From an optimization exercise on the open Yosys and OpenROAD flow, aimed at small area; shortcuts taken in it are not production practice. At most, simulation tests tie the RTL to the original design; equivalence was not proved. The series may have gaps, and a smaller design here may also do less where the tests do not look. For runs 2, 3 and 8, only the layout was checked, not whether the RTL still works. No activity file was given, so power comes from the tool's default toggle rates.

[design/flow/flow/run.sh]
#!/bin/bash
# Own flow: the standard layout (standard.sh, unchanged synthesis), with
# the port buffers made of the smallest buffer (buf_1) instead of the
# resizer's default choice, and a clock tree of small clock buffers without
# dummy loads. Each tool's output goes to a log in this folder (and ORFS's
# own per-step logs under orfs/logs).
set -euo pipefail
cd "$(dirname "$0")/.."

export BUFFER_PORTS_ARGS="-buffer_cell sky130_fd_sc_hd__buf_1"
export CTS_ARGS="-sink_clustering_enable -repair_clock_nets -dont_use_dummy_load -buf_list {sky130_fd_sc_hd__clkbuf_4 sky130_fd_sc_hd__clkbuf_8} -root_buf sky130_fd_sc_hd__clkbuf_4 -sink_clustering_size 10"

bash standard.sh finish > standard_flow.log 2>&1
[design/flow/standard.sh]
#!/bin/bash
# synth_recipe.tcl (not shown) runs the flow's synth.tcl, then flattens the netlist and writes it again
# the make line also repeats each setting of config.mk as NAME=value (left out here)
make -C /OpenROAD-flow-scripts/flow DESIGN_CONFIG=/design/flow/config.mk WORK_HOME=/design/flow/orfs CLKGATE_MAP_FILE= SYNTH_SCRIPT=/design/flow/synth_recipe.tcl "${@:-finish}"
[design/flow/config.mk]
export PLATFORM = sky130hd
export DESIGN_NAME = axi_to_apb_bridge
export DESIGN_NICKNAME = axi_to_apb_bridge
export VERILOG_FILES = /design/flow/design.v
export SDC_FILE = /design/flow/constraint.sdc
export NUM_CORES = 4
export LEC_CHECK = 0
export ABC_AREA = 1
export CAP_MARGIN = 20
export CORE_MARGIN = 2
export CORE_UTILIZATION = 65
export SLEW_MARGIN = 20
[design/flow/constraint.sdc]
create_clock -name core_clock -period 5.0 [get_ports {clk}]
set_input_delay 1.0000 -clock core_clock [delete_from_list [all_inputs] [get_ports {clk}]]
set_output_delay 1.0000 -clock core_clock [all_outputs]
set_load 0.01 [all_outputs]
[design/flow/design.v]
`timescale 1ns / 1ps
module axi_to_apb_bridge (
    input  logic        clk,
    input  logic        rst_n,
    input  logic [31:0] awaddr,
    input  logic        awvalid,
    output logic        awready,
    input  logic [31:0] wdata,
    input  logic        wvalid,
    output logic        wready,
    output logic        bvalid,
    input  logic        bready,
    output logic        PSEL,
    output logic        PENABLE,
    output logic        PWRITE,
    output logic [31:0] PADDR,
    output logic [31:0] PWDATA
);
    logic        st1, st0;
    logic [1:0]  cnt;
    logic [31:0] addr;
    logic [31:0] data;
    wire idle   = ~st1 & ~st0;
    wire setup  = ~st1 &  st0;
    wire access = st1 & ~st0;
    wire wdone  = st1 &  st0;
    wire last   = wdone & (cnt == 2'd3);
    wire bhs    = bvalid & bready;
    assign PSEL    = st1;
    assign PWRITE  = st1;
    assign wready  = access;
    assign PENABLE = wdone;
    assign PADDR   = addr;
    assign PWDATA  = data;
    always_ff @(posedge clk or negedge rst_n) begin
        if (!rst_n) begin
            st1     <= 1'b0;
            st0     <= 1'b0;
            awready <= 1'b0;
            bvalid  <= 1'b0;
            cnt     <= 2'd0;
        end else begin
            case ({st1, st0})
                2'b00: if (awvalid && awready) st0 <= 1'b1;
                2'b01: if (wvalid) begin st1 <= 1'b1; st0 <= 1'b0; end
                2'b10: st0 <= 1'b1;
                2'b11: begin st1 <= 1'b0; st0 <= ~last; end
            endcase
            if (bhs)
                awready <= 1'b1;
            else if (idle && awvalid)
                awready <= ~awready;
            if (bhs)
                bvalid <= 1'b0;
            else if (last)
                bvalid <= 1'b1;
            if (bhs)
                cnt <= 2'd0;
            else if (wdone)
                cnt <= cnt + 2'd1;
        end
    end
    logic [29:0] t;     
    logic [29:0] nxt;
    assign nxt = addr[31:2] ^ t;
    assign t[0] = wdone;
    assign t[15:1] = addr[16:2] & t[14:0];
    assign t[16] = t[0] & (&addr[17:2]);
    assign t[29:17] = addr[30:18] & t[28:16];
    always_ff @(posedge clk) begin
        if (idle)
            addr <= awaddr;
        else
            addr <= {nxt, addr[1:0]};
        if (!st1)
            data <= wdata;
    end
endmodule
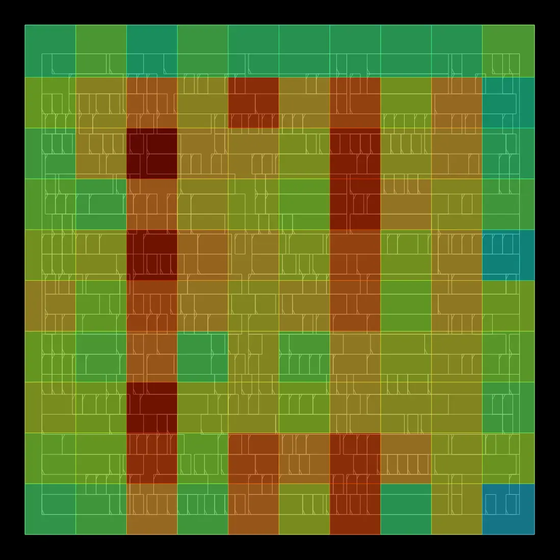
Fig. 1. Track usage over the die (run 1).
GRT met1 Usage: 32.9%
gr usage total: 27.1%

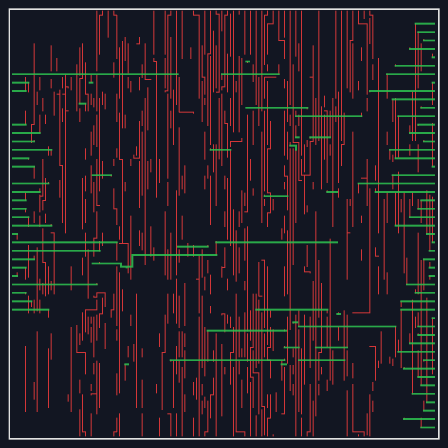
Fig. 2. Wiring by layer (run 1).
Only two layers are drawn.
metal 3 -> green  # wire length 485 µm
metal 2 -> red  # wire length 3070 µm

==> impl_results.md, run 1 <==
* Status: complete, no violations
* Hold Slack at between 0.4 and 0.5 ns
* Drc violations at 0
* EDFF count, synth at 34
* Area of the multi-input gates at 916 µm²
* Post-CTS Setup Repair Bufs at 0
* Post-layout util at ~83%
* Synth top area cells: edfxtp_1 (37%), dfxtp_1 (22%), ha_1 (13%), nand2_1 (9.9%), dfrtp_1 (5.4%)
* Simple-gate share of the synthesized area at 13.1%
* Iter 0 DRT Violations at around 150
* Reg2Reg Setup Slack at between 1 and 1.5 ns
* Setup TNS at 0 ns
* Clock power frac at between 10 and 15%
* Hold_buf cts at 0
* Area growth, synth to finish at 22.0%
* Clock Skew at around 0.027 ns
* Final count of hold timing violations at 0
* Fraction of area in multi-input gates at between 20 and 30%
* Combinational power share at 37.7%
* Group drawing the most power: sequential cells
* Adder-cell share of the synthesized area at a little over an eighth
* Largest cell class by area: registers
* Top Metal Used: met4
* Core area at between 4000 and 5000 µm²
* Worst setup SP type: flip-flop
* Gr ovfl total at 0
* Most common cell in the synthesized netlist: nand2_1
* Comb_multi_in at roughly 160
* PnR worst setup slack at between 1 and 1.5 ns
* Area after DPL at 3300 µm²
* Multiplexer area fraction after synthesis at 0%
* Post-Synth XOR/XNOR Area at 0.951%
* Global placement routability congestion at around 0.80
* DR WL met3 at 484 µm
* FF-to-FF path depth at 19
* First-pass GRT wire length at roughly 9900 µm
* Cts repair resizes at 0
* Register area share after synthesis at ~64%
* Biggest regs: addr: 32 flops, data: 32 flops, cnt: 2 flops
* Largest net degree at the start of global routing at 39
* Clock buffers at 9
* CP delay by family, top: adder cells
* Max Fclk at approximately 0.27 GHz
* Total sequential power at 995 µW
* Tcrit/Tclk final at about 73%
* Reg-to-Reg End: addr[17]
* Number of global-route vias before repair at 2051
* Sequential cell count at 70
* # Taps at 50
* Mapped Area at 2760 µm²
* Most frequent cells in the layout: buf_1 (138), nand2_1 (73), edfxtp_1 (34)
* Commonest cells post-synth: nand2_1 (73), edfxtp_1 (34), dfxtp_1 (30), o21ai_0 (30), ha_1 (29)
* Leakage at 1.45 nW
* Clock Power at roughly 250 µW
* CTS Buf Count at 9
* Cell taking the most area after synthesis: edfxtp_1
* Synthesis-stage register bit count at 70
* Fin. max-slew vios at 0
* Synth Net Count at 338
* Largest family of logic cells by synthesized area: adder cells
* Cell-internal power at 1.19 mW
* Nets at 479
* IR drop worst, VDD at around 0.00032 V
* Vias per cell at between 5 and 6
* # rows at 23
* Setup violators final at 0
* Signal buf overhead at between 10% and 20%
* Inverter count at 5
* Grt met2 use at 45.7%
* Top_reg_cell synth: edfxtp_1
* WL met2 at 3070 µm
* Initial antenna violation count at 0
* Non-clk bufs at 140
* Layout Cells excl Fill at around 430
* Most used cell, CP: ha_1
* Final min period at 3.64 ns
* RR Startpoint: st0
* Distinct cells, synth at 22
* Drt pass-1 iters at 4
* Synth top area share at 37.0%
* Asr flop ratio synth at approximately 8.6%
* Worst-path fanout max at 5
* RSZ-0062 raised after global routing: false
* PD cells at ~590 nW/µm²
* Placed cell count at 420
* Number of cells on the critical path at 19
* Slew @ Worst Pin at 0.830 ns
* CTS tree: built
* Critical Path Sink: addr[17]
* Power share of the sequential group at about half
* Worst setup EP type: flip-flop
* DP Worst Slack at roughly 1.3 ns
* Number of max-cap violations at 0
* Post-route ant nets at 0
* CP Cell Sequence: nand2_2 -> inv_2 -> ha_1 -> ha_1 -> ha_1 -> ha_1 -> ha_1 -> ha_1 -> ha_1 -> ha_1 -> ha_1 -> ha_1 -> ha_1 -> ha_1 -> ha_1 -> ha_1 -> ha_1 -> xnor2_1 -> o21ai_0
* Full die area at 4790 µm²
* P_comb at 753 µW
* ANT cells at 0
* Syn Area/Cell at approximately 12 µm²
* DP HPWL at roughly 4700 µm
* Sw Ratio at slightly above 40%
* Clock-cell share at under 10%
* Psw at 805 µW
* Max clock buf depth at 2
* Crit path buf inv count at 1
* Cell count after synthesis at 240
* Worst rel slew slack at 44.5%
* Register area at approximately 1800 µm²
* Metal1 wirelength at approximately 2500 µm
* Grt peak-use layer: met2
* Final Cell Area at 3370 µm²
* Largest stage delay, worst path at 0.39 ns
* Drt total wl at 6170 µm
* Worst-path clk slew at approximately 0.1 ns
* Critical-path top delay cell: dfrtp_1
* Initial Util at 68.1%
* Total power at between 1.5 and 2 mW
* Crit path from: st0
* Number of fillers in the final layout at 244
* Crit Path Class: flip-flop to flip-flop
* Post-DR wirelength/cell at roughly 14 µm
* WP data required at around 5.3 ns
* Fraction of layout cells with a size suffix above 1 at ~4.2%
* H-tree depth at 3
* Clk sinks at 70
* WP data arrival at about 3.9 ns
* Hold crit path type: input port to async pin
* Die width at roughly 69 µm
* Compound-gate portion of the synthesized area at approximately 6%
* Die Height at between 60 and 70 µm
* CTS root buffer: clkbuf_4
* Most common cell after layout, fill and taps aside: buf_1
* Clock Latency Late Sink at slightly above 0.4 ns
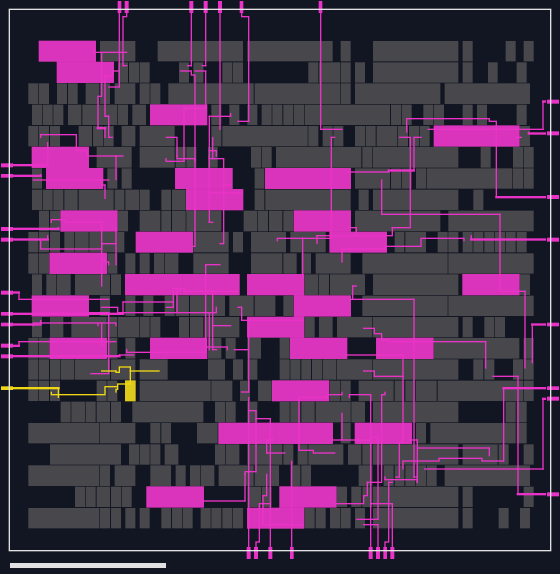
Fig. 3. Wires at chosen ports, followed through buffers (run 1).
The bar under the picture is 20 µm long.
PADDR -> magenta  # direction output, end cells 32, buffers 32, wire 1050 µm
PENABLE -> yellow  # direction output, end cells 1, buffers 1, wire 30.1 µm
Port Buf Inserts: 138
IO Count: 139

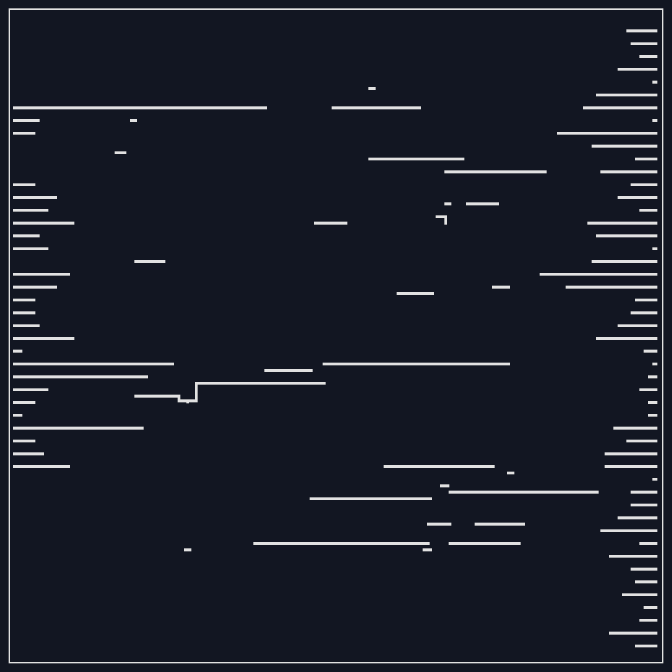
Fig. 4. Signal wires on met3 (run 1).
share of all routed wire = 7.9%
nets with wire on the layer = 87
met3 Usage GRT: 7.70%
Via Count: 2226

==> run 1 -> run 2 <==
--- a/design/flow/design.v
+++ b/design/flow/design.v
@@ -65,7 +65,9 @@
     assign nxt = addr[31:2] ^ t;
     assign t[0] = wdone;
-    assign t[15:1] = addr[16:2] & t[14:0];
-    assign t[16] = t[0] & (&addr[17:2]);
-    assign t[29:17] = addr[30:18] & t[28:16];
+    assign t[9:1] = addr[10:2] & t[8:0];
+    assign t[10] = t[0] & (&addr[11:2]);
+    assign t[19:11] = addr[20:12] & t[18:10];
+    assign t[20] = t[10] & (&addr[21:12]);
+    assign t[29:21] = addr[30:22] & t[28:20];
     always_ff @(posedge clk) begin
         if (idle)
==> impl_results.md, run 2 <==
* Cts repair resizes at 0 (unchanged)
* Die width at 69.8 µm (was 69.2 µm)
* Grt peak-use layer: met2 (unchanged)
* Asr flop ratio synth at 8.57% (unchanged)
* Final Cell Area at 3390 µm² (was 3370 µm²)
* Hold Slack at 0.467 ns (was 0.456 ns)
* FF-to-FF path depth at 15 (was 19)
* Grt met2 use at 47.0% (was 45.7%)
* Status: complete, no violations (unchanged)
* Gr ovfl total at 0 (unchanged)
* Drt pass-1 iters at 4 (unchanged)
* Vias per cell at 5.17 (was 5.19)
* WP data arrival at 3.44 ns (was 3.91 ns)
* DR WL met3 at 578 µm (was 484 µm)
* Hold crit path type: input port to async pin (unchanged)
* Sequential cell count at 70 (unchanged)
* Total sequential power at 1.06 mW (was 995 µW)
* Core area at 4090 µm² (was 4060 µm²)
* Group drawing the most power: sequential cells (unchanged)
* Critical-path top delay cell: dfrtp_1 (unchanged)
* IR drop worst, VDD at 0.000329 V (was 0.000323 V)
* Setup TNS at 0 ns (unchanged)
* Fraction of layout cells with a size suffix above 1 at 4.45% (was 4.22%)
* Number of max-cap violations at 0 (unchanged)
* Worst-path clk slew at 0.09 ns (was 0.10 ns)
* CTS tree: built (unchanged)
* Sw Ratio at 40.8% (was 40.4%)
* H-tree depth at 3 (unchanged)
* RSZ-0062 raised after global routing: false (unchanged)
* Global placement routability congestion at 0.754 (was 0.798)
* Area after DPL at 3320 µm² (was 3300 µm²)
* Worst-path fanout max at 33 (was 5)
* Initial Util at 68.8% (was 68.1%)
* Adder-cell share of the synthesized area at 12.5% (was 13.1%)
* Area of the multi-input gates at 928 µm² (was 916 µm²)
* Iter 0 DRT Violations at 191 (was 153)
* Final min period at 3.16 ns (was 3.64 ns)
* Post-Synth XOR/XNOR Area at 1.25% (was 0.951%)
* Initial antenna violation count at 0 (unchanged)
* CP Cell Sequence: nand2_4 -> nor2_2 -> nand3_2 -> inv_1 -> ha_1 -> ha_1 -> ha_1 -> ha_1 -> ha_1 -> ha_1 -> ha_1 -> ha_1 -> ha_1 -> o21ai_0 -> nand2_1 (was nand2_2 -> inv_2 -> ha_1 -> ha_1 -> ha_1 -> ha_1 -> ha_1 -> ha_1 -> ha_1 -> ha_1 -> ha_1 -> ha_1 -> ha_1 -> ha_1 -> ha_1 -> ha_1 -> ha_1 -> xnor2_1 -> o21ai_0)
* Die Height at 69.8 µm (was 69.2 µm)
* Largest net degree at the start of global routing at 34 (was 39)
* Tcrit/Tclk final at 63.1% (was 72.9%)
* Simple-gate share of the synthesized area at 13.2% (was 13.1%)
* Register area share after synthesis at 63.0% (was 64.1%)
* Clk sinks at 70 (unchanged)
* Metal1 wirelength at 2360 µm (was 2450 µm)
* Max Fclk at 0.317 GHz (was 0.275 GHz)
* Nets at 481 (was 479)
* CP delay by family, top: adder cells (unchanged)
* Critical Path Sink: addr[20] (was addr[17])
* Post-CTS Setup Repair Bufs at 0 (unchanged)
* Leakage at 1.45 nW (about the same)
* Comb_multi_in at 157 (was 155)
* Syn Area/Cell at 11.5 µm² (about the same)
* PnR worst setup slack at 1.84 ns (was 1.36 ns)
* Most common cell in the synthesized netlist: nand2_1 (unchanged)
* Via Count at 2235 (was 2226)
* Most used cell, CP: ha_1 (unchanged)
* Post-route ant nets at 0 (unchanged)
* Top Metal Used: met4 (unchanged)
* Synth top area cells: edfxtp_1 (36%), dfxtp_1 (21%), ha_1 (12%), nand2_1 (10%), dfrtp_1 (5.3%) (was edfxtp_1 (37%), dfxtp_1 (22%), ha_1 (13%), nand2_1 (9.9%), dfrtp_1 (5.4%))
* Clock Power at 244 µW (was 247 µW)
* Drt total wl at 6340 µm (was 6170 µm)
* First-pass GRT wire length at 10100 µm (was 9890 µm)
* PD cells at 594 nW/µm² (was 592 nW/µm²)
* Crit Path Class: flip-flop to flip-flop (unchanged)
* Largest family of logic cells by synthesized area: simple AND/OR/NAND/NOR gates (was adder cells)
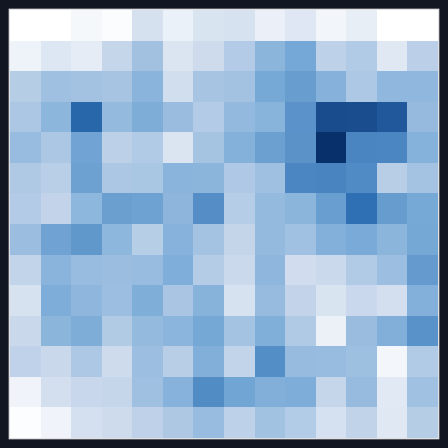
Fig. 5. Wiring heat map (run 2).
14 x 14 tiles, from white (low) to dark blue (high), scaled to the fullest tile. Values are wire area over tile area, all layers added.
nearly empty tiles = 3.1%
tiles over half the peak = 17%
mean over tiles = 0.22
densest ninth of the die = right middle

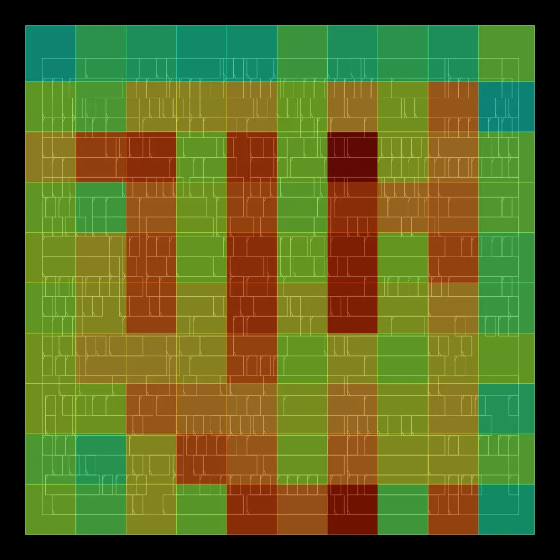
Fig. 6. Track usage over the die (run 2).
post-DR wirelength/cell: 14.7 µm
GRT met1 Usage: 32.1%
post-layout util: 82.9%
met3 Usage GRT: 9.45%
gr usage total: 27.2%

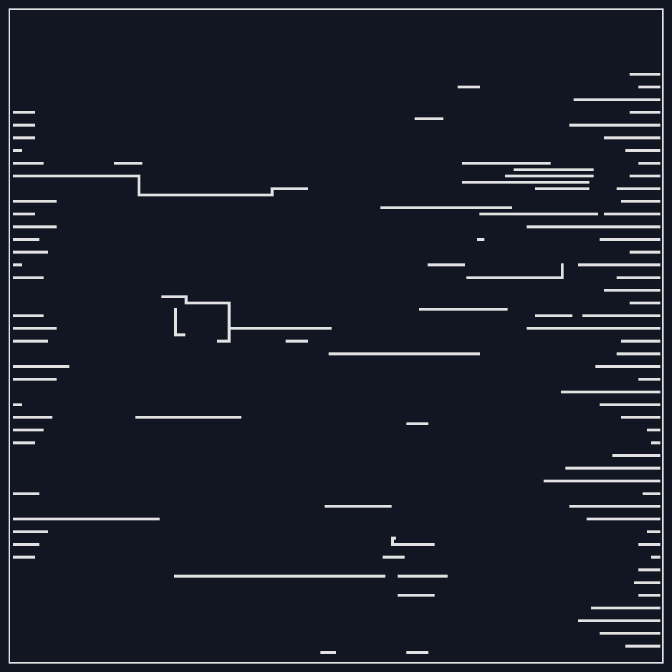
Fig. 7. Signal wires on met3 (run 2).
wire length on this layer = 578 µm
share of all routed wire = 9.1%

==> run 2 -> run 3 <==
--- a/design/flow/design.v
+++ b/design/flow/design.v
@@ -61,13 +61,14 @@
         end
     end
-    logic [29:0] t;     
+    logic [30:0] t;
     logic [29:0] nxt;
-    assign nxt = addr[31:2] ^ t;
     assign t[0] = wdone;
-    assign t[9:1] = addr[10:2] & t[8:0];
-    assign t[10] = t[0] & (&addr[11:2]);
-    assign t[19:11] = addr[20:12] & t[18:10];
-    assign t[20] = t[10] & (&addr[21:12]);
-    assign t[29:21] = addr[30:22] & t[28:20];
+    genvar i;
+    generate
+        for (i = 0; i < 30; i++) begin : g_inc
+            assign nxt[i]   = addr[i+2] ^ t[i];
+            assign t[i+1]   = addr[i+2] & t[i];
+        end
+    endgenerate
     always_ff @(posedge clk) begin
         if (idle)
--- a/design/flow/config.mk
+++ b/design/flow/config.mk
@@ -6,5 +6,4 @@
 export NUM_CORES = 4
 export LEC_CHECK = 0
-export ABC_AREA = 1
 export CAP_MARGIN = 20
 export CORE_MARGIN = 2
==> impl_results.md, run 3 <==
* Status: failed layout checks (was complete, no violations)
* Layout check faults: negative setup slack
* Synth top area share at 36.0% (was 36.3%)
* Crit Path Class: flip-flop to flip-flop (unchanged)
* First-pass GRT wire length at 9330 µm (was 10100 µm)
* RR Startpoint: st1 (unchanged)
* Global placement routability congestion at 0.718 (was 0.754)
* CTS Buf Count at 9 (unchanged)
* Hold Slack at 0.480 ns (was 0.467 ns)
* Clock-cell share at 1.77% (was 2.00%)
* IR drop worst, VDD at 0.000458 V (was 0.000329 V)
* Most frequent cells in the layout: buf_1 (138), edfxtp_1 (34), dfxtp_1 (30) (was buf_1 (138), nand2_1 (75), edfxtp_1 (34))
* DP HPWL at 4810 µm (was 4880 µm)
* Largest family of logic cells by synthesized area: multiplexers (was simple AND/OR/NAND/NOR gates)
* Top_reg_cell synth: edfxtp_1 (unchanged)
* Crit path buf inv count at 0 (was 1)
* Tcrit/Tclk final at 111% (was 63.1%)
* Most used cell, CP: ha_4 (was ha_1)
* Vias per cell at 5.19 (was 5.17)
* Simple-gate share of the synthesized area at 2.12% (was 13.2%)
* Worst setup EP type: flip-flop (unchanged)
* Worst-path clk slew at 0.08 ns (was 0.09 ns)
* DR WL met3 at 472 µm (was 578 µm)
* Non-clk bufs at 144 (was 140)
* PnR worst setup slack at -0.544 ns (was 1.84 ns)
* Fin. max-slew vios at 0 (unchanged)
* ANT cells at 0 (unchanged)
* Combinational power share at 42.5% (was 35.1%)
* Synthesis-stage register bit count at 70 (unchanged)
* Compound-gate portion of the synthesized area at 2.12% (was 6.14%)
* Number of max-cap violations at 0 (unchanged)
* CTS root buffer: clkbuf_4 (unchanged)
* Psw at 791 µW (was 820 µW)
* Biggest regs: addr: 32 flops, data: 32 flops, cnt: 2 flops (unchanged)
* Area after DPL at 3740 µm² (was 3320 µm²)
* Port Buf Inserts at 138 (unchanged)
* Most common cell after layout, fill and taps aside: buf_1 (unchanged)
* Placed cell count at 347 (was 423)
* Post-CTS Setup Repair Bufs at 1 (was 0)
* Asr flop ratio synth at 8.57% (unchanged)
* Crit path from: st1 (unchanged)
* Cell taking the most area after synthesis: edfxtp_1 (unchanged)
* Cell-internal power at 1.44 mW (was 1.19 mW)
* Syn Area/Cell at 17.8 µm² (was 11.5 µm²)
* Post-Synth XOR/XNOR Area at 0.309% (was 1.25%)
* WP data required at 5.27 ns (was 5.28 ns)
* Distinct cells, synth at 24 (was 23)
* Critical Path Sink: addr[31] (was addr[20])
* Drc violations at 0 (unchanged)
* Number of fillers in the final layout at 188 (was 264)
* Number of cells on the critical path at 32 (was 15)
* Clk sinks at 70 (unchanged)
* Layout Cells excl Fill at 358 (was 432)
* Area of the multi-input gates at 1350 µm² (was 928 µm²)
* Worst-path fanout max at 2 (was 33)
* Cell count after synthesis at 159 (was 244)
* Comb_multi_in at 82 (was 157)
* Total sequential power at 1.04 mW (was 1.06 mW)
* Final min period at 5.54 ns (was 3.16 ns)
* EDFF count, synth at 34 (unchanged)
* Drt total wl at 6000 µm (was 6340 µm)
* Fraction of area in multi-input gates at 35.3% (was 27.4%)
* Register area share after synthesis at 62.5% (was 63.0%)
* Gr ovfl total at 0 (unchanged)
* Drt pass-1 iters at 4 (unchanged)
* Initial Util at 66.5% (was 68.8%)
* Clock buffers at 9 (unchanged)
* Largest stage delay, worst path at 0.40 ns (was 0.72 ns)
* Clock power frac at 11.0% (was 12.2%)
* Worst rel slew slack at 62.2% (was 39.6%)
* WL met2 at 3480 µm (was 3310 µm)
* Multiplexer area fraction after synthesis at 16.9% (was 0%)
* RSZ-0062 raised after global routing: true (was false)
* Full die area at 4910 µm² (was 4870 µm²)
* Hold crit path type: input port to async pin (unchanged)
* Mapped Area at 2840 µm² (was 2810 µm²)
* Register area at 1770 µm² (about the same)
* Commonest cells post-synth: edfxtp_1 (34), dfxtp_1 (30), ha_1 (30) (was nand2_1 (75), edfxtp_1 (34), dfxtp_1 (30))
* Setup violators final at 4 (was 0)
* Via Count at 1859 (was 2235)
* Group drawing the most power: sequential cells (unchanged)
* P_comb at 948 µW (was 705 µW)
* Power share of the sequential group at 46.5% (was 52.8%)
* Critical-path top delay cell: dfrtp_2 (was dfrtp_1)
* Die width at 70.0 µm (was 69.8 µm)
* Final count of hold timing violations at 0 (unchanged)
* Signal buf overhead at 14.7% (was 15.7%)
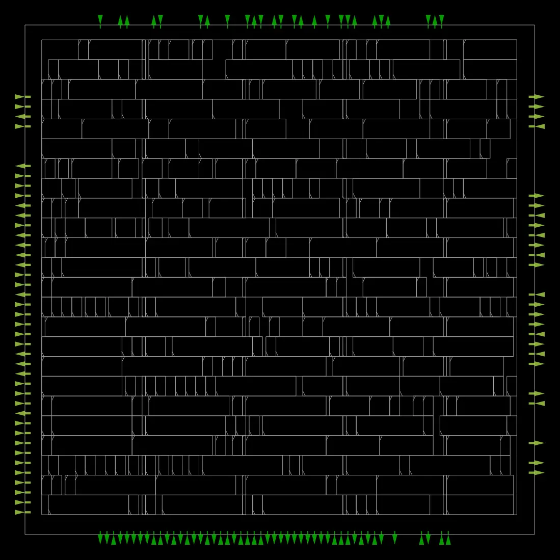
Fig. 8. Placement view (run 3).
core area: 4260 µm²
post-layout util: 89.6%
# Taps: 52

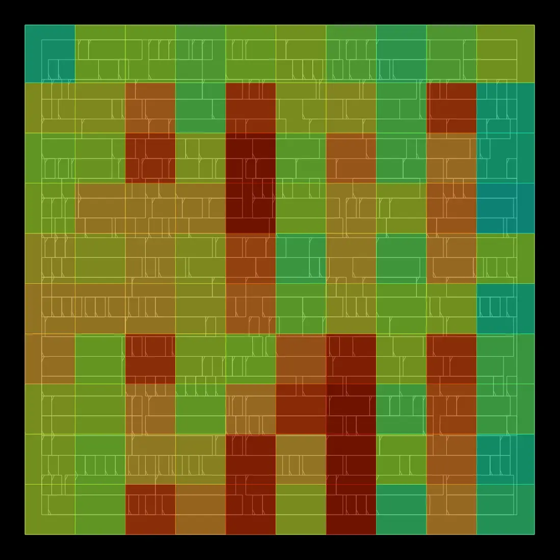
Fig. 9. Track usage over the die (run 3).
post-DR wirelength/cell: 16.8 µm
GRT met1 Usage: 24.4%
gr usage total: 26.0%
grt peak-use layer: met2
met3 Usage GRT: 11.0%

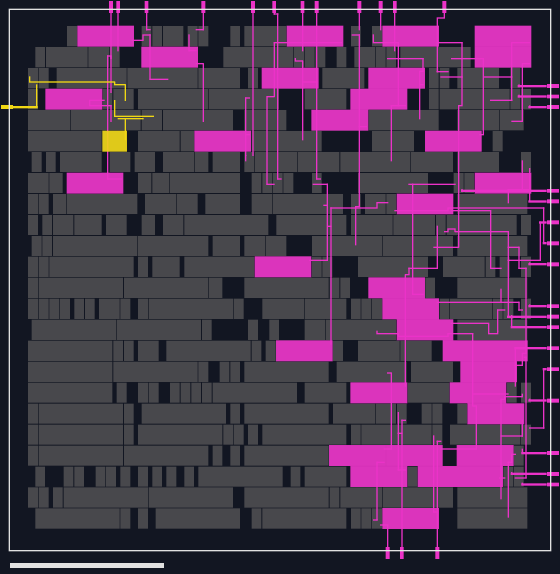
Fig. 10. Wires at chosen ports, followed through buffers (run 3).
The bar under the picture is 20 µm long.
PENABLE -> yellow  # direction output, end cells 1, buffers 3, wire 34.4 µm
PADDR -> magenta  # direction output, end cells 32, buffers 32, wire 791 µm

==> run 3 -> run 4 <==
--- a/design/flow/design.v
+++ b/design/flow/design.v
@@ -61,14 +61,11 @@
         end
     end
-    logic [30:0] t;
+    logic [29:0] t;     
     logic [29:0] nxt;
+    assign nxt = addr[31:2] ^ t;
     assign t[0] = wdone;
-    genvar i;
-    generate
-        for (i = 0; i < 30; i++) begin : g_inc
-            assign nxt[i]   = addr[i+2] ^ t[i];
-            assign t[i+1]   = addr[i+2] & t[i];
-        end
-    endgenerate
+    assign t[15:1] = addr[16:2] & t[14:0];
+    assign t[16] = t[0] & (&addr[17:2]);
+    assign t[29:17] = addr[30:18] & t[28:16];
     always_ff @(posedge clk) begin
         if (idle)
--- a/design/flow/flow/run.sh
+++ b/design/flow/flow/run.sh
@@ -9,5 +9,5 @@
 
 export BUFFER_PORTS_ARGS="-buffer_cell sky130_fd_sc_hd__buf_1"
-export CTS_ARGS="-sink_clustering_enable -repair_clock_nets -dont_use_dummy_load -buf_list {sky130_fd_sc_hd__clkbuf_4 sky130_fd_sc_hd__clkbuf_8} -root_buf sky130_fd_sc_hd__clkbuf_4 -sink_clustering_size 10"
+export CTS_ARGS="-sink_clustering_enable -repair_clock_nets -dont_use_dummy_load -buf_list {sky130_fd_sc_hd__clkbuf_8} -root_buf sky130_fd_sc_hd__clkbuf_8 -sink_clustering_size 24"
 
 bash standard.sh finish > standard_flow.log 2>&1
--- a/design/flow/config.mk
+++ b/design/flow/config.mk
@@ -6,4 +6,5 @@
 export NUM_CORES = 4
 export LEC_CHECK = 0
+export ABC_AREA = 1
 export CAP_MARGIN = 20
 export CORE_MARGIN = 2
==> impl_results.md, run 4 <==
* IO Count at 139 (unchanged)
* Fin. max-slew vios at 0 (unchanged)
* DR WL met3 at 444 µm (was 472 µm)
* Cell-internal power at 1.27 mW (was 1.44 mW)
* Tcrit/Tclk final at 73.1% (was 111%)
* Final min period at 3.66 ns (was 5.54 ns)
* Synth top area cells: edfxtp_1 (37%), dfxtp_1 (22%), ha_1 (13%), nand2_1 (9.9%), dfrtp_1 (5.4%) (was edfxtp_1 (36%), dfxtp_1 (21%), mux2_4 (15%), ha_1 (13%), dfrtp_1 (5.3%))
* Asr flop ratio synth at 8.57% (unchanged)
* Inverter count at 5 (was 1)
* FF-to-FF path depth at 19 (was 32)
* Cts repair resizes at 0 (unchanged)
* Full die area at 4790 µm² (was 4910 µm²)
* Drt pass-1 iters at 5 (was 4)
* Number of cells on the critical path at 19 (was 32)
* Clock Latency Late Sink at 0.34 ns (was 0.41 ns)
* CTS Buf Count at 9 (unchanged)
* Slew @ Worst Pin at 0.818 ns (was 0.567 ns)
* Sw Ratio at 39.2% (was 35.4%)
* Drc violations at 0 (unchanged)
* Most used cell, CP: ha_1 (was ha_4)
* Reg-to-Reg End: addr[17] (was addr[31])
* Leakage at 1.47 nW (was 1.42 nW)
* WP data arrival at 3.86 ns (was 5.82 ns)
* PD cells at 608 nW/µm² (was 584 nW/µm²)
* Critical-path top delay cell: dfrtp_1 (was dfrtp_2)
* Worst-path clk slew at 0.07 ns (was 0.08 ns)
* Area after DPL at 3300 µm² (was 3740 µm²)
* First-pass GRT wire length at 9830 µm (was 9330 µm)
* Final count of hold timing violations at 0 (unchanged)
* Port Buf Inserts at 138 (unchanged)
* Signal buf overhead at 15.6% (was 14.7%)
* Post-CTS Setup Repair Bufs at 0 (was 1)
* Top Metal Used: met4 (unchanged)
* Post-route ant nets at 0 (unchanged)
* Metal1 wirelength at 2470 µm (was 1930 µm)
* Synthesis-stage register bit count at 70 (unchanged)
* Fraction of area in multi-input gates at 26.7% (was 35.3%)
* Most common cell after layout, fill and taps aside: buf_1 (unchanged)
* Reg2Reg Setup Slack at 1.34 ns (was -0.54 ns)
* H-tree depth at 3 (unchanged)
* WL met2 at 3170 µm (was 3480 µm)
* Non-clk bufs at 140 (was 144)
* Area growth, synth to finish at 24.0% (was 34.7%)
* RR Startpoint: st0 (was st1)
* IR drop worst, VDD at 0.000336 V (was 0.000458 V)
* Syn Area/Cell at 11.5 µm² (was 17.8 µm²)
* Clock-cell share at 3.62% (was 1.77%)
* Total sequential power at 996 µW (was 1.04 mW)
* Clock power frac at 16.1% (was 11.0%)
* WP data required at 5.20 ns (was 5.27 ns)
* Multiplexer area fraction after synthesis at 0% (was 16.9%)
* Crit Path Class: flip-flop to flip-flop (unchanged)
* Seq/total area at 51.7% (was 46.4%)
* Post-DR wirelength/cell at 14.5 µm (was 16.8 µm)
* Simple-gate share of the synthesized area at 13.1% (was 2.12%)
* Group drawing the most power: sequential cells (unchanged)
* Mapped Area at 2760 µm² (was 2840 µm²)
* Worst setup SP type: flip-flop (unchanged)
* Power share of the sequential group at 47.8% (was 46.5%)
* Number of fillers in the final layout at 229 (was 188)
* Combinational power share at 36.1% (was 42.5%)
* Max Fclk at 0.274 GHz (was 0.180 GHz)
* EDFF count, synth at 34 (unchanged)
* Crit path buf inv count at 1 (was 0)
* PnR worst setup slack at 1.34 ns (was -0.544 ns)
* Adder-cell share of the synthesized area at 13.1% (was 13.2%)
* Register area share after synthesis at 64.1% (was 62.5%)
* Total power at 2.08 mW (was 2.23 mW)
* Biggest regs: addr: 32 flops, data: 32 flops, cnt: 2 flops (unchanged)
* Synth top area share at 37.0% (was 36.0%)
* DP HPWL at 4660 µm (was 4810 µm)
* RSZ-0062 raised after global routing: false (was true)
* Register area at 1770 µm² (about the same)
* Final Cell Area at 3430 µm² (was 3820 µm²)
* CTS tree: built (unchanged)
* Psw at 817 µW (was 791 µW)
* Die width at 69.2 µm (was 70.0 µm)
* Clock Skew at 0.0169 ns (was 0.0314 ns)
* Largest family of logic cells by synthesized area: adder cells (was multiplexers)
* Clk sinks at 70 (unchanged)
* Largest stage delay, worst path at 0.38 ns (was 0.40 ns)
* Most frequent cells in the layout: buf_1 (138), nand2_1 (73), edfxtp_1 (34) (was buf_1 (138), edfxtp_1 (34), dfxtp_1 (30))
* Distinct cells, synth at 22 (was 24)
* CP Cell Sequence: nand2_2 -> inv_2 -> ha_1 -> ha_1 -> ha_1 -> ha_1 -> ha_1 -> ha_1 -> ha_1 -> ha_1 -> ha_1 -> ha_1 -> ha_1 -> ha_1 -> ha_1 -> ha_1 -> ha_1 -> xnor2_1 -> o21ai_0
* CTS root buffer: clkbuf_8 (was clkbuf_4)
* Hold crit path type: input port to async pin (unchanged)
* Fraction of layout cells with a size suffix above 1 at 4.22% (was 25.8%)
* Number of max-cap violations at 0 (unchanged)
* Worst-path fanout max at 5 (was 2)
* Top_reg_cell synth: edfxtp_1 (unchanged)
* Comb_multi_in at 155 (was 82)
* YS warnings at 1 (unchanged)
* Placed cell count at 420 (was 347)
* Worst setup EP type: flip-flop (unchanged)
* # rows at 23 (was 24)
* Max clock buf depth at 2 (unchanged)
* Core area at 4060 µm² (was 4260 µm²)
* Synth Net Count at 338 (was 258)
* Status: complete, no violations (was failed layout checks)
* Commonest cells post-synth: nand2_1 (73), edfxtp_1 (34), dfxtp_1 (30), o21ai_0 (30), ha_1 (29) (was edfxtp_1 (34), dfxtp_1 (30), ha_1 (30))
* Most common cell in the synthesized netlist: nand2_1 (was edfxtp_1)
* Hold_buf cts at 0 (unchanged)
* Critical Path Sink: addr[17] (was addr[31])
* Initial Util at 68.1% (was 66.5%)
* Worst rel slew slack at 45.3% (was 62.2%)
* P_comb at 751 µW (was 948 µW)
* Hold Slack at 0.516 ns (was 0.480 ns)
* Setup TNS at 0 ns (was -1.42 ns)
* Clock buffers at 9 (unchanged)
* CP delay by family, top: adder cells (unchanged)
* Grt peak-use layer: met2 (unchanged)
* Setup violators final at 0 (was 4)
* Crit path from: st0 (was st1)
* Cell taking the most area after synthesis: edfxtp_1 (unchanged)
* Gr ovfl total at 0 (unchanged)
* Layout Cells excl Fill at 429 (was 358)
* Clock Power at 336 µW (was 246 µW)
* DP Worst Slack at 1.31 ns (was -0.553 ns)
* Global placement routability congestion at 0.798 (was 0.718)
* ANT cells at 0 (unchanged)
* Die Height at 69.2 µm (was 70.0 µm)
* Iter 0 DRT Violations at 118 (was 55)
* Area of the multi-input gates at 916 µm² (was 1350 µm²)
* Nets at 479 (was 407)
* Vias per cell at 5.18 (was 5.19)
* Compound-gate portion of the synthesized area at 5.98% (was 2.12%)
* Initial antenna violation count at 0 (unchanged)
* Number of global-route vias before repair at 2053 (was 1932)
* Cell count after synthesis at 240 (was 159)
* Sequential cell count at 70 (unchanged)
* Largest net degree at the start of global routing at 39 (was 35)
* Largest cell class by area: registers (unchanged)
* Post-Synth XOR/XNOR Area at 0.951% (was 0.309%)
* # Taps at 50 (was 52)
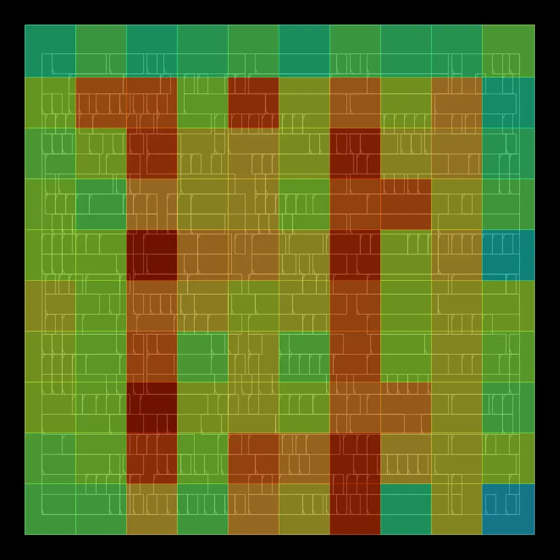
Fig. 11. Track usage over the die (run 4).
met3 Usage GRT: 6.69%
GRT met1 Usage: 31.9%
gr usage total: 26.9%
post-layout util: 84.4%
grt met2 use: 46.0%

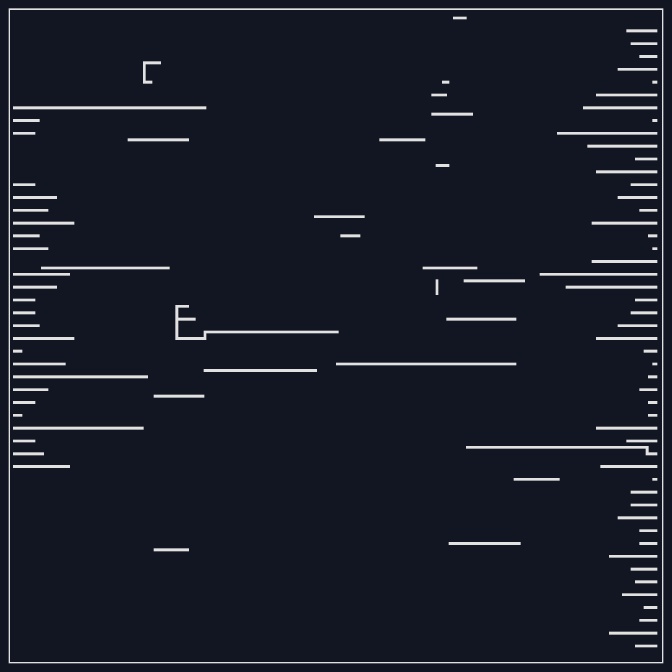
Fig. 12. Signal wires on met3 (run 4).
wire length on this layer = 445 µm
main direction = horizontal
drt total wl: 6200 µm
Via Count: 2224

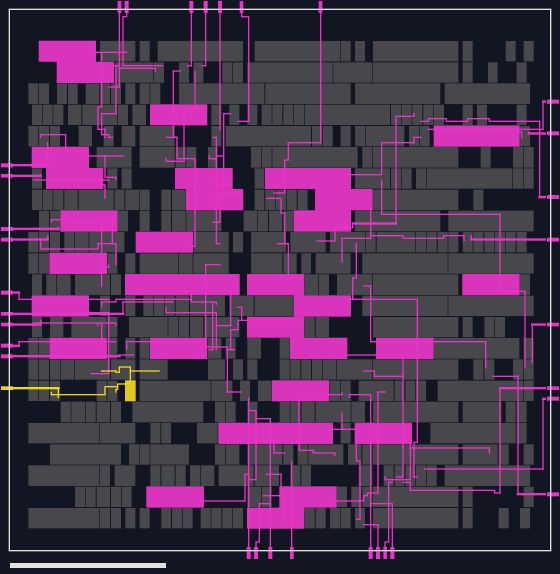
Fig. 13. Wires at chosen ports, followed through buffers (run 4).
The bar under the picture is 20 µm long.
PADDR -> magenta  # direction output, end cells 32, buffers 32, wire 1080 µm
PENABLE -> yellow  # direction output, end cells 1, buffers 1, wire 30.1 µm

==> run 4 -> run 5 <==
--- a/design/flow/flow/run.sh
+++ b/design/flow/flow/run.sh
@@ -9,5 +9,5 @@
 
 export BUFFER_PORTS_ARGS="-buffer_cell sky130_fd_sc_hd__buf_1"
-export CTS_ARGS="-sink_clustering_enable -repair_clock_nets -dont_use_dummy_load -buf_list {sky130_fd_sc_hd__clkbuf_8} -root_buf sky130_fd_sc_hd__clkbuf_8 -sink_clustering_size 24"
+export CTS_ARGS="-sink_clustering_enable -repair_clock_nets -dont_use_dummy_load -buf_list {sky130_fd_sc_hd__clkbuf_8} -root_buf sky130_fd_sc_hd__clkbuf_4 -sink_clustering_size 16"
 
 bash standard.sh finish > standard_flow.log 2>&1
==> impl_results.md, run 5 <==
* Status: complete, no violations (unchanged)
* Cell taking the most area after synthesis: edfxtp_1 (unchanged)
* Initial Util at 68.1% (unchanged)
* Mapped Area at 2760 µm² (unchanged)
* Power share of the sequential group at 49.9% (was 47.8%)
* Met3 Usage GRT at 7.70% (was 6.69%)
* Placed cell count at 420 (unchanged)
* Initial antenna violation count at 0 (unchanged)
* Most common cell after layout, fill and taps aside: buf_1 (unchanged)
* Adder-cell share of the synthesized area at 13.1% (unchanged)
* Drt pass-1 iters at 4 (was 5)
* Final count of hold timing violations at 0 (unchanged)
* Final Cell Area at 3370 µm² (was 3430 µm²)
* Most used cell, CP: ha_1 (unchanged)
* Die Height at 69.2 µm (unchanged)
* Gr usage total at 27.1% (was 26.9%)
* CTS tree: built (unchanged)
* Hold_buf cts at 0 (unchanged)
* Synth Net Count at 338 (unchanged)
* Post-layout util at 83.0% (was 84.4%)
* Multiplexer area fraction after synthesis at 0% (unchanged)
* Total sequential power at 995 µW (was 996 µW)
* Crit path buf inv count at 1 (unchanged)
* Slew @ Worst Pin at 0.830 ns (was 0.818 ns)
* Cts repair resizes at 0 (unchanged)
* GRT met1 Usage at 32.9% (was 31.9%)
* Nets at 479 (unchanged)
* Psw at 805 µW (was 817 µW)
* Core area at 4060 µm² (unchanged)
* Simple-gate share of the synthesized area at 13.1% (unchanged)
* Iter 0 DRT Violations at 153 (was 118)
* CP Cell Sequence: nand2_2 -> inv_2 -> ha_1 -> ha_1 -> ha_1 -> ha_1 -> ha_1 -> ha_1 -> ha_1 -> ha_1 -> ha_1 -> ha_1 -> ha_1 -> ha_1 -> ha_1 -> ha_1 -> ha_1 -> xnor2_1 -> o21ai_0 (unchanged)
* Most frequent cells in the layout: buf_1 (138), nand2_1 (73), edfxtp_1 (34) (unchanged)
* Register area at 1770 µm² (unchanged)
* Grt peak-use layer: met2 (unchanged)
* Crit path from: st0 (unchanged)
* Clock power frac at 12.4% (was 16.1%)
* CP delay by family, top: adder cells (unchanged)
* Non-clk bufs at 140 (unchanged)
* RR Startpoint: st0 (unchanged)
* Synth top area share at 37.0% (unchanged)
* Worst setup SP type: flip-flop (unchanged)
* Setup violators final at 0 (unchanged)
* YS warnings at 1 (unchanged)
* Biggest regs: addr: 32 flops, data: 32 flops, cnt: 2 flops (unchanged)
* Worst-path fanout max at 5 (unchanged)
* Setup TNS at 0 ns (unchanged)
* Cell-internal power at 1.19 mW (was 1.27 mW)
* Area of the multi-input gates at 916 µm² (unchanged)
* Area after DPL at 3300 µm² (unchanged)
* Total power at 1.99 mW (was 2.08 mW)
* Number of global-route vias before repair at 2051 (was 2053)
* Hold Slack at 0.456 ns (was 0.516 ns)
* ANT cells at 0 (unchanged)
* PD cells at 592 nW/µm² (was 608 nW/µm²)
* Clk sinks at 70 (unchanged)
* First-pass GRT wire length at 9890 µm (was 9830 µm)
* Largest stage delay, worst path at 0.39 ns (was 0.38 ns)
* Most common cell in the synthesized netlist: nand2_1 (unchanged)
* Sequential cell count at 70 (unchanged)
* Cell count after synthesis at 240 (unchanged)
* IO Count at 139 (unchanged)
* RSZ-0062 raised after global routing: false (unchanged)
* WP data arrival at 3.91 ns (was 3.86 ns)
* Inverter count at 5 (unchanged)
* Clock-cell share at 2.01% (was 3.62%)
* Metal1 wirelength at 2450 µm (was 2470 µm)
* WP data required at 5.27 ns (was 5.20 ns)
* Number of max-cap violations at 0 (unchanged)
* Final min period at 3.64 ns (was 3.66 ns)
* Compound-gate portion of the synthesized area at 5.98% (unchanged)
* Number of fillers in the final layout at 244 (was 229)
* Largest net degree at the start of global routing at 39 (unchanged)
* Reg-to-Reg End: addr[17] (unchanged)
* Max clock buf depth at 2 (unchanged)
* Comb_multi_in at 155 (unchanged)
* Area growth, synth to finish at 22.0% (was 24.0%)
* Clock Power at 247 µW (was 336 µW)
* Fraction of area in multi-input gates at 27.2% (was 26.7%)
* Global placement routability congestion at 0.798 (unchanged)
* Tcrit/Tclk final at 72.9% (was 73.1%)
* Seq/total area at 52.6% (was 51.7%)
* DR WL met3 at 484 µm (was 444 µm)
* Port Buf Inserts at 138 (unchanged)
* Gr ovfl total at 0 (unchanged)
* Drc violations at 0 (unchanged)
* Worst setup EP type: flip-flop (unchanged)
* H-tree depth at 3 (unchanged)
* P_comb at 753 µW (was 751 µW)
* Post-DR wirelength/cell at 14.4 µm (was 14.5 µm)
* Sw Ratio at 40.4% (was 39.2%)
* Grt met2 use at 45.7% (was 46.0%)
* Drt total wl at 6170 µm (was 6200 µm)
* EDFF count, synth at 34 (unchanged)
* Reg2Reg Setup Slack at 1.36 ns (was 1.34 ns)
* Syn Area/Cell at 11.5 µm² (unchanged)
* Combinational power share at 37.7% (was 36.1%)
* PnR worst setup slack at 1.36 ns (was 1.34 ns)
* Fraction of layout cells with a size suffix above 1 at 4.22% (unchanged)
* WL met2 at 3070 µm (was 3170 µm)
* Post-CTS Setup Repair Bufs at 0 (unchanged)
* # Taps at 50 (unchanged)
* CTS Buf Count at 9 (unchanged)
* Largest cell class by area: registers (unchanged)
* Synthesis-stage register bit count at 70 (unchanged)
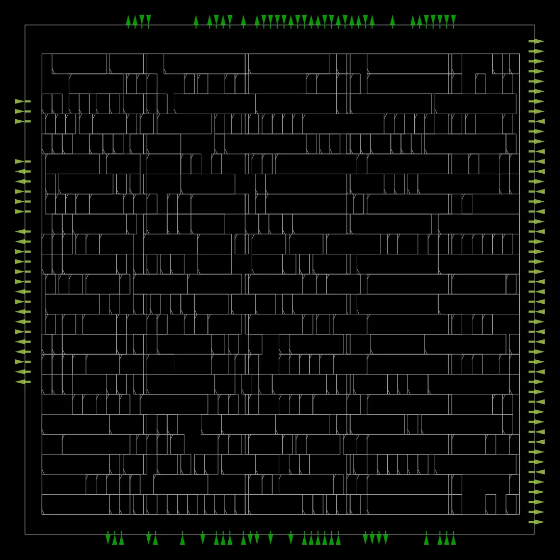
Fig. 14. Placement view (run 5).
# rows: 23
Layout Cells excl Fill: 429

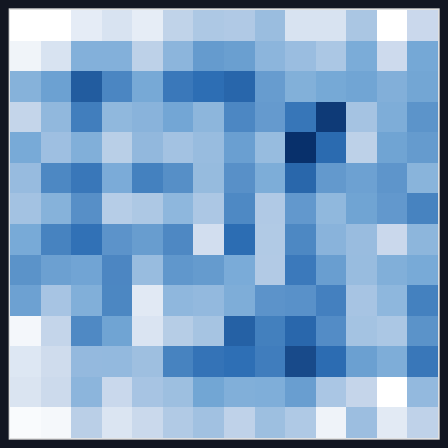
Fig. 15. Wiring heat map (run 5).
14 x 14 tiles, from white (low) to dark blue (high), scaled to the fullest tile. Values are wire area over tile area, all layers added.
fullest tile = 0.47
nearly empty tiles = 2.0%
mean over tiles = 0.21
tiles over half the peak = 41%

==> run 5 -> run 6 <==
--- a/design/flow/flow/run.sh
+++ b/design/flow/flow/run.sh
@@ -9,5 +9,5 @@
 
 export BUFFER_PORTS_ARGS="-buffer_cell sky130_fd_sc_hd__buf_1"
-export CTS_ARGS="-sink_clustering_enable -repair_clock_nets -dont_use_dummy_load -buf_list {sky130_fd_sc_hd__clkbuf_8} -root_buf sky130_fd_sc_hd__clkbuf_4 -sink_clustering_size 16"
+export CTS_ARGS="-sink_clustering_enable -repair_clock_nets -dont_use_dummy_load -buf_list {sky130_fd_sc_hd__clkbuf_4 sky130_fd_sc_hd__clkbuf_8} -root_buf sky130_fd_sc_hd__clkbuf_4 -sink_clustering_size 24 -sink_clustering_max_diameter 100"
 
 bash standard.sh finish > standard_flow.log 2>&1
==> impl_results.md, run 6 <==
* Status: complete, no violations (unchanged)
* Die Height at 69.2 µm (unchanged)
* Clock Latency Late Sink at 0.41 ns (about the same)
* Cts repair resizes at 0 (unchanged)
* Nets at 479 (unchanged)
* Total sequential power at 995 µW (about the same)
* CTS Buf Count at 9 (unchanged)
* Post-layout util at 83.0% (unchanged)
* Grt met2 use at 45.7% (unchanged)
* Initial Util at 68.1% (unchanged)
* Drc violations at 0 (unchanged)
* Fraction of area in multi-input gates at 27.2% (unchanged)
* Adder-cell share of the synthesized area at 13.1% (unchanged)
* PnR worst setup slack at 1.36 ns (unchanged)
* Clock Power at 247 µW (about the same)
* Final count of hold timing violations at 0 (unchanged)
* CTS tree: built (unchanged)
* Comb_multi_in at 155 (unchanged)
* Gr usage total at 27.1% (unchanged)
* Grt peak-use layer: met2 (unchanged)
* WL met2 at 3070 µm (unchanged)
* Sequential cell count at 70 (unchanged)
* Number of max-cap violations at 0 (unchanged)
* Largest stage delay, worst path at 0.39 ns (about the same)
* Max clock buf depth at 2 (unchanged)
* Post-Synth XOR/XNOR Area at 0.951% (unchanged)
* Area of the multi-input gates at 916 µm² (unchanged)
* Mapped Area at 2760 µm² (unchanged)
* Reg-to-Reg End: addr[17] (unchanged)
* Reg2Reg Setup Slack at 1.36 ns (about the same)
* Placed cell count at 420 (unchanged)
* Global placement routability congestion at 0.798 (unchanged)
* Metal1 wirelength at 2450 µm (unchanged)
* Via Count at 2226 (unchanged)
* Post-route ant nets at 0 (unchanged)
* Number of global-route vias before repair at 2051 (unchanged)
* Setup TNS at 0 ns (unchanged)
* Most frequent cells in the layout: buf_1 (138), nand2_1 (73), edfxtp_1 (34) (unchanged)
* Distinct cells, synth at 22 (unchanged)
* Top_reg_cell synth: edfxtp_1 (unchanged)
* PD cells at 592 nW/µm² (unchanged)
* DR WL met3 at 484 µm (unchanged)
* Power share of the sequential group at 49.9% (about the same)
* Drt pass-1 iters at 4 (unchanged)
* Worst setup SP type: flip-flop (unchanged)
* Synth top area cells: edfxtp_1 (37%), dfxtp_1 (22%), ha_1 (13%), nand2_1 (9.9%), dfrtp_1 (5.4%) (unchanged)
* WP data arrival at 3.91 ns (about the same)
* Post-CTS Setup Repair Bufs at 0 (unchanged)
* FF-to-FF path depth at 19 (unchanged)
* DP Worst Slack at 1.31 ns (unchanged)
* Most common cell after layout, fill and taps aside: buf_1 (unchanged)
* Met3 Usage GRT at 7.70% (unchanged)
* Area growth, synth to finish at 22.0% (unchanged)
* Signal buf overhead at 15.8% (unchanged)
* Synth Net Count at 338 (unchanged)
* Number of cells on the critical path at 19 (unchanged)
* Largest net degree at the start of global routing at 39 (unchanged)
* Psw at 805 µW (unchanged)
* Slew @ Worst Pin at 0.830 ns (unchanged)
* Largest family of logic cells by synthesized area: adder cells (unchanged)
* Compound-gate portion of the synthesized area at 5.98% (unchanged)
* Most common cell in the synthesized netlist: nand2_1 (unchanged)
* Port Buf Inserts at 138 (unchanged)
* Register area at 1770 µm² (unchanged)
* RSZ-0062 raised after global routing: false (unchanged)
* Group drawing the most power: sequential cells (unchanged)
* GRT met1 Usage at 32.9% (unchanged)
* YS warnings at 1 (unchanged)
* EDFF count, synth at 34 (unchanged)
==> run 6 -> run 7 <==
--- a/design/flow/flow/run.sh
+++ b/design/flow/flow/run.sh
@@ -9,5 +9,5 @@
 
 export BUFFER_PORTS_ARGS="-buffer_cell sky130_fd_sc_hd__buf_1"
-export CTS_ARGS="-sink_clustering_enable -repair_clock_nets -dont_use_dummy_load -buf_list {sky130_fd_sc_hd__clkbuf_4 sky130_fd_sc_hd__clkbuf_8} -root_buf sky130_fd_sc_hd__clkbuf_4 -sink_clustering_size 24 -sink_clustering_max_diameter 100"
+export CTS_ARGS="-sink_clustering_enable -repair_clock_nets -dont_use_dummy_load -buf_list {sky130_fd_sc_hd__clkbuf_4 sky130_fd_sc_hd__clkbuf_8} -root_buf sky130_fd_sc_hd__clkbuf_4 -sink_clustering_size 35 -sink_clustering_max_diameter 200"
 
 bash standard.sh finish > standard_flow.log 2>&1
==> impl_results.md, run 7 <==
* CP Cell Sequence: nand2_2 -> inv_2 -> ha_1 -> ha_1 -> ha_1 -> ha_1 -> ha_1 -> ha_1 -> ha_1 -> ha_1 -> ha_1 -> ha_1 -> ha_1 -> ha_1 -> ha_1 -> ha_1 -> ha_1 -> xnor2_1 -> o21ai_0 (unchanged)
* RR Startpoint: st0 (unchanged)
* Psw at 805 µW (unchanged)
* PD cells at 592 nW/µm² (unchanged)
* Combinational power share at 37.7% (about the same)
* Via Count at 2226 (unchanged)
* Adder-cell share of the synthesized area at 13.1% (unchanged)
* Seq/total area at 52.6% (unchanged)
* Most common cell in the synthesized netlist: nand2_1 (unchanged)
* Clock power frac at 12.4% (about the same)
* Drc violations at 0 (unchanged)
* Metal1 wirelength at 2450 µm (unchanged)
* Max Fclk at 0.275 GHz (unchanged)
* WP data arrival at 3.91 ns (about the same)
* Final count of hold timing violations at 0 (unchanged)
* Initial antenna violation count at 0 (unchanged)
* Final min period at 3.64 ns (unchanged)
* Most common cell after layout, fill and taps aside: buf_1 (unchanged)
* Synth Net Count at 338 (unchanged)
* RSZ-0062 raised after global routing: false (unchanged)
* Largest family of logic cells by synthesized area: adder cells (unchanged)
* Port Buf Inserts at 138 (unchanged)
* Post-route ant nets at 0 (unchanged)
* Top Metal Used: met4 (unchanged)
* Cell-internal power at 1.19 mW (unchanged)
* Biggest regs: addr: 32 flops, data: 32 flops, cnt: 2 flops (unchanged)
* ANT cells at 0 (unchanged)
* Register area share after synthesis at 64.1% (unchanged)
* First-pass GRT wire length at 9890 µm (unchanged)
* EDFF count, synth at 34 (unchanged)
* Nets at 479 (unchanged)
* Leakage at 1.45 nW (unchanged)
* Status: complete, no violations (unchanged)
* Signal buf overhead at 15.8% (unchanged)
* Gr ovfl total at 0 (unchanged)
* Syn Area/Cell at 11.5 µm² (unchanged)
* WL met2 at 3070 µm (unchanged)
* Hold crit path type: input port to async pin (unchanged)
* Post-layout util at 83.0% (unchanged)
* Reg-to-Reg End: addr[17] (unchanged)
* Total power at 1.99 mW (unchanged)
* Inverter count at 5 (unchanged)
* Drt pass-1 iters at 4 (unchanged)
* Largest net degree at the start of global routing at 39 (unchanged)
* Largest stage delay, worst path at 0.39 ns (about the same)
* P_comb at 753 µW (about the same)
* Setup TNS at 0 ns (unchanged)
* Non-clk bufs at 140 (unchanged)
* Critical-path top delay cell: dfrtp_1 (unchanged)
* Simple-gate share of the synthesized area at 13.1% (unchanged)
* Worst-path fanout max at 5 (unchanged)
* DR WL met3 at 484 µm (unchanged)
* DP Worst Slack at 1.31 ns (unchanged)
* Number of cells on the critical path at 19 (unchanged)
* Crit Path Class: flip-flop to flip-flop (unchanged)
* Slew @ Worst Pin at 0.830 ns (unchanged)
* Core area at 4060 µm² (unchanged)
* Total sequential power at 995 µW (about the same)
* IO Count at 139 (unchanged)
* GRT met1 Usage at 32.9% (unchanged)
* Distinct cells, synth at 22 (unchanged)
* YS warnings at 1 (unchanged)
* Area after DPL at 3300 µm² (unchanged)
* Grt met2 use at 45.7% (unchanged)
* Fraction of layout cells with a size suffix above 1 at 4.22% (unchanged)
* Tcrit/Tclk final at 72.9% (unchanged)
* Vias per cell at 5.19 (unchanged)
* Hold Slack at 0.456 ns (unchanged)
* Group drawing the most power: sequential cells (unchanged)
* # rows at 23 (unchanged)
* PnR worst setup slack at 1.36 ns (unchanged)
* Cell taking the most area after synthesis: edfxtp_1 (unchanged)
* Sequential cell count at 70 (unchanged)
* Power share of the sequential group at 49.9% (about the same)
* Cell count after synthesis at 240 (unchanged)
* Multiplexer area fraction after synthesis at 0% (unchanged)
* Synth top area cells: edfxtp_1 (37%), dfxtp_1 (22%), ha_1 (13%), nand2_1 (9.9%), dfrtp_1 (5.4%) (unchanged)
* Full die area at 4790 µm² (unchanged)
* Number of max-cap violations at 0 (unchanged)
* Number of fillers in the final layout at 244 (unchanged)
* Hold_buf cts at 0 (unchanged)
* Iter 0 DRT Violations at 153 (unchanged)
* Post-Synth XOR/XNOR Area at 0.951% (unchanged)
* H-tree depth at 3 (unchanged)
* CTS tree: built (unchanged)
* Placed cell count at 420 (unchanged)
* Met3 Usage GRT at 7.70% (unchanged)
* WP data required at 5.27 ns (about the same)
* Post-CTS Setup Repair Bufs at 0 (unchanged)
* Area growth, synth to finish at 22.0% (unchanged)
* Clk sinks at 70 (unchanged)
* Worst setup EP type: flip-flop (unchanged)
* Asr flop ratio synth at 8.57% (unchanged)
* Most used cell, CP: ha_1 (unchanged)
* Commonest cells post-synth: nand2_1 (73), edfxtp_1 (34), dfxtp_1 (30), o21ai_0 (30), ha_1 (29) (unchanged)
* Most frequent cells in the layout: buf_1 (138), nand2_1 (73), edfxtp_1 (34) (unchanged)
* Fin. max-slew vios at 0 (unchanged)
* Comb_multi_in at 155 (unchanged)
* Critical Path Sink: addr[17] (unchanged)
* Largest cell class by area: registers (unchanged)
* FF-to-FF path depth at 19 (unchanged)
* Fraction of area in multi-input gates at 27.2% (unchanged)
* Mapped Area at 2760 µm² (unchanged)
* Layout Cells excl Fill at 429 (unchanged)
* Cts repair resizes at 0 (unchanged)
* Worst rel slew slack at 44.5% (unchanged)
* CP delay by family, top: adder cells (unchanged)
* Top_reg_cell synth: edfxtp_1 (unchanged)
* Compound-gate portion of the synthesized area at 5.98% (unchanged)
* Number of global-route vias before repair at 2051 (unchanged)
* Gr usage total at 27.1% (unchanged)
* Reg2Reg Setup Slack at 1.36 ns (about the same)
* Final Cell Area at 3370 µm² (unchanged)
* Worst-path clk slew at 0.10 ns (about the same)
* Synthesis-stage register bit count at 70 (unchanged)
* Setup violators final at 0 (unchanged)
* Sw Ratio at 40.4% (unchanged)
* Clock-cell share at 2.01% (unchanged)
* Crit path from: st0 (unchanged)
* Clock Power at 247 µW (about the same)
* Post-DR wirelength/cell at 14.4 µm (unchanged)
* Crit path buf inv count at 1 (unchanged)
* DP HPWL at 4660 µm (unchanged)
* IR drop worst, VDD at 0.000323 V (unchanged)
==> run 7 -> run 8 <==
--- a/design/flow/design.v
+++ b/design/flow/design.v
@@ -61,16 +61,9 @@
         end
     end
-    logic [29:0] t;     
-    logic [29:0] nxt;
-    assign nxt = addr[31:2] ^ t;
-    assign t[0] = wdone;
-    assign t[15:1] = addr[16:2] & t[14:0];
-    assign t[16] = t[0] & (&addr[17:2]);
-    assign t[29:17] = addr[30:18] & t[28:16];
     always_ff @(posedge clk) begin
         if (idle)
             addr <= awaddr;
-        else
-            addr <= {nxt, addr[1:0]};
+        else if (wdone)
+            addr[31:2] <= addr[31:2] + 30'd1;
         if (!st1)
             data <= wdata;
==> design/flow/run.sh (new file) <==
#!/bin/bash
# synth_recipe.tcl (not shown) runs the flow's synth.tcl, then flattens the netlist and writes it again
# the make line also repeats each setting of config.mk as NAME=value (left out here)
make -C /OpenROAD-flow-scripts/flow DESIGN_CONFIG=/design/flow/config.mk WORK_HOME=/design/flow/orfs CLKGATE_MAP_FILE= SYNTH_SCRIPT=/design/flow/synth_recipe.tcl finish
--- a/design/flow/config.mk
+++ b/design/flow/config.mk
@@ -6,7 +6,6 @@
 export NUM_CORES = 4
 export LEC_CHECK = 0
-export ABC_AREA = 1
 export CAP_MARGIN = 20
 export CORE_MARGIN = 2
-export CORE_UTILIZATION = 65
+export CORE_UTILIZATION = 40
 export SLEW_MARGIN = 20
removed: design/flow/flow/run.sh
removed: design/flow/standard.sh
==> impl_results.md, run 8 <==
* Hold path cells at 1
* Largest net degree at the start of global routing at 41 (was 39)
* Clock Skew at 0.00806 ns (was 0.0271 ns)
* Most frequent cells in the layout: clkdlybuf4s50_1 (138), edfxtp_1 (64), nand2_1 (26) (was buf_1 (138), nand2_1 (73), edfxtp_1 (34))
* Critical Path Sink: PENABLE (was addr[17])
* Initial Util at 40.5% (was 68.1%)
* Cell count after synthesis at 262 (was 240)
* Port Buf Inserts at 138 (unchanged)
* Drt pass-1 iters at 4 (unchanged)
* CTS root buffer: clkbuf_8 (was clkbuf_4)
* Metal1 wirelength at 3400 µm (was 2450 µm)
* Syn Area/Cell at 12.5 µm² (was 11.5 µm²)
* Max clock buf depth at 2 (unchanged)
* H-tree depth at 3 (unchanged)
* Area of the multi-input gates at 1060 µm² (was 916 µm²)
* Layout Cells excl Fill at 510 (was 429)
* CP delay by family, top: buffers and inverters (was adder cells)
* Compound-gate portion of the synthesized area at 10.7% (was 5.98%)
* Final Cell Area at 4910 µm² (was 3370 µm²)
* Via Count at 2598 (was 2226)
* Inverter count at 11 (was 5)
* CTS tree: built (unchanged)
* Drc violations at 0 (unchanged)
* Hold endpoint: cnt[0]
* Mapped Area at 3280 µm² (was 2760 µm²)
* Area growth, synth to finish at 49.7% (was 22.0%)
* Clock-cell share at 3.98% (was 2.01%)
* Hold path startpoint: bvalid
* Global placement routability congestion at 0.742 (was 0.798)
* CTS Buf Count at 9 (unchanged)
* Met3 Usage GRT at 3.75% (was 7.70%)
* Total power at 3.01 mW (was 1.99 mW)
* Largest family of logic cells by synthesized area: simple AND/OR/NAND/NOR gates (was adder cells)
* Sequential cell count at 70 (unchanged)
* WL met2 at 3810 µm (was 3070 µm)
* Number of max-cap violations at 0 (unchanged)
* Slew @ Worst Pin at 0.712 ns (was 0.830 ns)
* PD cells at 612 nW/µm² (was 592 nW/µm²)
* RR Startpoint: addr[2] (was st0)
* Multiplexer area fraction after synthesis at 0.954% (was 0%)
* Area after DPL at 4710 µm² (was 3300 µm²)
* Largest stage delay, worst path at 0.61 ns (was 0.39 ns)
* RSZ-0062 raised after global routing: false (unchanged)
* Setup violators final at 0 (unchanged)
* Group drawing the most power: combinational cells (was sequential cells)
* CP Cell Sequence: ha_1 -> clkdlybuf4s50_1 (was nand2_2 -> inv_2 -> ha_1 -> ha_1 -> ha_1 -> ha_1 -> ha_1 -> ha_1 -> ha_1 -> ha_1 -> ha_1 -> ha_1 -> ha_1 -> ha_1 -> ha_1 -> ha_1 -> ha_1 -> xnor2_1 -> o21ai_0)
* Register area share after synthesis at 63.2% (was 64.1%)
* Fin. max-slew vios at 0 (unchanged)
* Fraction of area in multi-input gates at 21.7% (was 27.2%)
* Core area at 8090 µm² (was 4060 µm²)
* Crit path from: st1 (was st0)
* Synth top area share at 58.6% (was 37.0%)
* Power share of the sequential group at 41.8% (was 49.9%)
* Synthesis-stage register bit count at 70 (unchanged)
* Post-layout util at 60.6% (was 83.0%)
* Simple-gate share of the synthesized area at 15.3% (was 13.1%)
* IR drop worst, VDD at 0.000294 V (was 0.000323 V)
* Hold Slack at 0.546 ns (was 0.456 ns)
* Synth Net Count at 337 (was 338)
* Number of global-route vias before repair at 2309 (was 2051)
* Nets at 475 (was 479)
* Final count of hold timing violations at 0 (unchanged)
* Initial antenna violation count at 0 (unchanged)
* # Taps at 105 (was 50)
* Placed cell count at 494 (was 420)
* Post-DR wirelength/cell at 15.2 µm (was 14.4 µm)
* Setup TNS at 0 ns (unchanged)
* Reg-to-Reg End: addr[26] (was addr[17])
* Hold crit path type: flip-flop to flip-flop (was input port to async pin)
* WP data arrival at 1.75 ns (was 3.91 ns)
* ANT cells at 0 (unchanged)
* Adder-cell share of the synthesized area at 2.29% (was 13.1%)
* Number of cells on the critical path at 2 (was 19)
* Full die area at 8940 µm² (was 4790 µm²)
* Cell taking the most area after synthesis: edfxtp_1 (unchanged)
* Top Metal Used: met4 (unchanged)
* Gr usage total at 16.7% (was 27.1%)
* Reg2Reg Setup Slack at 2.66 ns (was 1.36 ns)
* FF-to-FF path depth at 5 (was 19)
* Iter 0 DRT Violations at 119 (was 153)
* YS warnings at 1 (unchanged)
* Post-Synth XOR/XNOR Area at 3.21% (was 0.951%)
* Crit Path Class: flip-flop to primary output (was flip-flop to flip-flop)
* First-pass GRT wire length at 11400 µm (was 9890 µm)
* Leakage at 1.68 nW (was 1.45 nW)
* Critical-path top delay cell: clkdlybuf4s50_1 (was dfrtp_1)
* Commonest cells post-synth: edfxtp_1 (64), nand2_1 (26), o21ai_0 (14), or4_1 (14) (was nand2_1 (73), edfxtp_1 (34), dfxtp_1 (30), o21ai_0 (30), ha_1 (29))
* Die Height at 94.5 µm (was 69.2 µm)
* Worst rel slew slack at 52.2% (was 44.5%)
* Vias per cell at 5.09 (was 5.19)
* EDFF count, synth at 64 (was 34)
* P_comb at 1.29 mW (was 753 µW)
* Distinct cells, synth at 42 (was 22)
* Worst-path clk slew at 0.07 ns (was 0.10 ns)
* Max Fclk at 0.364 GHz (was 0.275 GHz)
* Synth top area cells: edfxtp_1 (59%), dfrtp_1 (4.6%), or4_1 (3.2%), nand2_1 (3.0%), o31ai_1 (2.5%) (was edfxtp_1 (37%), dfxtp_1 (22%), ha_1 (13%), nand2_1 (9.9%), dfrtp_1 (5.4%))
* Clock Power at 458 µW (was 247 µW)
* PnR worst setup slack at 2.25 ns (was 1.36 ns)
* Cts repair resizes at 0 (unchanged)
* DR WL met3 at 402 µm (was 484 µm)
* Combinational power share at 43.0% (was 37.7%)
* DP HPWL at 5550 µm (was 4660 µm)
* Hold_buf cts at 0 (unchanged)
* Register area at 2070 µm² (was 1770 µm²)
* Asr flop ratio synth at 8.57% (unchanged)
* IO Count at 139 (unchanged)
* Clock buffers at 9 (unchanged)
* Total sequential power at 1.26 mW (was 995 µW)
* Worst setup EP type: primary output (was flip-flop)
* Cell-internal power at 1.92 mW (was 1.19 mW)
* Non-clk bufs at 141 (was 140)
* Gr ovfl total at 0 (unchanged)
* Fraction of layout cells with a size suffix above 1 at 5.68% (was 4.22%)
* Tcrit/Tclk final at 55.0% (was 72.9%)
* Largest cell class by area: registers (unchanged)
* Status: complete, no violations (unchanged)
* Biggest regs: addr: 32 flops, data: 32 flops, cnt: 2 flops (unchanged)
* Final min period at 2.75 ns (was 3.64 ns)
* Grt met2 use at 27.7% (was 45.7%)
* Worst setup SP type: flip-flop (unchanged)
* DP Worst Slack at 2.61 ns (was 1.31 ns)
* Drt total wl at 7730 µm (was 6170 µm)
* Most common cell in the synthesized netlist: edfxtp_1 (was nand2_1)
* Clock Latency Late Sink at 0.34 ns (was 0.41 ns)
* Comb_multi_in at 167 (was 155)
* # rows at 33 (was 23)
* GRT met1 Usage at 21.2% (was 32.9%)
* Most common cell after layout, fill and taps aside: clkdlybuf4s50_1 (was buf_1)
* WP data required at 4.00 ns (was 5.27 ns)
* Number of fillers in the final layout at 693 (was 244)
* Top_reg_cell synth: edfxtp_1 (unchanged)
* Signal buf overhead at 28.6% (was 15.8%)
* Post-route ant nets at 0 (unchanged)
* Clock power frac at 15.2% (was 12.4%)
* Die width at 94.5 µm (was 69.2 µm)
* Sw Ratio at 36.0% (was 40.4%)
* Post-CTS Setup Repair Bufs at 0 (unchanged)
* Worst-path fanout max at 9 (was 5)
* Seq/total area at 42.2% (was 52.6%)
* Crit path buf inv count at 1 (unchanged)
* Clk sinks at 70 (unchanged)
* Grt peak-use layer: met2 (unchanged)
* Psw at 1.08 mW (was 805 µW)
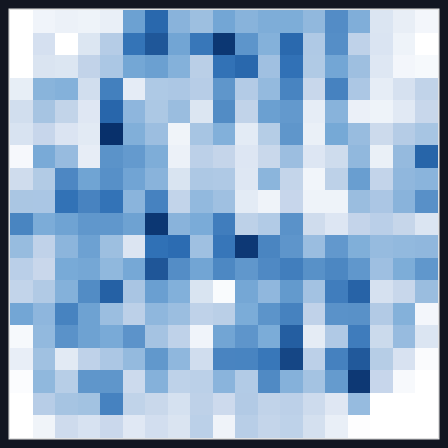
Fig. 16. Wiring heat map (run 8).
19 x 19 tiles, from white (low) to dark blue (high), scaled to the fullest tile. Values are wire area over tile area, all layers added.
mean over tiles = 0.14
tiles over half the peak = 29%
nearly empty tiles = 4.4%
fullest tile = 0.36

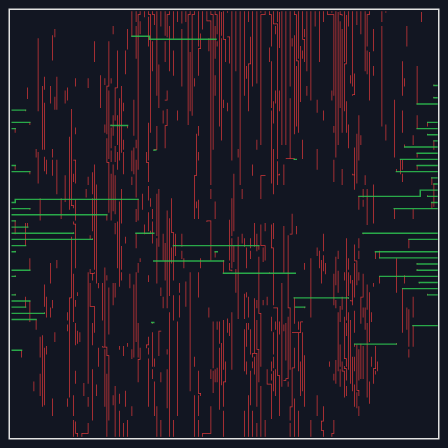
Fig. 17. Wiring by layer (run 8).
Only two layers are drawn.
metal 2 -> red  # wire length 3810 µm
metal 3 -> green  # wire length 403 µm

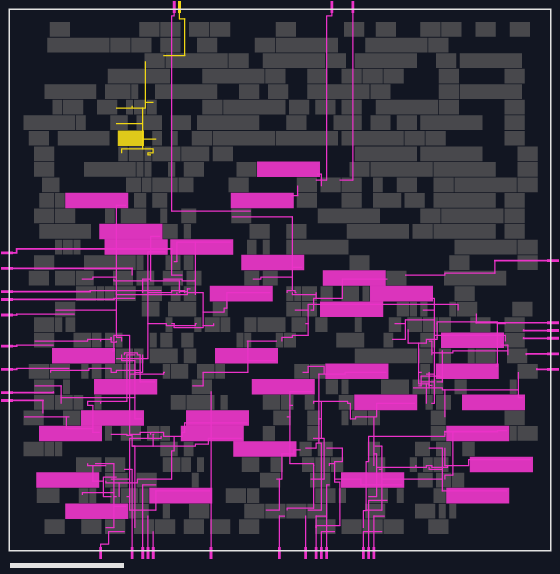
Fig. 18. Wires at chosen ports, followed through buffers (run 8).
The bar under the picture is 20 µm long.
PADDR -> magenta  # direction output, end cells 32, buffers 32, wire 1590 µm
PENABLE -> yellow  # direction output, end cells 1, buffers 1, wire 49.8 µm

==> run 8 -> run 9 <==
--- a/design/flow/design.v
+++ b/design/flow/design.v
@@ -1,3 +1,12 @@
 `timescale 1ns / 1ps
+module axi_to_apb_bridge_sel (
+    input  logic s0,
+    input  logic a,
+    input  logic s1,
+    input  logic b,
+    output logic y
+);
+    assign y = (s0 & a) | (s1 & b);
+endmodule
 module axi_to_apb_bridge (
     input  logic        clk,
@@ -22,5 +31,5 @@
     logic [31:0] data;
     wire idle   = ~st1 & ~st0;
-    wire setup  = ~st1 &  st0;
+    wire busy   = st1 | st0;
     wire access = st1 & ~st0;
     wire wdone  = st1 &  st0;
@@ -61,11 +70,31 @@
         end
     end
+    logic [29:0] t;     
+    logic [29:0] nxt;
+    assign nxt = addr[31:2] ^ t;
+    assign t[0] = wdone;
+    assign t[15:1] = addr[16:2] & t[14:0];
+    assign t[16] = t[0] & (&addr[17:2]);
+    assign t[29:17] = addr[30:18] & t[28:16];
+    logic [31:0] addr_d, data_d;
+    logic        load_d, hold_d;
+    assign load_d = ~st1;
+    assign hold_d = st1;
+    genvar i;
+    generate
+        for (i = 0; i < 32; i++) begin : g_sel
+            axi_to_apb_bridge_sel u_addr (
+                .s0(idle), .a(awaddr[i]),
+                .s1(busy), .b(i < 2 ? addr[i] : nxt[i >= 2 ? i - 2 : 0]),
+                .y(addr_d[i]));
+            axi_to_apb_bridge_sel u_data (
+                .s0(load_d), .a(wdata[i]),
+                .s1(hold_d), .b(data[i]),
+                .y(data_d[i]));
+        end
+    endgenerate
     always_ff @(posedge clk) begin
-        if (idle)
-            addr <= awaddr;
-        else if (wdone)
-            addr[31:2] <= addr[31:2] + 30'd1;
-        if (!st1)
-            data <= wdata;
+        addr <= addr_d;
+        data <= data_d;
     end
 endmodule
==> design/flow/flow/run.sh (new file) <==
#!/bin/bash
# Own flow: the standard layout (standard.sh, unchanged synthesis), with
# the port buffers made of the smallest buffer (buf_1) instead of the
# resizer's default choice, and a clock tree of small clock buffers without
# dummy loads. Each tool's output goes to a log in this folder (and ORFS's
# own per-step logs under orfs/logs).
set -euo pipefail
cd "$(dirname "$0")/.."

export BUFFER_PORTS_ARGS="-buffer_cell sky130_fd_sc_hd__buf_1"
export CTS_ARGS="-sink_clustering_enable -repair_clock_nets -dont_use_dummy_load -buf_list {sky130_fd_sc_hd__clkbuf_4 sky130_fd_sc_hd__clkbuf_8} -root_buf sky130_fd_sc_hd__clkbuf_4 -sink_clustering_size 35 -sink_clustering_max_diameter 200 -sink_buffer_max_cap_derate 1.0"

bash standard.sh finish > standard_flow.log 2>&1
==> design/flow/standard.sh (new file) <==
#!/bin/bash
# synth_recipe.tcl (not shown) runs the flow's synth.tcl, then flattens the netlist and writes it again
# the make line also repeats each setting of config.mk as NAME=value (left out here)
make -C /OpenROAD-flow-scripts/flow DESIGN_CONFIG=/design/flow/config.mk WORK_HOME=/design/flow/orfs CLKGATE_MAP_FILE= SYNTH_SCRIPT=/design/flow/synth_recipe.tcl "${@:-finish}"
--- a/design/flow/config.mk
+++ b/design/flow/config.mk
@@ -8,4 +8,6 @@
 export CAP_MARGIN = 20
 export CORE_MARGIN = 2
-export CORE_UTILIZATION = 40
+export CORE_UTILIZATION = 65
 export SLEW_MARGIN = 20
+export SYNTH_HIERARCHICAL = 1
+export SYNTH_MINIMUM_KEEP_SIZE = 0
removed: design/flow/run.sh
==> impl_results.md, run 9 <==
* Status: complete, no violations (unchanged)
* CTS tree: built (unchanged)
* Hold crit path type: input port to async pin (was flip-flop to flip-flop)
* Clock Power at 247 µW (was 458 µW)
* Critical Path Sink: addr[17] (was PENABLE)
* Crit Path Class: flip-flop to flip-flop (was flip-flop to primary output)
* Post-Synth XOR/XNOR Area at 1.04% (was 3.21%)
* DP Worst Slack at 1.16 ns (was 2.61 ns)
* FF-to-FF path depth at 19 (was 5)
* CP Cell Sequence: nand2_1 -> inv_1 -> ha_1 -> ha_1 -> ha_1 -> ha_1 -> ha_1 -> ha_1 -> ha_1 -> ha_1 -> ha_1 -> ha_1 -> ha_1 -> ha_1 -> ha_1 -> ha_1 -> ha_1 -> xor2_1 -> a22o_1 (was ha_1 -> clkdlybuf4s50_1)
* Worst setup EP type: flip-flop (was primary output)
* Group drawing the most power: sequential cells (was combinational cells)
* Seq/total area at 45.0% (was 42.2%)
* H-tree depth at 3 (unchanged)
* Core area at 3720 µm² (was 8090 µm²)
* Fraction of area in multi-input gates at 34.2% (was 21.7%)
* Cell taking the most area after synthesis: dfxtp_1 (was edfxtp_1)
* Slew @ Worst Pin at 1.01 ns (was 0.712 ns)
* Clock power frac at 11.4% (was 15.2%)
* Max Fclk at 0.256 GHz (was 0.364 GHz)
* Clk sinks at 70 (unchanged)
* Nets at 440 (was 475)
* Drc violations at 0 (unchanged)
* Synth top area share at 50.5% (was 58.6%)
* Signal buf overhead at 16.5% (was 28.6%)
* Number of cells on the critical path at 19 (was 2)
* Drt total wl at 5990 µm (was 7730 µm)
* Biggest regs: addr: 32 flops, data: 32 flops, cnt: 2 flops (unchanged)
* Non-clk bufs at 139 (was 141)
* Worst-path clk slew at 0.11 ns (was 0.07 ns)
* Multiplexer area fraction after synthesis at 0.789% (was 0.954%)
* P_comb at 913 µW (was 1.29 mW)
* Sw Ratio at 39.6% (was 36.0%)
* Simple-gate share of the synthesized area at 2.86% (was 15.3%)
* CP delay by family, top: adder cells (was buffers and inverters)
* Top_reg_cell synth: dfxtp_1 (was edfxtp_1)
* Grt met2 use at 46.5% (was 27.7%)
* Setup violators final at 0 (unchanged)
* Compound-gate portion of the synthesized area at 23.9% (was 10.7%)
* Number of global-route vias before repair at 2024 (was 2309)
* Crit path from: st0 (was st1)
* WP data required at 5.27 ns (was 4.00 ns)
* Sequential cell count at 70 (unchanged)
* GRT met1 Usage at 33.7% (was 21.2%)
* Tcrit/Tclk final at 78.1% (was 55.0%)
* DR WL met3 at 524 µm (was 402 µm)
* Largest family of logic cells by synthesized area: compound AO/OA/AOI/OAI gates (was simple AND/OR/NAND/NOR gates)
* Hold_buf cts at 0 (unchanged)
* Synthesis-stage register bit count at 70 (unchanged)
* EDFF count, synth at 0 (was 64)
* IO Count at 139 (unchanged)
* Largest net degree at the start of global routing at 39 (was 41)
* First-pass GRT wire length at 9240 µm (was 11400 µm)
* Combinational power share at 42.1% (was 43.0%)
* DP HPWL at 4400 µm (was 5550 µm)
* Global placement routability congestion at 0.835 (was 0.742)
* WL met2 at 2900 µm (was 3810 µm)
* Most frequent cells in the layout: buf_1 (138), a22o_1 (64), dfxtp_1 (64) (was clkdlybuf4s50_1 (138), edfxtp_1 (64), nand2_1 (26))
* Distinct cells, synth at 20 (was 42)
* Total sequential power at 1.01 mW (was 1.26 mW)
* Critical-path top delay cell: dfrtp_1 (was clkdlybuf4s50_1)
* Initial Util at 68.3% (was 40.5%)
* CTS Buf Count at 9 (unchanged)
* Fin. max-slew vios at 0 (unchanged)
* Iter 0 DRT Violations at 130 (was 119)
* Clock Skew at 0.0259 ns (was 0.00806 ns)
* YS warnings at 7 (was 1)
* Met3 Usage GRT at 6.59% (was 3.75%)
* Reg-to-Reg End: addr[17] (was addr[26])
* IR drop worst, VDD at 0.000434 V (was 0.000294 V)
* Most used cell, CP: ha_1
* Full die area at 4420 µm² (was 8940 µm²)
* Post-DR wirelength/cell at 15.4 µm (was 15.2 µm)
* Asr flop ratio synth at 8.57% (unchanged)
* Initial antenna violation count at 0 (unchanged)
* Most common cell after layout, fill and taps aside: buf_1 (was clkdlybuf4s50_1)
* Top Metal Used: met4 (unchanged)
* Register area share after synthesis at 56.4% (was 63.2%)
* Clock buffers at 9 (unchanged)
* Via Count at 2179 (was 2598)
* Synth top area cells: dfxtp_1 (50%), a22o_1 (22%), ha_1 (14%), dfrtp_1 (5.9%), a21oi_1 (0.99%) (was edfxtp_1 (59%), dfrtp_1 (4.6%), or4_1 (3.2%), nand2_1 (3.0%), o31ai_1 (2.5%))
* Worst-path fanout max at 6 (was 9)
* Power share of the sequential group at 46.5% (was 41.8%)
* Gr usage total at 28.1% (was 16.7%)
* Fraction of layout cells with a size suffix above 1 at 3.53% (was 5.68%)
* Comb_multi_in at 119 (was 167)
* Inverter count at 3 (was 11)
* Area growth, synth to finish at 25.4% (was 49.7%)
* Number of max-cap violations at 0 (unchanged)
* Crit path buf inv count at 1 (unchanged)
* Placed cell count at 379 (was 494)
* Cts repair resizes at 0 (unchanged)
* Cell count after synthesis at 193 (was 262)
* Post-route ant nets at 0 (unchanged)
* Metal1 wirelength at 2430 µm (was 3400 µm)
* Final min period at 3.91 ns (was 2.75 ns)
* Reg2Reg Setup Slack at 1.09 ns (was 2.66 ns)
* RSZ-0062 raised after global routing: false (unchanged)
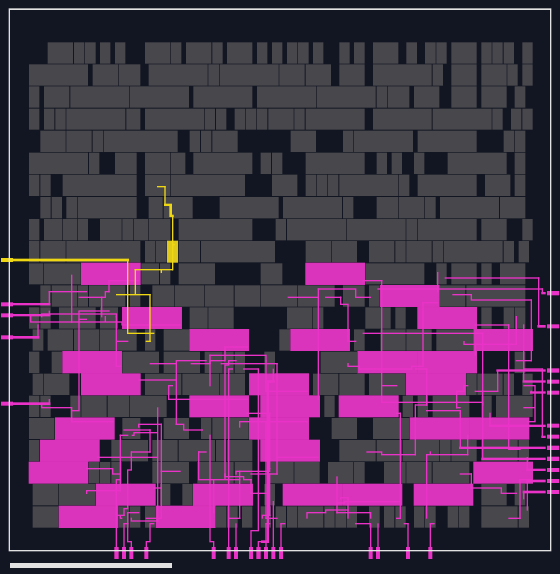
Fig. 19. Wires at chosen ports, followed through buffers (run 9).
The bar under the picture is 20 µm long.
PADDR -> magenta  # direction output, end cells 32, buffers 32, wire 904 µm
PENABLE -> yellow  # direction output, end cells 1, buffers 1, wire 56.9 µm

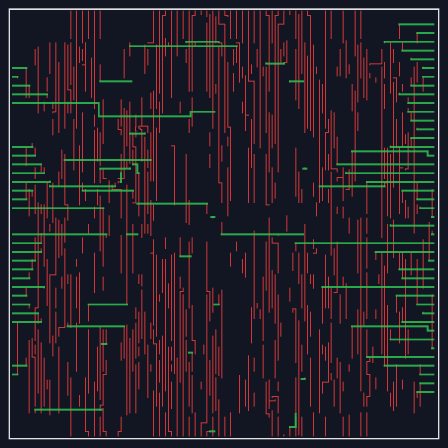
Fig. 20. Wiring by layer (run 9).
Only two layers are drawn.
metal 3 -> green  # wire length 525 µm
metal 2 -> red  # wire length 2900 µm

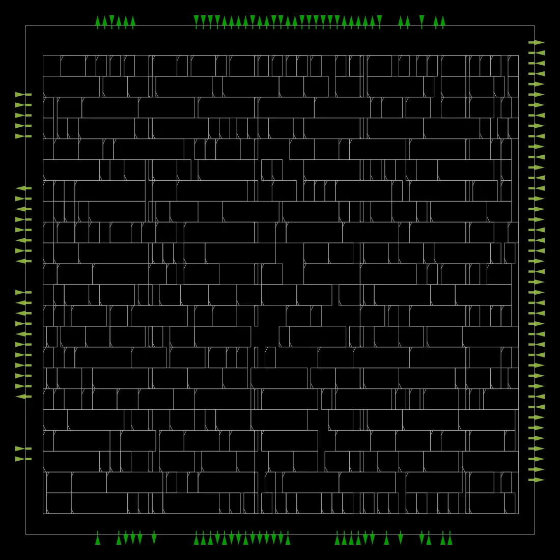
Fig. 21. Placement view (run 9).
Layout Cells excl Fill: 388
number of fillers in the final layout: 217
post-layout util: 85.7%
# Taps: 48

==> run 9 -> run 10 <==
--- a/design/flow/flow/run.sh
+++ b/design/flow/flow/run.sh
@@ -9,5 +9,5 @@
 
 export BUFFER_PORTS_ARGS="-buffer_cell sky130_fd_sc_hd__buf_1"
-export CTS_ARGS="-sink_clustering_enable -repair_clock_nets -dont_use_dummy_load -buf_list {sky130_fd_sc_hd__clkbuf_4 sky130_fd_sc_hd__clkbuf_8} -root_buf sky130_fd_sc_hd__clkbuf_4 -sink_clustering_size 35 -sink_clustering_max_diameter 200 -sink_buffer_max_cap_derate 1.0"
+export CTS_ARGS="-sink_clustering_enable -repair_clock_nets -dont_use_dummy_load -buf_list {sky130_fd_sc_hd__clkbuf_2} -root_buf sky130_fd_sc_hd__clkbuf_4"
 
 bash standard.sh finish > standard_flow.log 2>&1
==> impl_results.md, run 10 <==
* Power share of the sequential group at 46.5% (about the same)
* Fraction of layout cells with a size suffix above 1 at 3.53% (unchanged)
* Total sequential power at 1.01 mW (about the same)
* PnR worst setup slack at 1.09 ns (unchanged)
* Largest net degree at the start of global routing at 39 (unchanged)
* WP data arrival at 4.18 ns (about the same)
* Adder-cell share of the synthesized area at 14.3% (unchanged)
* Iter 0 DRT Violations at 130 (unchanged)
* Cell-internal power at 1.31 mW (unchanged)
* Drt pass-1 iters at 4 (unchanged)
* Most used cell, CP: ha_1 (unchanged)
* Most frequent cells in the layout: buf_1 (138), a22o_1 (64), dfxtp_1 (64) (unchanged)
* P_comb at 913 µW (about the same)
* Post-CTS Setup Repair Bufs at 0 (unchanged)
* Cell count after synthesis at 193 (unchanged)
* Clk sinks at 70 (unchanged)
* Crit path buf inv count at 1 (unchanged)
* Slew @ Worst Pin at 1.01 ns (unchanged)
* Clock Power at 247 µW (about the same)
* CTS root buffer: clkbuf_4 (unchanged)
* Status: complete, no violations (unchanged)
* Sw Ratio at 39.6% (unchanged)
* Grt peak-use layer: met2 (unchanged)
* Max Fclk at 0.256 GHz (unchanged)
* WP data required at 5.27 ns (about the same)
* Reg-to-Reg End: addr[17] (unchanged)
* Psw at 860 µW (unchanged)
* IR drop worst, VDD at 0.000434 V (unchanged)
* Setup violators final at 0 (unchanged)
* PD cells at 682 nW/µm² (unchanged)
* Number of fillers in the final layout at 217 (unchanged)
* Crit path from: st0 (unchanged)
* Hold Slack at 0.460 ns (unchanged)
* EDFF count, synth at 0 (unchanged)
* Crit Path Class: flip-flop to flip-flop (unchanged)
* Post-layout util at 85.7% (unchanged)
* CP Cell Sequence: nand2_1 -> inv_1 -> ha_1 -> ha_1 -> ha_1 -> ha_1 -> ha_1 -> ha_1 -> ha_1 -> ha_1 -> ha_1 -> ha_1 -> ha_1 -> ha_1 -> ha_1 -> ha_1 -> ha_1 -> xor2_1 -> a22o_1 (unchanged)
* Synth top area share at 50.5% (unchanged)
* DP HPWL at 4400 µm (unchanged)
* Drt total wl at 5990 µm (unchanged)
* Commonest cells post-synth: a22o_1 (64), dfxtp_1 (64), ha_1 (29) (unchanged)
* Vias per cell at 5.62 (unchanged)
* Synth top area cells: dfxtp_1 (50%), a22o_1 (22%), ha_1 (14%), dfrtp_1 (5.9%), a21oi_1 (0.99%) (unchanged)
* Metal1 wirelength at 2430 µm (unchanged)
* Nets at 440 (unchanged)
* Critical Path Sink: addr[17] (unchanged)
* Leakage at 1.43 nW (unchanged)
* Compound-gate portion of the synthesized area at 23.9% (unchanged)
* Reg2Reg Setup Slack at 1.09 ns (about the same)
* Drc violations at 0 (unchanged)
* Final count of hold timing violations at 0 (unchanged)
* Total power at 2.17 mW (unchanged)
* Max clock buf depth at 2 (unchanged)
* Top Metal Used: met4 (unchanged)
* Largest cell class by area: registers (unchanged)
* Most common cell after layout, fill and taps aside: buf_1 (unchanged)
* Post-Synth XOR/XNOR Area at 1.04% (unchanged)
* Hold crit path type: input port to async pin (unchanged)
* IO Count at 139 (unchanged)
* CP delay by family, top: adder cells (unchanged)
* Register area share after synthesis at 56.4% (unchanged)
* Clock Skew at 0.0259 ns (unchanged)
* Global placement routability congestion at 0.835 (unchanged)
* Simple-gate share of the synthesized area at 2.86% (unchanged)
* Number of global-route vias before repair at 2024 (unchanged)
* Final Cell Area at 3180 µm² (unchanged)
* Clock Latency Late Sink at 0.40 ns (about the same)
* Comb_multi_in at 119 (unchanged)
* Non-clk bufs at 139 (unchanged)
* Worst setup SP type: flip-flop (unchanged)
* Largest stage delay, worst path at 0.44 ns (about the same)
* FF-to-FF path depth at 19 (unchanged)
* Register area at 1430 µm² (unchanged)
* Number of max-cap violations at 0 (unchanged)
* Initial antenna violation count at 0 (unchanged)
* Post-DR wirelength/cell at 15.4 µm (unchanged)
* Post-route ant nets at 0 (unchanged)
* Area growth, synth to finish at 25.4% (unchanged)
* Inverter count at 3 (unchanged)
* Gr ovfl total at 0 (unchanged)
* Tcrit/Tclk final at 78.1% (unchanged)
* Grt met2 use at 46.5% (unchanged)
* Asr flop ratio synth at 8.57% (unchanged)
* Die Height at 66.5 µm (unchanged)
* Full die area at 4420 µm² (unchanged)
* Area after DPL at 3120 µm² (unchanged)
* First-pass GRT wire length at 9240 µm (unchanged)
* Worst rel slew slack at 32.7% (unchanged)
* Sequential cell count at 70 (unchanged)
* Port Buf Inserts at 138 (unchanged)
* Mapped Area at 2540 µm² (unchanged)
* CTS tree: built (unchanged)
* Via Count at 2179 (unchanged)
* Largest family of logic cells by synthesized area: compound AO/OA/AOI/OAI gates (unchanged)
* DR WL met3 at 524 µm (unchanged)
* Worst-path fanout max at 6 (unchanged)
* Layout Cells excl Fill at 388 (unchanged)
* Initial Util at 68.3% (unchanged)
* Synthesis-stage register bit count at 70 (unchanged)
* Final min period at 3.91 ns (unchanged)
* Clock-cell share at 2.12% (unchanged)
* RR Startpoint: st0 (unchanged)
* Syn Area/Cell at 13.1 µm² (unchanged)
* Placed cell count at 379 (unchanged)
* # rows at 22 (unchanged)
* Synth Net Count at 291 (unchanged)
* Worst setup EP type: flip-flop (unchanged)
* Seq/total area at 45.0% (unchanged)
* Cts repair resizes at 0 (unchanged)
* Biggest regs: addr: 32 flops, data: 32 flops, cnt: 2 flops (unchanged)
* Group drawing the most power: sequential cells (unchanged)
* Combinational power share at 42.1% (about the same)
* H-tree depth at 3 (unchanged)
* Worst-path clk slew at 0.11 ns (about the same)
* Critical-path top delay cell: dfrtp_1 (unchanged)
* Multiplexer area fraction after synthesis at 0.789% (unchanged)
* Fraction of area in multi-input gates at 34.2% (unchanged)
* Signal buf overhead at 16.5% (unchanged)
* Area of the multi-input gates at 1090 µm² (unchanged)
* Clock buffers at 9 (unchanged)
* Number of cells on the critical path at 19 (unchanged)
* Die width at 66.5 µm (unchanged)
* YS warnings at 7 (unchanged)
* DP Worst Slack at 1.16 ns (unchanged)
* # Taps at 48 (unchanged)
* Fin. max-slew vios at 0 (unchanged)
* CTS Buf Count at 9 (unchanged)
* Top_reg_cell synth: dfxtp_1 (unchanged)
* ANT cells at 0 (unchanged)
* Setup TNS at 0 ns (unchanged)
* Cell taking the most area after synthesis: dfxtp_1 (unchanged)
* Core area at 3720 µm² (unchanged)
* Clock power frac at 11.4% (about the same)
* WL met2 at 2900 µm (unchanged)
* Distinct cells, synth at 20 (unchanged)
* RSZ-0062 raised after global routing: false (unchanged)
* Hold_buf cts at 0 (unchanged)
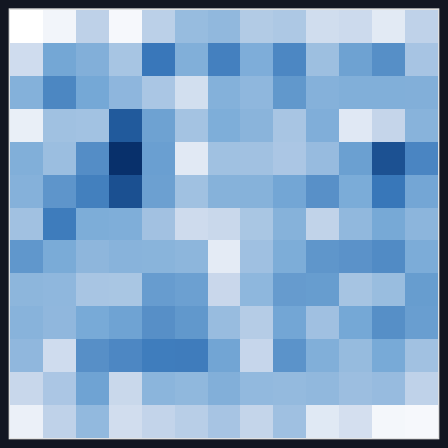
Fig. 22. Wiring heat map (run 10).
13 x 13 tiles, from white (low) to dark blue (high), scaled to the fullest tile. Values are wire area over tile area, all layers added.
nearly empty tiles = 0.60%
tiles over half the peak = 30%
mean over tiles = 0.23

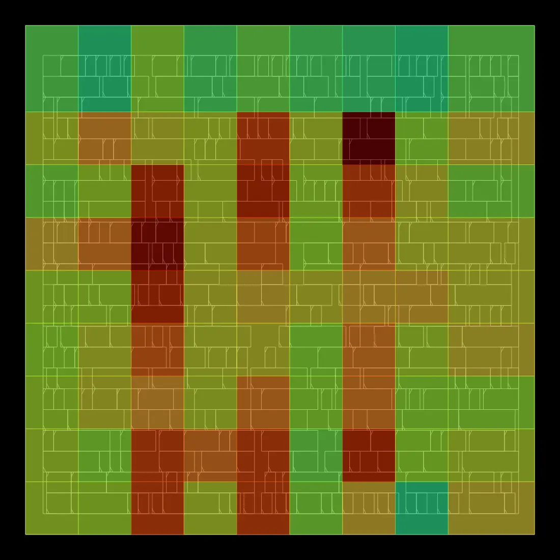
Fig. 23. Track usage over the die (run 10).
gr usage total: 28.1%
GRT met1 Usage: 33.7%
met3 Usage GRT: 6.59%

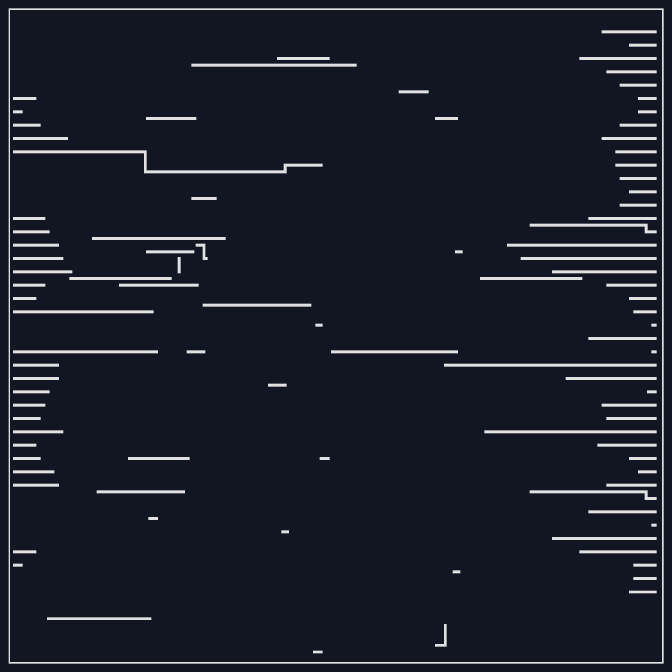
Fig. 24. Signal wires on met3 (run 10).
nets with wire on the layer = 85
share of all routed wire = 8.8%

==> run 10 -> run 11 <==
--- a/design/flow/flow/run.sh
+++ b/design/flow/flow/run.sh
@@ -9,5 +9,5 @@
 
 export BUFFER_PORTS_ARGS="-buffer_cell sky130_fd_sc_hd__buf_1"
-export CTS_ARGS="-sink_clustering_enable -repair_clock_nets -dont_use_dummy_load -buf_list {sky130_fd_sc_hd__clkbuf_2} -root_buf sky130_fd_sc_hd__clkbuf_4"
+export CTS_ARGS="-sink_clustering_enable -repair_clock_nets -dont_use_dummy_load -buf_list {sky130_fd_sc_hd__clkbuf_1} -root_buf sky130_fd_sc_hd__clkbuf_4"
 
 bash standard.sh finish > standard_flow.log 2>&1
==> impl_results.md, run 11 <==
* Global placement routability congestion at 0.835 (unchanged)
* RR Startpoint: st0 (unchanged)
* Post-layout util at 85.7% (unchanged)
* Group drawing the most power: sequential cells (unchanged)
* Iter 0 DRT Violations at 130 (unchanged)
* Top_reg_cell synth: dfxtp_1 (unchanged)
* Compound-gate portion of the synthesized area at 23.9% (unchanged)
* Top Metal Used: met4 (unchanged)
* Psw at 860 µW (unchanged)
* Sequential cell count at 70 (unchanged)
* RSZ-0062 raised after global routing: false (unchanged)
* Fraction of layout cells with a size suffix above 1 at 3.53% (unchanged)
* Register area share after synthesis at 56.4% (unchanged)
* Worst setup EP type: flip-flop (unchanged)
* Worst rel slew slack at 32.7% (unchanged)
* Seq/total area at 45.0% (unchanged)
* CTS Buf Count at 9 (unchanged)
* Post-Synth XOR/XNOR Area at 1.04% (unchanged)
* DP HPWL at 4400 µm (unchanged)
* Number of cells on the critical path at 19 (unchanged)
* Crit path from: st0 (unchanged)
* WP data required at 5.27 ns (about the same)
* Full die area at 4420 µm² (unchanged)
* Non-clk bufs at 139 (unchanged)
* Area of the multi-input gates at 1090 µm² (unchanged)
* Cell-internal power at 1.31 mW (unchanged)
* Tcrit/Tclk final at 78.1% (unchanged)
* WP data arrival at 4.18 ns (about the same)
* Cell taking the most area after synthesis: dfxtp_1 (unchanged)
* # rows at 22 (unchanged)
* Number of global-route vias before repair at 2024 (unchanged)
* Status: complete, no violations (unchanged)
* PnR worst setup slack at 1.09 ns (unchanged)
* YS warnings at 7 (unchanged)
* Grt peak-use layer: met2 (unchanged)
* IR drop worst, VDD at 0.000434 V (unchanged)
* Comb_multi_in at 119 (unchanged)
* FF-to-FF path depth at 19 (unchanged)
* EDFF count, synth at 0 (unchanged)
* ANT cells at 0 (unchanged)
* DP Worst Slack at 1.16 ns (unchanged)
* Leakage at 1.43 nW (unchanged)
* Synthesis-stage register bit count at 70 (unchanged)
* Cell count after synthesis at 193 (unchanged)
* Clock-cell share at 2.12% (unchanged)
* Inverter count at 3 (unchanged)
* Post-CTS Setup Repair Bufs at 0 (unchanged)
* Clock Skew at 0.0259 ns (unchanged)
* Synth top area share at 50.5% (unchanged)
* WL met2 at 2900 µm (unchanged)
* CTS root buffer: clkbuf_4 (unchanged)
* Register area at 1430 µm² (unchanged)
* Nets at 440 (unchanged)
* DR WL met3 at 524 µm (unchanged)
* Drt pass-1 iters at 4 (unchanged)
* Post-route ant nets at 0 (unchanged)
* Synth Net Count at 291 (unchanged)
* Met3 Usage GRT at 6.59% (unchanged)
* Mapped Area at 2540 µm² (unchanged)
* Port Buf Inserts at 138 (unchanged)
* Initial antenna violation count at 0 (unchanged)
* Placed cell count at 379 (unchanged)
* Layout Cells excl Fill at 388 (unchanged)
* H-tree depth at 3 (unchanged)
* Most frequent cells in the layout: buf_1 (138), a22o_1 (64), dfxtp_1 (64) (unchanged)
* Die width at 66.5 µm (unchanged)
* IO Count at 139 (unchanged)
* Reg2Reg Setup Slack at 1.09 ns (about the same)
* Most common cell after layout, fill and taps aside: buf_1 (unchanged)
* Largest net degree at the start of global routing at 39 (unchanged)
* # Taps at 48 (unchanged)
* CP delay by family, top: adder cells (unchanged)
* Final count of hold timing violations at 0 (unchanged)
* Most used cell, CP: ha_1 (unchanged)
* Combinational power share at 42.1% (about the same)
* Worst setup SP type: flip-flop (unchanged)
* CP Cell Sequence: nand2_1 -> inv_1 -> ha_1 -> ha_1 -> ha_1 -> ha_1 -> ha_1 -> ha_1 -> ha_1 -> ha_1 -> ha_1 -> ha_1 -> ha_1 -> ha_1 -> ha_1 -> ha_1 -> ha_1 -> xor2_1 -> a22o_1 (unchanged)
* Worst-path fanout max at 6 (unchanged)
* Critical-path top delay cell: dfrtp_1 (unchanged)
* Final Cell Area at 3180 µm² (unchanged)
* Core area at 3720 µm² (unchanged)
* Sw Ratio at 39.6% (unchanged)
* GRT met1 Usage at 33.7% (unchanged)
* Drt total wl at 5990 µm (unchanged)
* Critical Path Sink: addr[17] (unchanged)
* Via Count at 2179 (unchanged)
* Vias per cell at 5.62 (unchanged)
* Final min period at 3.91 ns (unchanged)
* Number of fillers in the final layout at 217 (unchanged)
* Hold Slack at 0.460 ns (unchanged)
* Largest cell class by area: registers (unchanged)
* Max clock buf depth at 2 (unchanged)
* Syn Area/Cell at 13.1 µm² (unchanged)
* Max Fclk at 0.256 GHz (unchanged)
* PD cells at 682 nW/µm² (unchanged)
* Area after DPL at 3120 µm² (unchanged)
* Gr ovfl total at 0 (unchanged)
* Clk sinks at 70 (unchanged)
* Adder-cell share of the synthesized area at 14.3% (unchanged)
* Die Height at 66.5 µm (unchanged)
* Gr usage total at 28.1% (unchanged)
* First-pass GRT wire length at 9240 µm (unchanged)
* Synth top area cells: dfxtp_1 (50%), a22o_1 (22%), ha_1 (14%), dfrtp_1 (5.9%), a21oi_1 (0.99%) (unchanged)
* Clock buffers at 9 (unchanged)
* Crit path buf inv count at 1 (unchanged)
* Signal buf overhead at 16.5% (unchanged)
* Simple-gate share of the synthesized area at 2.86% (unchanged)
* Power share of the sequential group at 46.5% (about the same)
* Largest family of logic cells by synthesized area: compound AO/OA/AOI/OAI gates (unchanged)
* Total power at 2.17 mW (unchanged)
* Area growth, synth to finish at 25.4% (unchanged)
* Setup violators final at 0 (unchanged)
* Grt met2 use at 46.5% (unchanged)
* Multiplexer area fraction after synthesis at 0.789% (unchanged)
* Hold_buf cts at 0 (unchanged)
* Clock Power at 247 µW (about the same)
* Clock power frac at 11.4% (about the same)
* Clock Latency Late Sink at 0.40 ns (about the same)
* Post-DR wirelength/cell at 15.4 µm (unchanged)
* Metal1 wirelength at 2430 µm (unchanged)
* Asr flop ratio synth at 8.57% (unchanged)
* Biggest regs: addr: 32 flops, data: 32 flops, cnt: 2 flops (unchanged)
* Distinct cells, synth at 20 (unchanged)
* Hold crit path type: input port to async pin (unchanged)
* Largest stage delay, worst path at 0.44 ns (about the same)
* CTS tree: built (unchanged)
* Cts repair resizes at 0 (unchanged)
* Crit Path Class: flip-flop to flip-flop (unchanged)
* P_comb at 913 µW (about the same)
* Fin. max-slew vios at 0 (unchanged)
* Drc violations at 0 (unchanged)
* Reg-to-Reg End: addr[17] (unchanged)
* Setup TNS at 0 ns (unchanged)
* Worst-path clk slew at 0.11 ns (about the same)
==> run 11 -> run 12 <==
--- a/design/flow/flow/run.sh
+++ b/design/flow/flow/run.sh
@@ -9,5 +9,5 @@
 
 export BUFFER_PORTS_ARGS="-buffer_cell sky130_fd_sc_hd__buf_1"
-export CTS_ARGS="-sink_clustering_enable -repair_clock_nets -dont_use_dummy_load -buf_list {sky130_fd_sc_hd__clkbuf_1} -root_buf sky130_fd_sc_hd__clkbuf_4"
+export CTS_ARGS="-sink_clustering_enable -repair_clock_nets -dont_use_dummy_load -buf_list {sky130_fd_sc_hd__clkbuf_1} -root_buf sky130_fd_sc_hd__clkbuf_4 -tree_buf sky130_fd_sc_hd__clkbuf_1"
 
 bash standard.sh finish > standard_flow.log 2>&1
==> impl_results.md, run 12 <==
* Status: complete, no violations (unchanged)
* Number of cells on the critical path at 19 (unchanged)
* Grt peak-use layer: met2 (unchanged)
* Area of the multi-input gates at 1090 µm² (unchanged)
* Nets at 440 (unchanged)
* Layout Cells excl Fill at 388 (unchanged)
* Clock-cell share at 2.12% (unchanged)
* Compound-gate portion of the synthesized area at 23.9% (unchanged)
* Critical-path top delay cell: dfrtp_1 (unchanged)
* Number of global-route vias before repair at 2024 (unchanged)
* Most used cell, CP: ha_1 (unchanged)
* Hold crit path type: input port to async pin (unchanged)
* Combinational power share at 42.1% (about the same)
* Commonest cells post-synth: a22o_1 (64), dfxtp_1 (64), ha_1 (29) (unchanged)
* IO Count at 139 (unchanged)
* Synth Net Count at 291 (unchanged)
* Number of max-cap violations at 0 (unchanged)
* Hold_buf cts at 0 (unchanged)
* Fraction of layout cells with a size suffix above 1 at 3.53% (unchanged)
* Die width at 66.5 µm (unchanged)
* Worst-path clk slew at 0.11 ns (about the same)
* Post-Synth XOR/XNOR Area at 1.04% (unchanged)
* Cell count after synthesis at 193 (unchanged)
* Most frequent cells in the layout: buf_1 (138), a22o_1 (64), dfxtp_1 (64) (unchanged)
* Synth top area share at 50.5% (unchanged)
* Post-layout util at 85.7% (unchanged)
* Iter 0 DRT Violations at 130 (unchanged)
* Reg2Reg Setup Slack at 1.09 ns (about the same)
* Slew @ Worst Pin at 1.01 ns (unchanged)
* Via Count at 2179 (unchanged)
* Worst setup EP type: flip-flop (unchanged)
* Tcrit/Tclk final at 78.1% (unchanged)
* Signal buf overhead at 16.5% (unchanged)
* Grt met2 use at 46.5% (unchanged)
* Number of fillers in the final layout at 217 (unchanged)
* Initial antenna violation count at 0 (unchanged)
* Reg-to-Reg End: addr[17] (unchanged)
* Cts repair resizes at 0 (unchanged)
* PnR worst setup slack at 1.09 ns (unchanged)
* Global placement routability congestion at 0.835 (unchanged)
* Largest family of logic cells by synthesized area: compound AO/OA/AOI/OAI gates (unchanged)
* Clock power frac at 11.4% (about the same)
* Clk sinks at 70 (unchanged)
* Power share of the sequential group at 46.5% (about the same)
* Setup TNS at 0 ns (unchanged)
* Largest net degree at the start of global routing at 39 (unchanged)
* GRT met1 Usage at 33.7% (unchanged)
* DR WL met3 at 524 µm (unchanged)
* Metal1 wirelength at 2430 µm (unchanged)
* # Taps at 48 (unchanged)
* WP data arrival at 4.18 ns (about the same)
* Final Cell Area at 3180 µm² (unchanged)
* CTS root buffer: clkbuf_4 (unchanged)
* Final count of hold timing violations at 0 (unchanged)
* CTS Buf Count at 9 (unchanged)
* Clock buffers at 9 (unchanged)
* YS warnings at 7 (unchanged)
* FF-to-FF path depth at 19 (unchanged)
* Cell taking the most area after synthesis: dfxtp_1 (unchanged)
* Hold Slack at 0.460 ns (unchanged)
* Area growth, synth to finish at 25.4% (unchanged)
* Top_reg_cell synth: dfxtp_1 (unchanged)
* Leakage at 1.43 nW (unchanged)
* Die Height at 66.5 µm (unchanged)
* Simple-gate share of the synthesized area at 2.86% (unchanged)
* Adder-cell share of the synthesized area at 14.3% (unchanged)
* Non-clk bufs at 139 (unchanged)
==> run 12 -> run 13 <==
--- a/design/flow/flow/run.sh
+++ b/design/flow/flow/run.sh
@@ -9,5 +9,5 @@
 
 export BUFFER_PORTS_ARGS="-buffer_cell sky130_fd_sc_hd__buf_1"
-export CTS_ARGS="-sink_clustering_enable -repair_clock_nets -dont_use_dummy_load -buf_list {sky130_fd_sc_hd__clkbuf_1} -root_buf sky130_fd_sc_hd__clkbuf_4 -tree_buf sky130_fd_sc_hd__clkbuf_1"
+export CTS_ARGS="-sink_clustering_enable -repair_clock_nets -dont_use_dummy_load -buf_list {sky130_fd_sc_hd__clkbuf_2} -root_buf sky130_fd_sc_hd__clkbuf_4 -tree_buf sky130_fd_sc_hd__clkbuf_2"
 
 bash standard.sh finish > standard_flow.log 2>&1
==> impl_results.md, run 13 <==
* Grt peak-use layer: met2 (unchanged)
* Metal1 wirelength at 2430 µm (unchanged)
* Reg2Reg Setup Slack at 1.09 ns (about the same)
* Area growth, synth to finish at 25.4% (unchanged)
* WP data arrival at 4.18 ns (about the same)
* Gr ovfl total at 0 (unchanged)
* Die width at 66.5 µm (unchanged)
* Post-layout util at 85.7% (unchanged)
* CTS root buffer: clkbuf_4 (unchanged)
* Clock-cell share at 2.12% (unchanged)
* Fin. max-slew vios at 0 (unchanged)
* Met3 Usage GRT at 6.59% (unchanged)
* Clock Latency Late Sink at 0.40 ns (about the same)
* Most frequent cells in the layout: buf_1 (138), a22o_1 (64), dfxtp_1 (64) (unchanged)
* Top_reg_cell synth: dfxtp_1 (unchanged)
* Adder-cell share of the synthesized area at 14.3% (unchanged)
* Worst setup SP type: flip-flop (unchanged)
* Synth top area share at 50.5% (unchanged)
* Drt total wl at 5990 µm (unchanged)
* Core area at 3720 µm² (unchanged)
* Cell-internal power at 1.31 mW (unchanged)
* Hold_buf cts at 0 (unchanged)
* Cell taking the most area after synthesis: dfxtp_1 (unchanged)
* Distinct cells, synth at 20 (unchanged)
* Drc violations at 0 (unchanged)
* Most used cell, CP: ha_1 (unchanged)
* Global placement routability congestion at 0.835 (unchanged)
* CP Cell Sequence: nand2_1 -> inv_1 -> ha_1 -> ha_1 -> ha_1 -> ha_1 -> ha_1 -> ha_1 -> ha_1 -> ha_1 -> ha_1 -> ha_1 -> ha_1 -> ha_1 -> ha_1 -> ha_1 -> ha_1 -> xor2_1 -> a22o_1 (unchanged)
* Worst-path clk slew at 0.11 ns (about the same)
* Grt met2 use at 46.5% (unchanged)
* Status: complete, no violations (unchanged)
* Critical-path top delay cell: dfrtp_1 (unchanged)
* Gr usage total at 28.1% (unchanged)
* Register area share after synthesis at 56.4% (unchanged)
* ANT cells at 0 (unchanged)
* Port Buf Inserts at 138 (unchanged)
* Area after DPL at 3120 µm² (unchanged)
* IO Count at 139 (unchanged)
* FF-to-FF path depth at 19 (unchanged)
* Slew @ Worst Pin at 1.01 ns (unchanged)
* Largest net degree at the start of global routing at 39 (unchanged)
* DP HPWL at 4400 µm (unchanged)
* Largest family of logic cells by synthesized area: compound AO/OA/AOI/OAI gates (unchanged)
* Nets at 440 (unchanged)
* Final Cell Area at 3180 µm² (unchanged)
* Compound-gate portion of the synthesized area at 23.9% (unchanged)
* # rows at 22 (unchanged)
* Cell count after synthesis at 193 (unchanged)
* Group drawing the most power: sequential cells (unchanged)
* Number of fillers in the final layout at 217 (unchanged)
* Comb_multi_in at 119 (unchanged)
* P_comb at 913 µW (about the same)
* RR Startpoint: st0 (unchanged)
* Cts repair resizes at 0 (unchanged)
* Combinational power share at 42.1% (about the same)
* Drt pass-1 iters at 4 (unchanged)
* Mapped Area at 2540 µm² (unchanged)
* Crit Path Class: flip-flop to flip-flop (unchanged)
* Non-clk bufs at 139 (unchanged)
* Worst rel slew slack at 32.7% (unchanged)
* CTS Buf Count at 9 (unchanged)
* Crit path from: st0 (unchanged)
* Reg-to-Reg End: addr[17] (unchanged)
* First-pass GRT wire length at 9240 µm (unchanged)
* IR drop worst, VDD at 0.000434 V (unchanged)
* Max clock buf depth at 2 (unchanged)
* Number of max-cap violations at 0 (unchanged)
* Fraction of layout cells with a size suffix above 1 at 3.53% (unchanged)
* WP data required at 5.27 ns (about the same)
* Register area at 1430 µm² (unchanged)
* Leakage at 1.43 nW (unchanged)
* Syn Area/Cell at 13.1 µm² (unchanged)
* Iter 0 DRT Violations at 130 (unchanged)
* Area of the multi-input gates at 1090 µm² (unchanged)
* Die Height at 66.5 µm (unchanged)
* Setup TNS at 0 ns (unchanged)
* Clock buffers at 9 (unchanged)
* Biggest regs: addr: 32 flops, data: 32 flops, cnt: 2 flops (unchanged)
* Hold Slack at 0.460 ns (unchanged)
* Placed cell count at 379 (unchanged)
* PnR worst setup slack at 1.09 ns (unchanged)
* Number of global-route vias before repair at 2024 (unchanged)
* Worst setup EP type: flip-flop (unchanged)
* Initial Util at 68.3% (unchanged)
* Clock Power at 247 µW (about the same)
* Post-CTS Setup Repair Bufs at 0 (unchanged)
* Clk sinks at 70 (unchanged)
* Seq/total area at 45.0% (unchanged)
* DP Worst Slack at 1.16 ns (unchanged)
* Max Fclk at 0.256 GHz (unchanged)
* Post-DR wirelength/cell at 15.4 µm (unchanged)
* Psw at 860 µW (unchanged)
* Total power at 2.17 mW (unchanged)
* Largest stage delay, worst path at 0.44 ns (about the same)
* Post-Synth XOR/XNOR Area at 1.04% (unchanged)
* Clock Skew at 0.0259 ns (unchanged)
* Final min period at 3.91 ns (unchanged)
* Layout Cells excl Fill at 388 (unchanged)
* Full die area at 4420 µm² (unchanged)
* Largest cell class by area: registers (unchanged)
* GRT met1 Usage at 33.7% (unchanged)
* Initial antenna violation count at 0 (unchanged)
* Sequential cell count at 70 (unchanged)
* YS warnings at 7 (unchanged)
* RSZ-0062 raised after global routing: false (unchanged)
* Vias per cell at 5.62 (unchanged)
* PD cells at 682 nW/µm² (unchanged)
* Simple-gate share of the synthesized area at 2.86% (unchanged)
* Inverter count at 3 (unchanged)
* Post-route ant nets at 0 (unchanged)
* Commonest cells post-synth: a22o_1 (64), dfxtp_1 (64), ha_1 (29) (unchanged)
==> run 13 -> run 14 <==
--- a/design/flow/flow/run.sh
+++ b/design/flow/flow/run.sh
@@ -9,5 +9,6 @@
 
 export BUFFER_PORTS_ARGS="-buffer_cell sky130_fd_sc_hd__buf_1"
-export CTS_ARGS="-sink_clustering_enable -repair_clock_nets -dont_use_dummy_load -buf_list {sky130_fd_sc_hd__clkbuf_2} -root_buf sky130_fd_sc_hd__clkbuf_4 -tree_buf sky130_fd_sc_hd__clkbuf_2"
+export RECOVER_POWER=100
+export CTS_ARGS="-sink_clustering_enable -repair_clock_nets -dont_use_dummy_load -buf_list {sky130_fd_sc_hd__clkbuf_4 sky130_fd_sc_hd__clkbuf_8} -root_buf sky130_fd_sc_hd__clkbuf_4 -sink_clustering_size 10"
 
 bash standard.sh finish > standard_flow.log 2>&1
==> impl_results.md, run 14 <==
* Status: failed layout checks (was complete, no violations)
* Layout check faults: max-capacitance violations, max-slew violations
* Clock power frac at 11.4% (about the same)
* Seq/total area at 45.0% (unchanged)
* Largest cell class by area: registers (unchanged)
* Fraction of area in multi-input gates at 34.2% (unchanged)
* Commonest cells post-synth: a22o_1 (64), dfxtp_1 (64), ha_1 (29) (unchanged)
* Hold_buf cts at 0 (unchanged)
* Worst setup EP type: flip-flop (unchanged)
* ANT cells at 0 (unchanged)
* Largest stage delay, worst path at 0.45 ns (was 0.44 ns)
* Gr ovfl total at 0 (unchanged)
* Die Height at 66.5 µm (unchanged)
* Combinational power share at 42.1% (about the same)
* Clock Power at 248 µW (was 247 µW)
* Top Metal Used: met4 (unchanged)
* Post-route ant nets at 0 (unchanged)
* Fin. max-slew vios at 34 (was 0)
* Reg2Reg Setup Slack at 1.08 ns (was 1.09 ns)
* Largest family of logic cells by synthesized area: compound AO/OA/AOI/OAI gates (unchanged)
* Grt peak-use layer: met2 (unchanged)
* Multiplexer area fraction after synthesis at 0.789% (unchanged)
* CTS tree: built (unchanged)
* Distinct cells, synth at 20 (unchanged)
* Post-DR wirelength/cell at 15.5 µm (was 15.4 µm)
* Worst-path clk slew at 0.11 ns (about the same)
* Most frequent cells in the layout: buf_1 (137), a22o_1 (64), dfxtp_1 (64) (was buf_1 (138), a22o_1 (64), dfxtp_1 (64))
* Crit path from: st0 (unchanged)
* Met3 Usage GRT at 6.59% (unchanged)
* Sequential cell count at 70 (unchanged)
* P_comb at 914 µW (was 913 µW)
* Area growth, synth to finish at 25.4% (unchanged)
* Asr flop ratio synth at 8.57% (unchanged)
* Final min period at 3.92 ns (was 3.91 ns)
* Critical Path Sink: addr[17] (unchanged)
* Worst rel slew slack at -17.6% (was 32.7%)
* Simple-gate share of the synthesized area at 2.86% (unchanged)
* Initial Util at 68.3% (unchanged)
* Cell count after synthesis at 193 (unchanged)
* Hold Slack at 0.458 ns (was 0.460 ns)
* Metal1 wirelength at 2480 µm (was 2430 µm)
* Hold crit path type: input port to async pin (unchanged)
* Area of the multi-input gates at 1090 µm² (unchanged)
* Vias per cell at 5.60 (was 5.62)
* Syn Area/Cell at 13.1 µm² (unchanged)
* Adder-cell share of the synthesized area at 14.3% (unchanged)
* Top_reg_cell synth: dfxtp_1 (unchanged)
* Synthesis-stage register bit count at 70 (unchanged)
* Power share of the sequential group at 46.5% (about the same)
* Reg-to-Reg End: addr[17] (unchanged)
* RR Startpoint: st0 (unchanged)
* Inverter count at 3 (unchanged)
* Slew @ Worst Pin at 1.76 ns (was 1.01 ns)
* Layout Cells excl Fill at 388 (unchanged)
* Cts repair resizes at 0 (unchanged)
* WL met2 at 2890 µm (was 2900 µm)
* Sw Ratio at 39.7% (was 39.6%)
* PnR worst setup slack at 1.08 ns (was 1.09 ns)
* Clock buffers at 9 (unchanged)
* GRT met1 Usage at 33.7% (unchanged)
* # Taps at 48 (unchanged)
* Number of max-cap violations at 1 (was 0)
* Max Fclk at 0.255 GHz (was 0.256 GHz)
* Post-Synth XOR/XNOR Area at 1.04% (unchanged)
* Critical-path top delay cell: dfrtp_1 (unchanged)
* Full die area at 4420 µm² (unchanged)
* DP HPWL at 4400 µm (unchanged)
* Signal buf overhead at 16.5% (unchanged)
* EDFF count, synth at 0 (unchanged)
* Drc violations at 0 (unchanged)
* Synth top area share at 50.5% (unchanged)
* Nets at 440 (unchanged)
* Number of fillers in the final layout at 217 (unchanged)
* H-tree depth at 3 (unchanged)
* Final Cell Area at 3180 µm² (unchanged)
* Number of global-route vias before repair at 2024 (unchanged)
* Global placement routability congestion at 0.835 (unchanged)
* Worst-path fanout max at 6 (unchanged)
* IO Count at 139 (unchanged)
* Drt pass-1 iters at 4 (unchanged)
* Non-clk bufs at 139 (unchanged)
* Compound-gate portion of the synthesized area at 23.9% (unchanged)
* Post-layout util at 85.7% (unchanged)
* Total power at 2.17 mW (about the same)
* Fraction of layout cells with a size suffix above 1 at 3.24% (was 3.53%)
* WP data arrival at 4.19 ns (was 4.18 ns)
* PD cells at 682 nW/µm² (about the same)
* Core area at 3720 µm² (unchanged)
* First-pass GRT wire length at 9240 µm (unchanged)
* Clock-cell share at 2.12% (unchanged)
* Leakage at 1.43 nW (about the same)
* Mapped Area at 2540 µm² (unchanged)
* Setup violators final at 0 (unchanged)
* # rows at 22 (unchanged)
* Post-CTS Setup Repair Bufs at 0 (unchanged)
* Tcrit/Tclk final at 78.4% (was 78.1%)
* Worst setup SP type: flip-flop (unchanged)
* Area after DPL at 3120 µm² (unchanged)
* Cell-internal power at 1.31 mW (about the same)
* CTS root buffer: clkbuf_4 (unchanged)
* Most common cell after layout, fill and taps aside: buf_1 (unchanged)
* Placed cell count at 379 (unchanged)
* Most used cell, CP: ha_1 (unchanged)
* Psw at 862 µW (was 860 µW)
* Number of cells on the critical path at 19 (unchanged)
* Crit Path Class: flip-flop to flip-flop (unchanged)
* Clock Latency Late Sink at 0.40 ns (about the same)
* Final count of hold timing violations at 0 (unchanged)
* YS warnings at 7 (unchanged)
* Clock Skew at 0.0267 ns (was 0.0259 ns)
* Die width at 66.5 µm (unchanged)
* CP delay by family, top: adder cells (unchanged)
* Iter 0 DRT Violations at 147 (was 130)
* DR WL met3 at 508 µm (was 524 µm)
* Port Buf Inserts at 138 (unchanged)
* Grt met2 use at 46.5% (unchanged)
* CP Cell Sequence: nand2_1 -> inv_1 -> ha_1 -> ha_1 -> ha_1 -> ha_1 -> ha_1 -> ha_1 -> ha_1 -> ha_1 -> ha_1 -> ha_1 -> ha_1 -> ha_1 -> ha_1 -> ha_1 -> ha_1 -> xor2_1 -> a22o_1 (unchanged)
* Cell taking the most area after synthesis: dfxtp_1 (unchanged)
* Initial antenna violation count at 0 (unchanged)
* CTS Buf Count at 9 (unchanged)
* DP Worst Slack at 1.16 ns (unchanged)
* Setup TNS at 0 ns (unchanged)
* Biggest regs: addr: 32 flops, data: 32 flops, cnt: 2 flops (unchanged)
* Group drawing the most power: sequential cells (unchanged)
* RSZ-0062 raised after global routing: false (unchanged)
* Max clock buf depth at 2 (unchanged)
* Synth Net Count at 291 (unchanged)
* Clk sinks at 70 (unchanged)
* IR drop worst, VDD at 0.000431 V (was 0.000434 V)
* Largest net degree at the start of global routing at 39 (unchanged)
* Register area at 1430 µm² (unchanged)
* Gr usage total at 28.1% (unchanged)
* WP data required at 5.27 ns (about the same)
* Crit path buf inv count at 1 (unchanged)
* Comb_multi_in at 119 (unchanged)
* FF-to-FF path depth at 19 (unchanged)
* Register area share after synthesis at 56.4% (unchanged)
* Total sequential power at 1.01 mW (about the same)
* Synth top area cells: dfxtp_1 (50%), a22o_1 (22%), ha_1 (14%), dfrtp_1 (5.9%), a21oi_1 (0.99%) (unchanged)
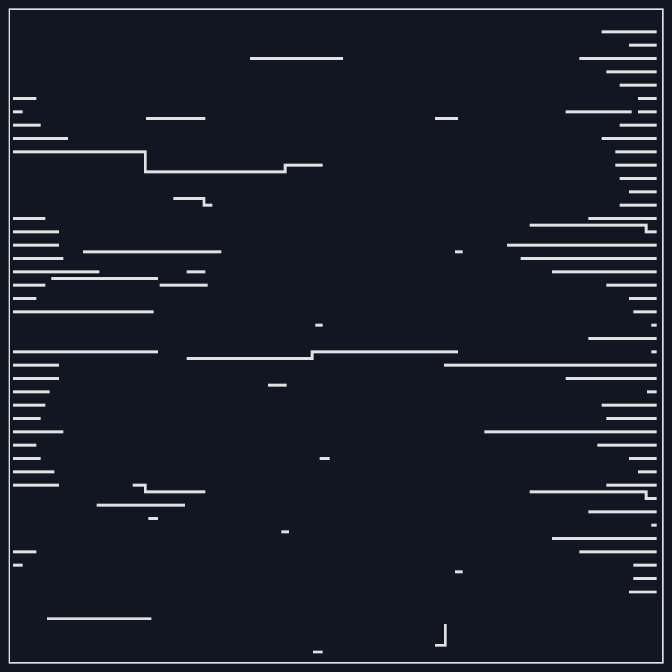
Fig. 25. Signal wires on met3 (run 14).
main direction = horizontal
nets with wire on the layer = 80
Via Count: 2173
drt total wl: 6010 µm

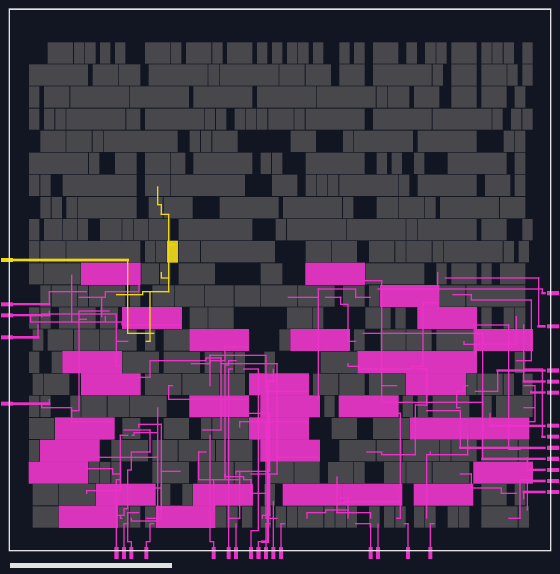
Fig. 26. Wires at chosen ports, followed through buffers (run 14).
The bar under the picture is 20 µm long.
PADDR -> magenta  # direction output, end cells 32, buffers 32, wire 905 µm
PENABLE -> yellow  # direction output, end cells 1, buffers 1, wire 56.2 µm

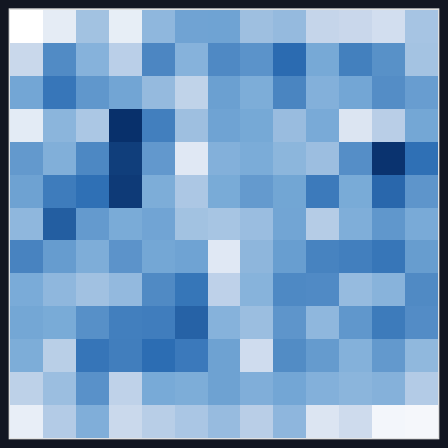
Fig. 27. Wiring heat map (run 14).
13 x 13 tiles, from white (low) to dark blue (high), scaled to the fullest tile. Values are wire area over tile area, all layers added.
tiles over half the peak = 48%
nearly empty tiles = 0.60%
mean over tiles = 0.23
fullest tile = 0.46


==> screenshots <==
Wiring by layer.
Only two layers are drawn.
Plate I
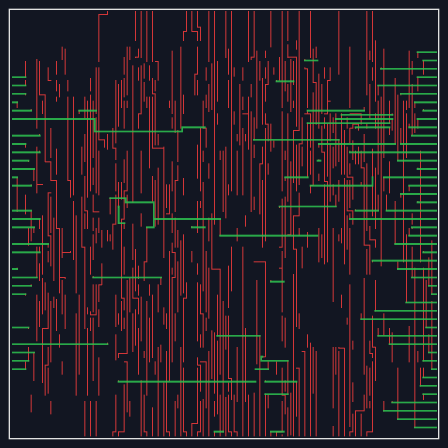
Plate II
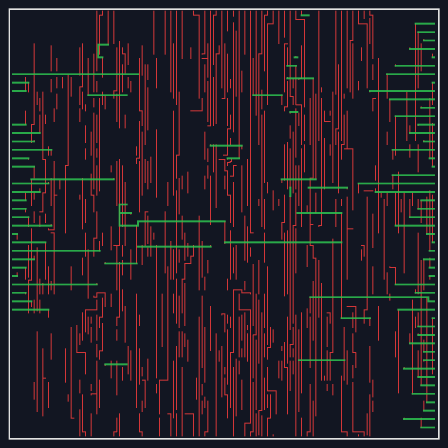
Plate III
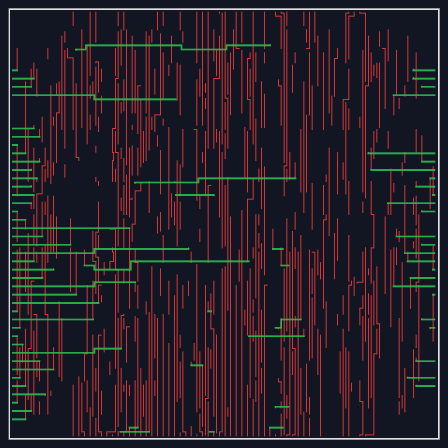
Plate IV
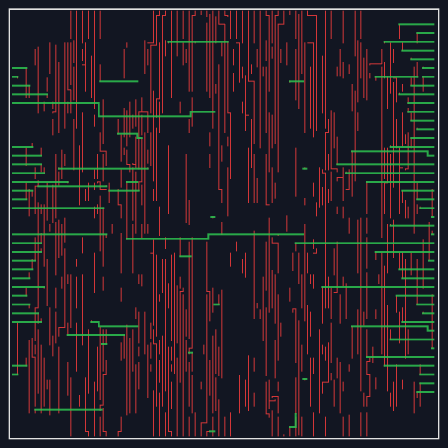
| picture | from |
|---|---|
| Plate II | run 4 |
| Plate III | run 3 |
| Plate IV | run 14 |
| Plate I | run 2 |


==> screenshots <==
Placement view.
image #1
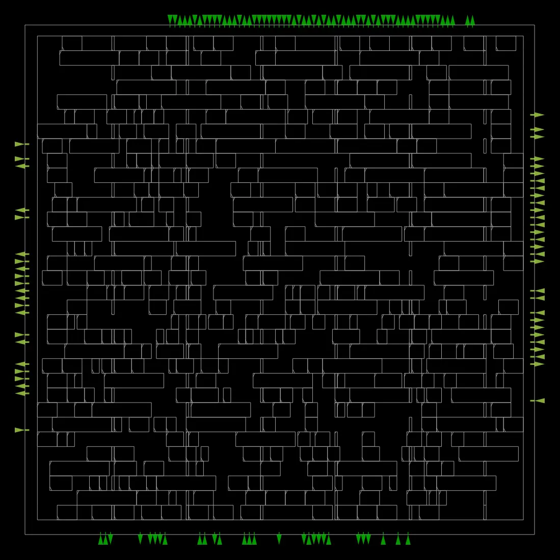
image #2
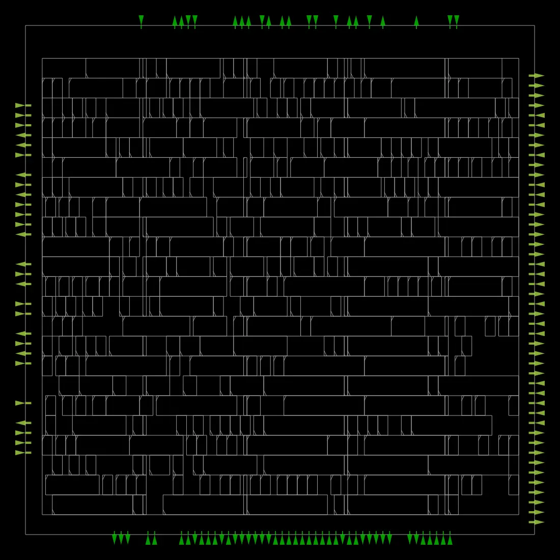
image #3
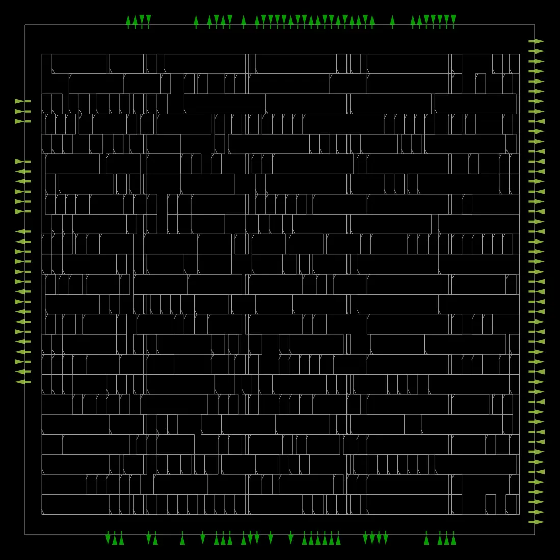
image #2: run 2
image #1: run 8
image #3: run 4
Of these, lowest utilization: image #1
Of these, most cells: image #1

## what the ideal ports hide
Ports are ideal in the flow. The routed layouts listed here were re-timed in OpenROAD. Step 1 sets driving cells, clkbuf_16 on the clock port and buf_2 on the other inputs (assumed; they add their load-dependent delay and slew). Step 2 also shifts input and output timing later by t, the mid clock arrival at the registers, as if the neighbouring blocks saw the same clock. Slacks: ideal / step 1 / step 2; pairs: ideal / step 1.
| run | shift t [ns] | setup WS [ns] | latest minus earliest clock arrival (ns) |
|---|---|---|---|
| run 1 | 0.418 | 1.357 / 1.357 / 1.357 | 0.028 / 0.027 |
| run 2 | 0.414 | 1.845 / 1.845 / 1.845 | 0.035 / 0.035 |
| run 3 | 0.417 | -0.544 / -0.544 / -0.544 | 0.034 / 0.034 |
| run 4 | 0.363 | 1.344 / 1.344 / 1.344 | 0.017 / 0.017 |
| run 5 | 0.418 | 1.357 / 1.357 / 1.357 | 0.028 / 0.027 |
| run 6 | 0.418 | 1.357 / 1.357 / 1.357 | 0.028 / 0.027 |
| run 7 | 0.418 | 1.357 / 1.357 / 1.357 | 0.028 / 0.027 |
| run 8 | 0.369 | 2.250 / 2.219 / 2.588 | 0.011 / 0.011 |
| run 9 | 0.411 | 1.094 / 1.094 / 1.094 | 0.030 / 0.030 |
| run 10 | 0.411 | 1.094 / 1.094 / 1.094 | 0.030 / 0.030 |
| run 11 | 0.411 | 1.094 / 1.094 / 1.094 | 0.030 / 0.030 |
| run 12 | 0.411 | 1.094 / 1.094 / 1.094 | 0.030 / 0.030 |
| run 13 | 0.411 | 1.094 / 1.094 / 1.094 | 0.030 / 0.030 |
| run 14 | 0.412 | 1.080 / 1.080 / 1.080 | 0.032 / 0.032 |
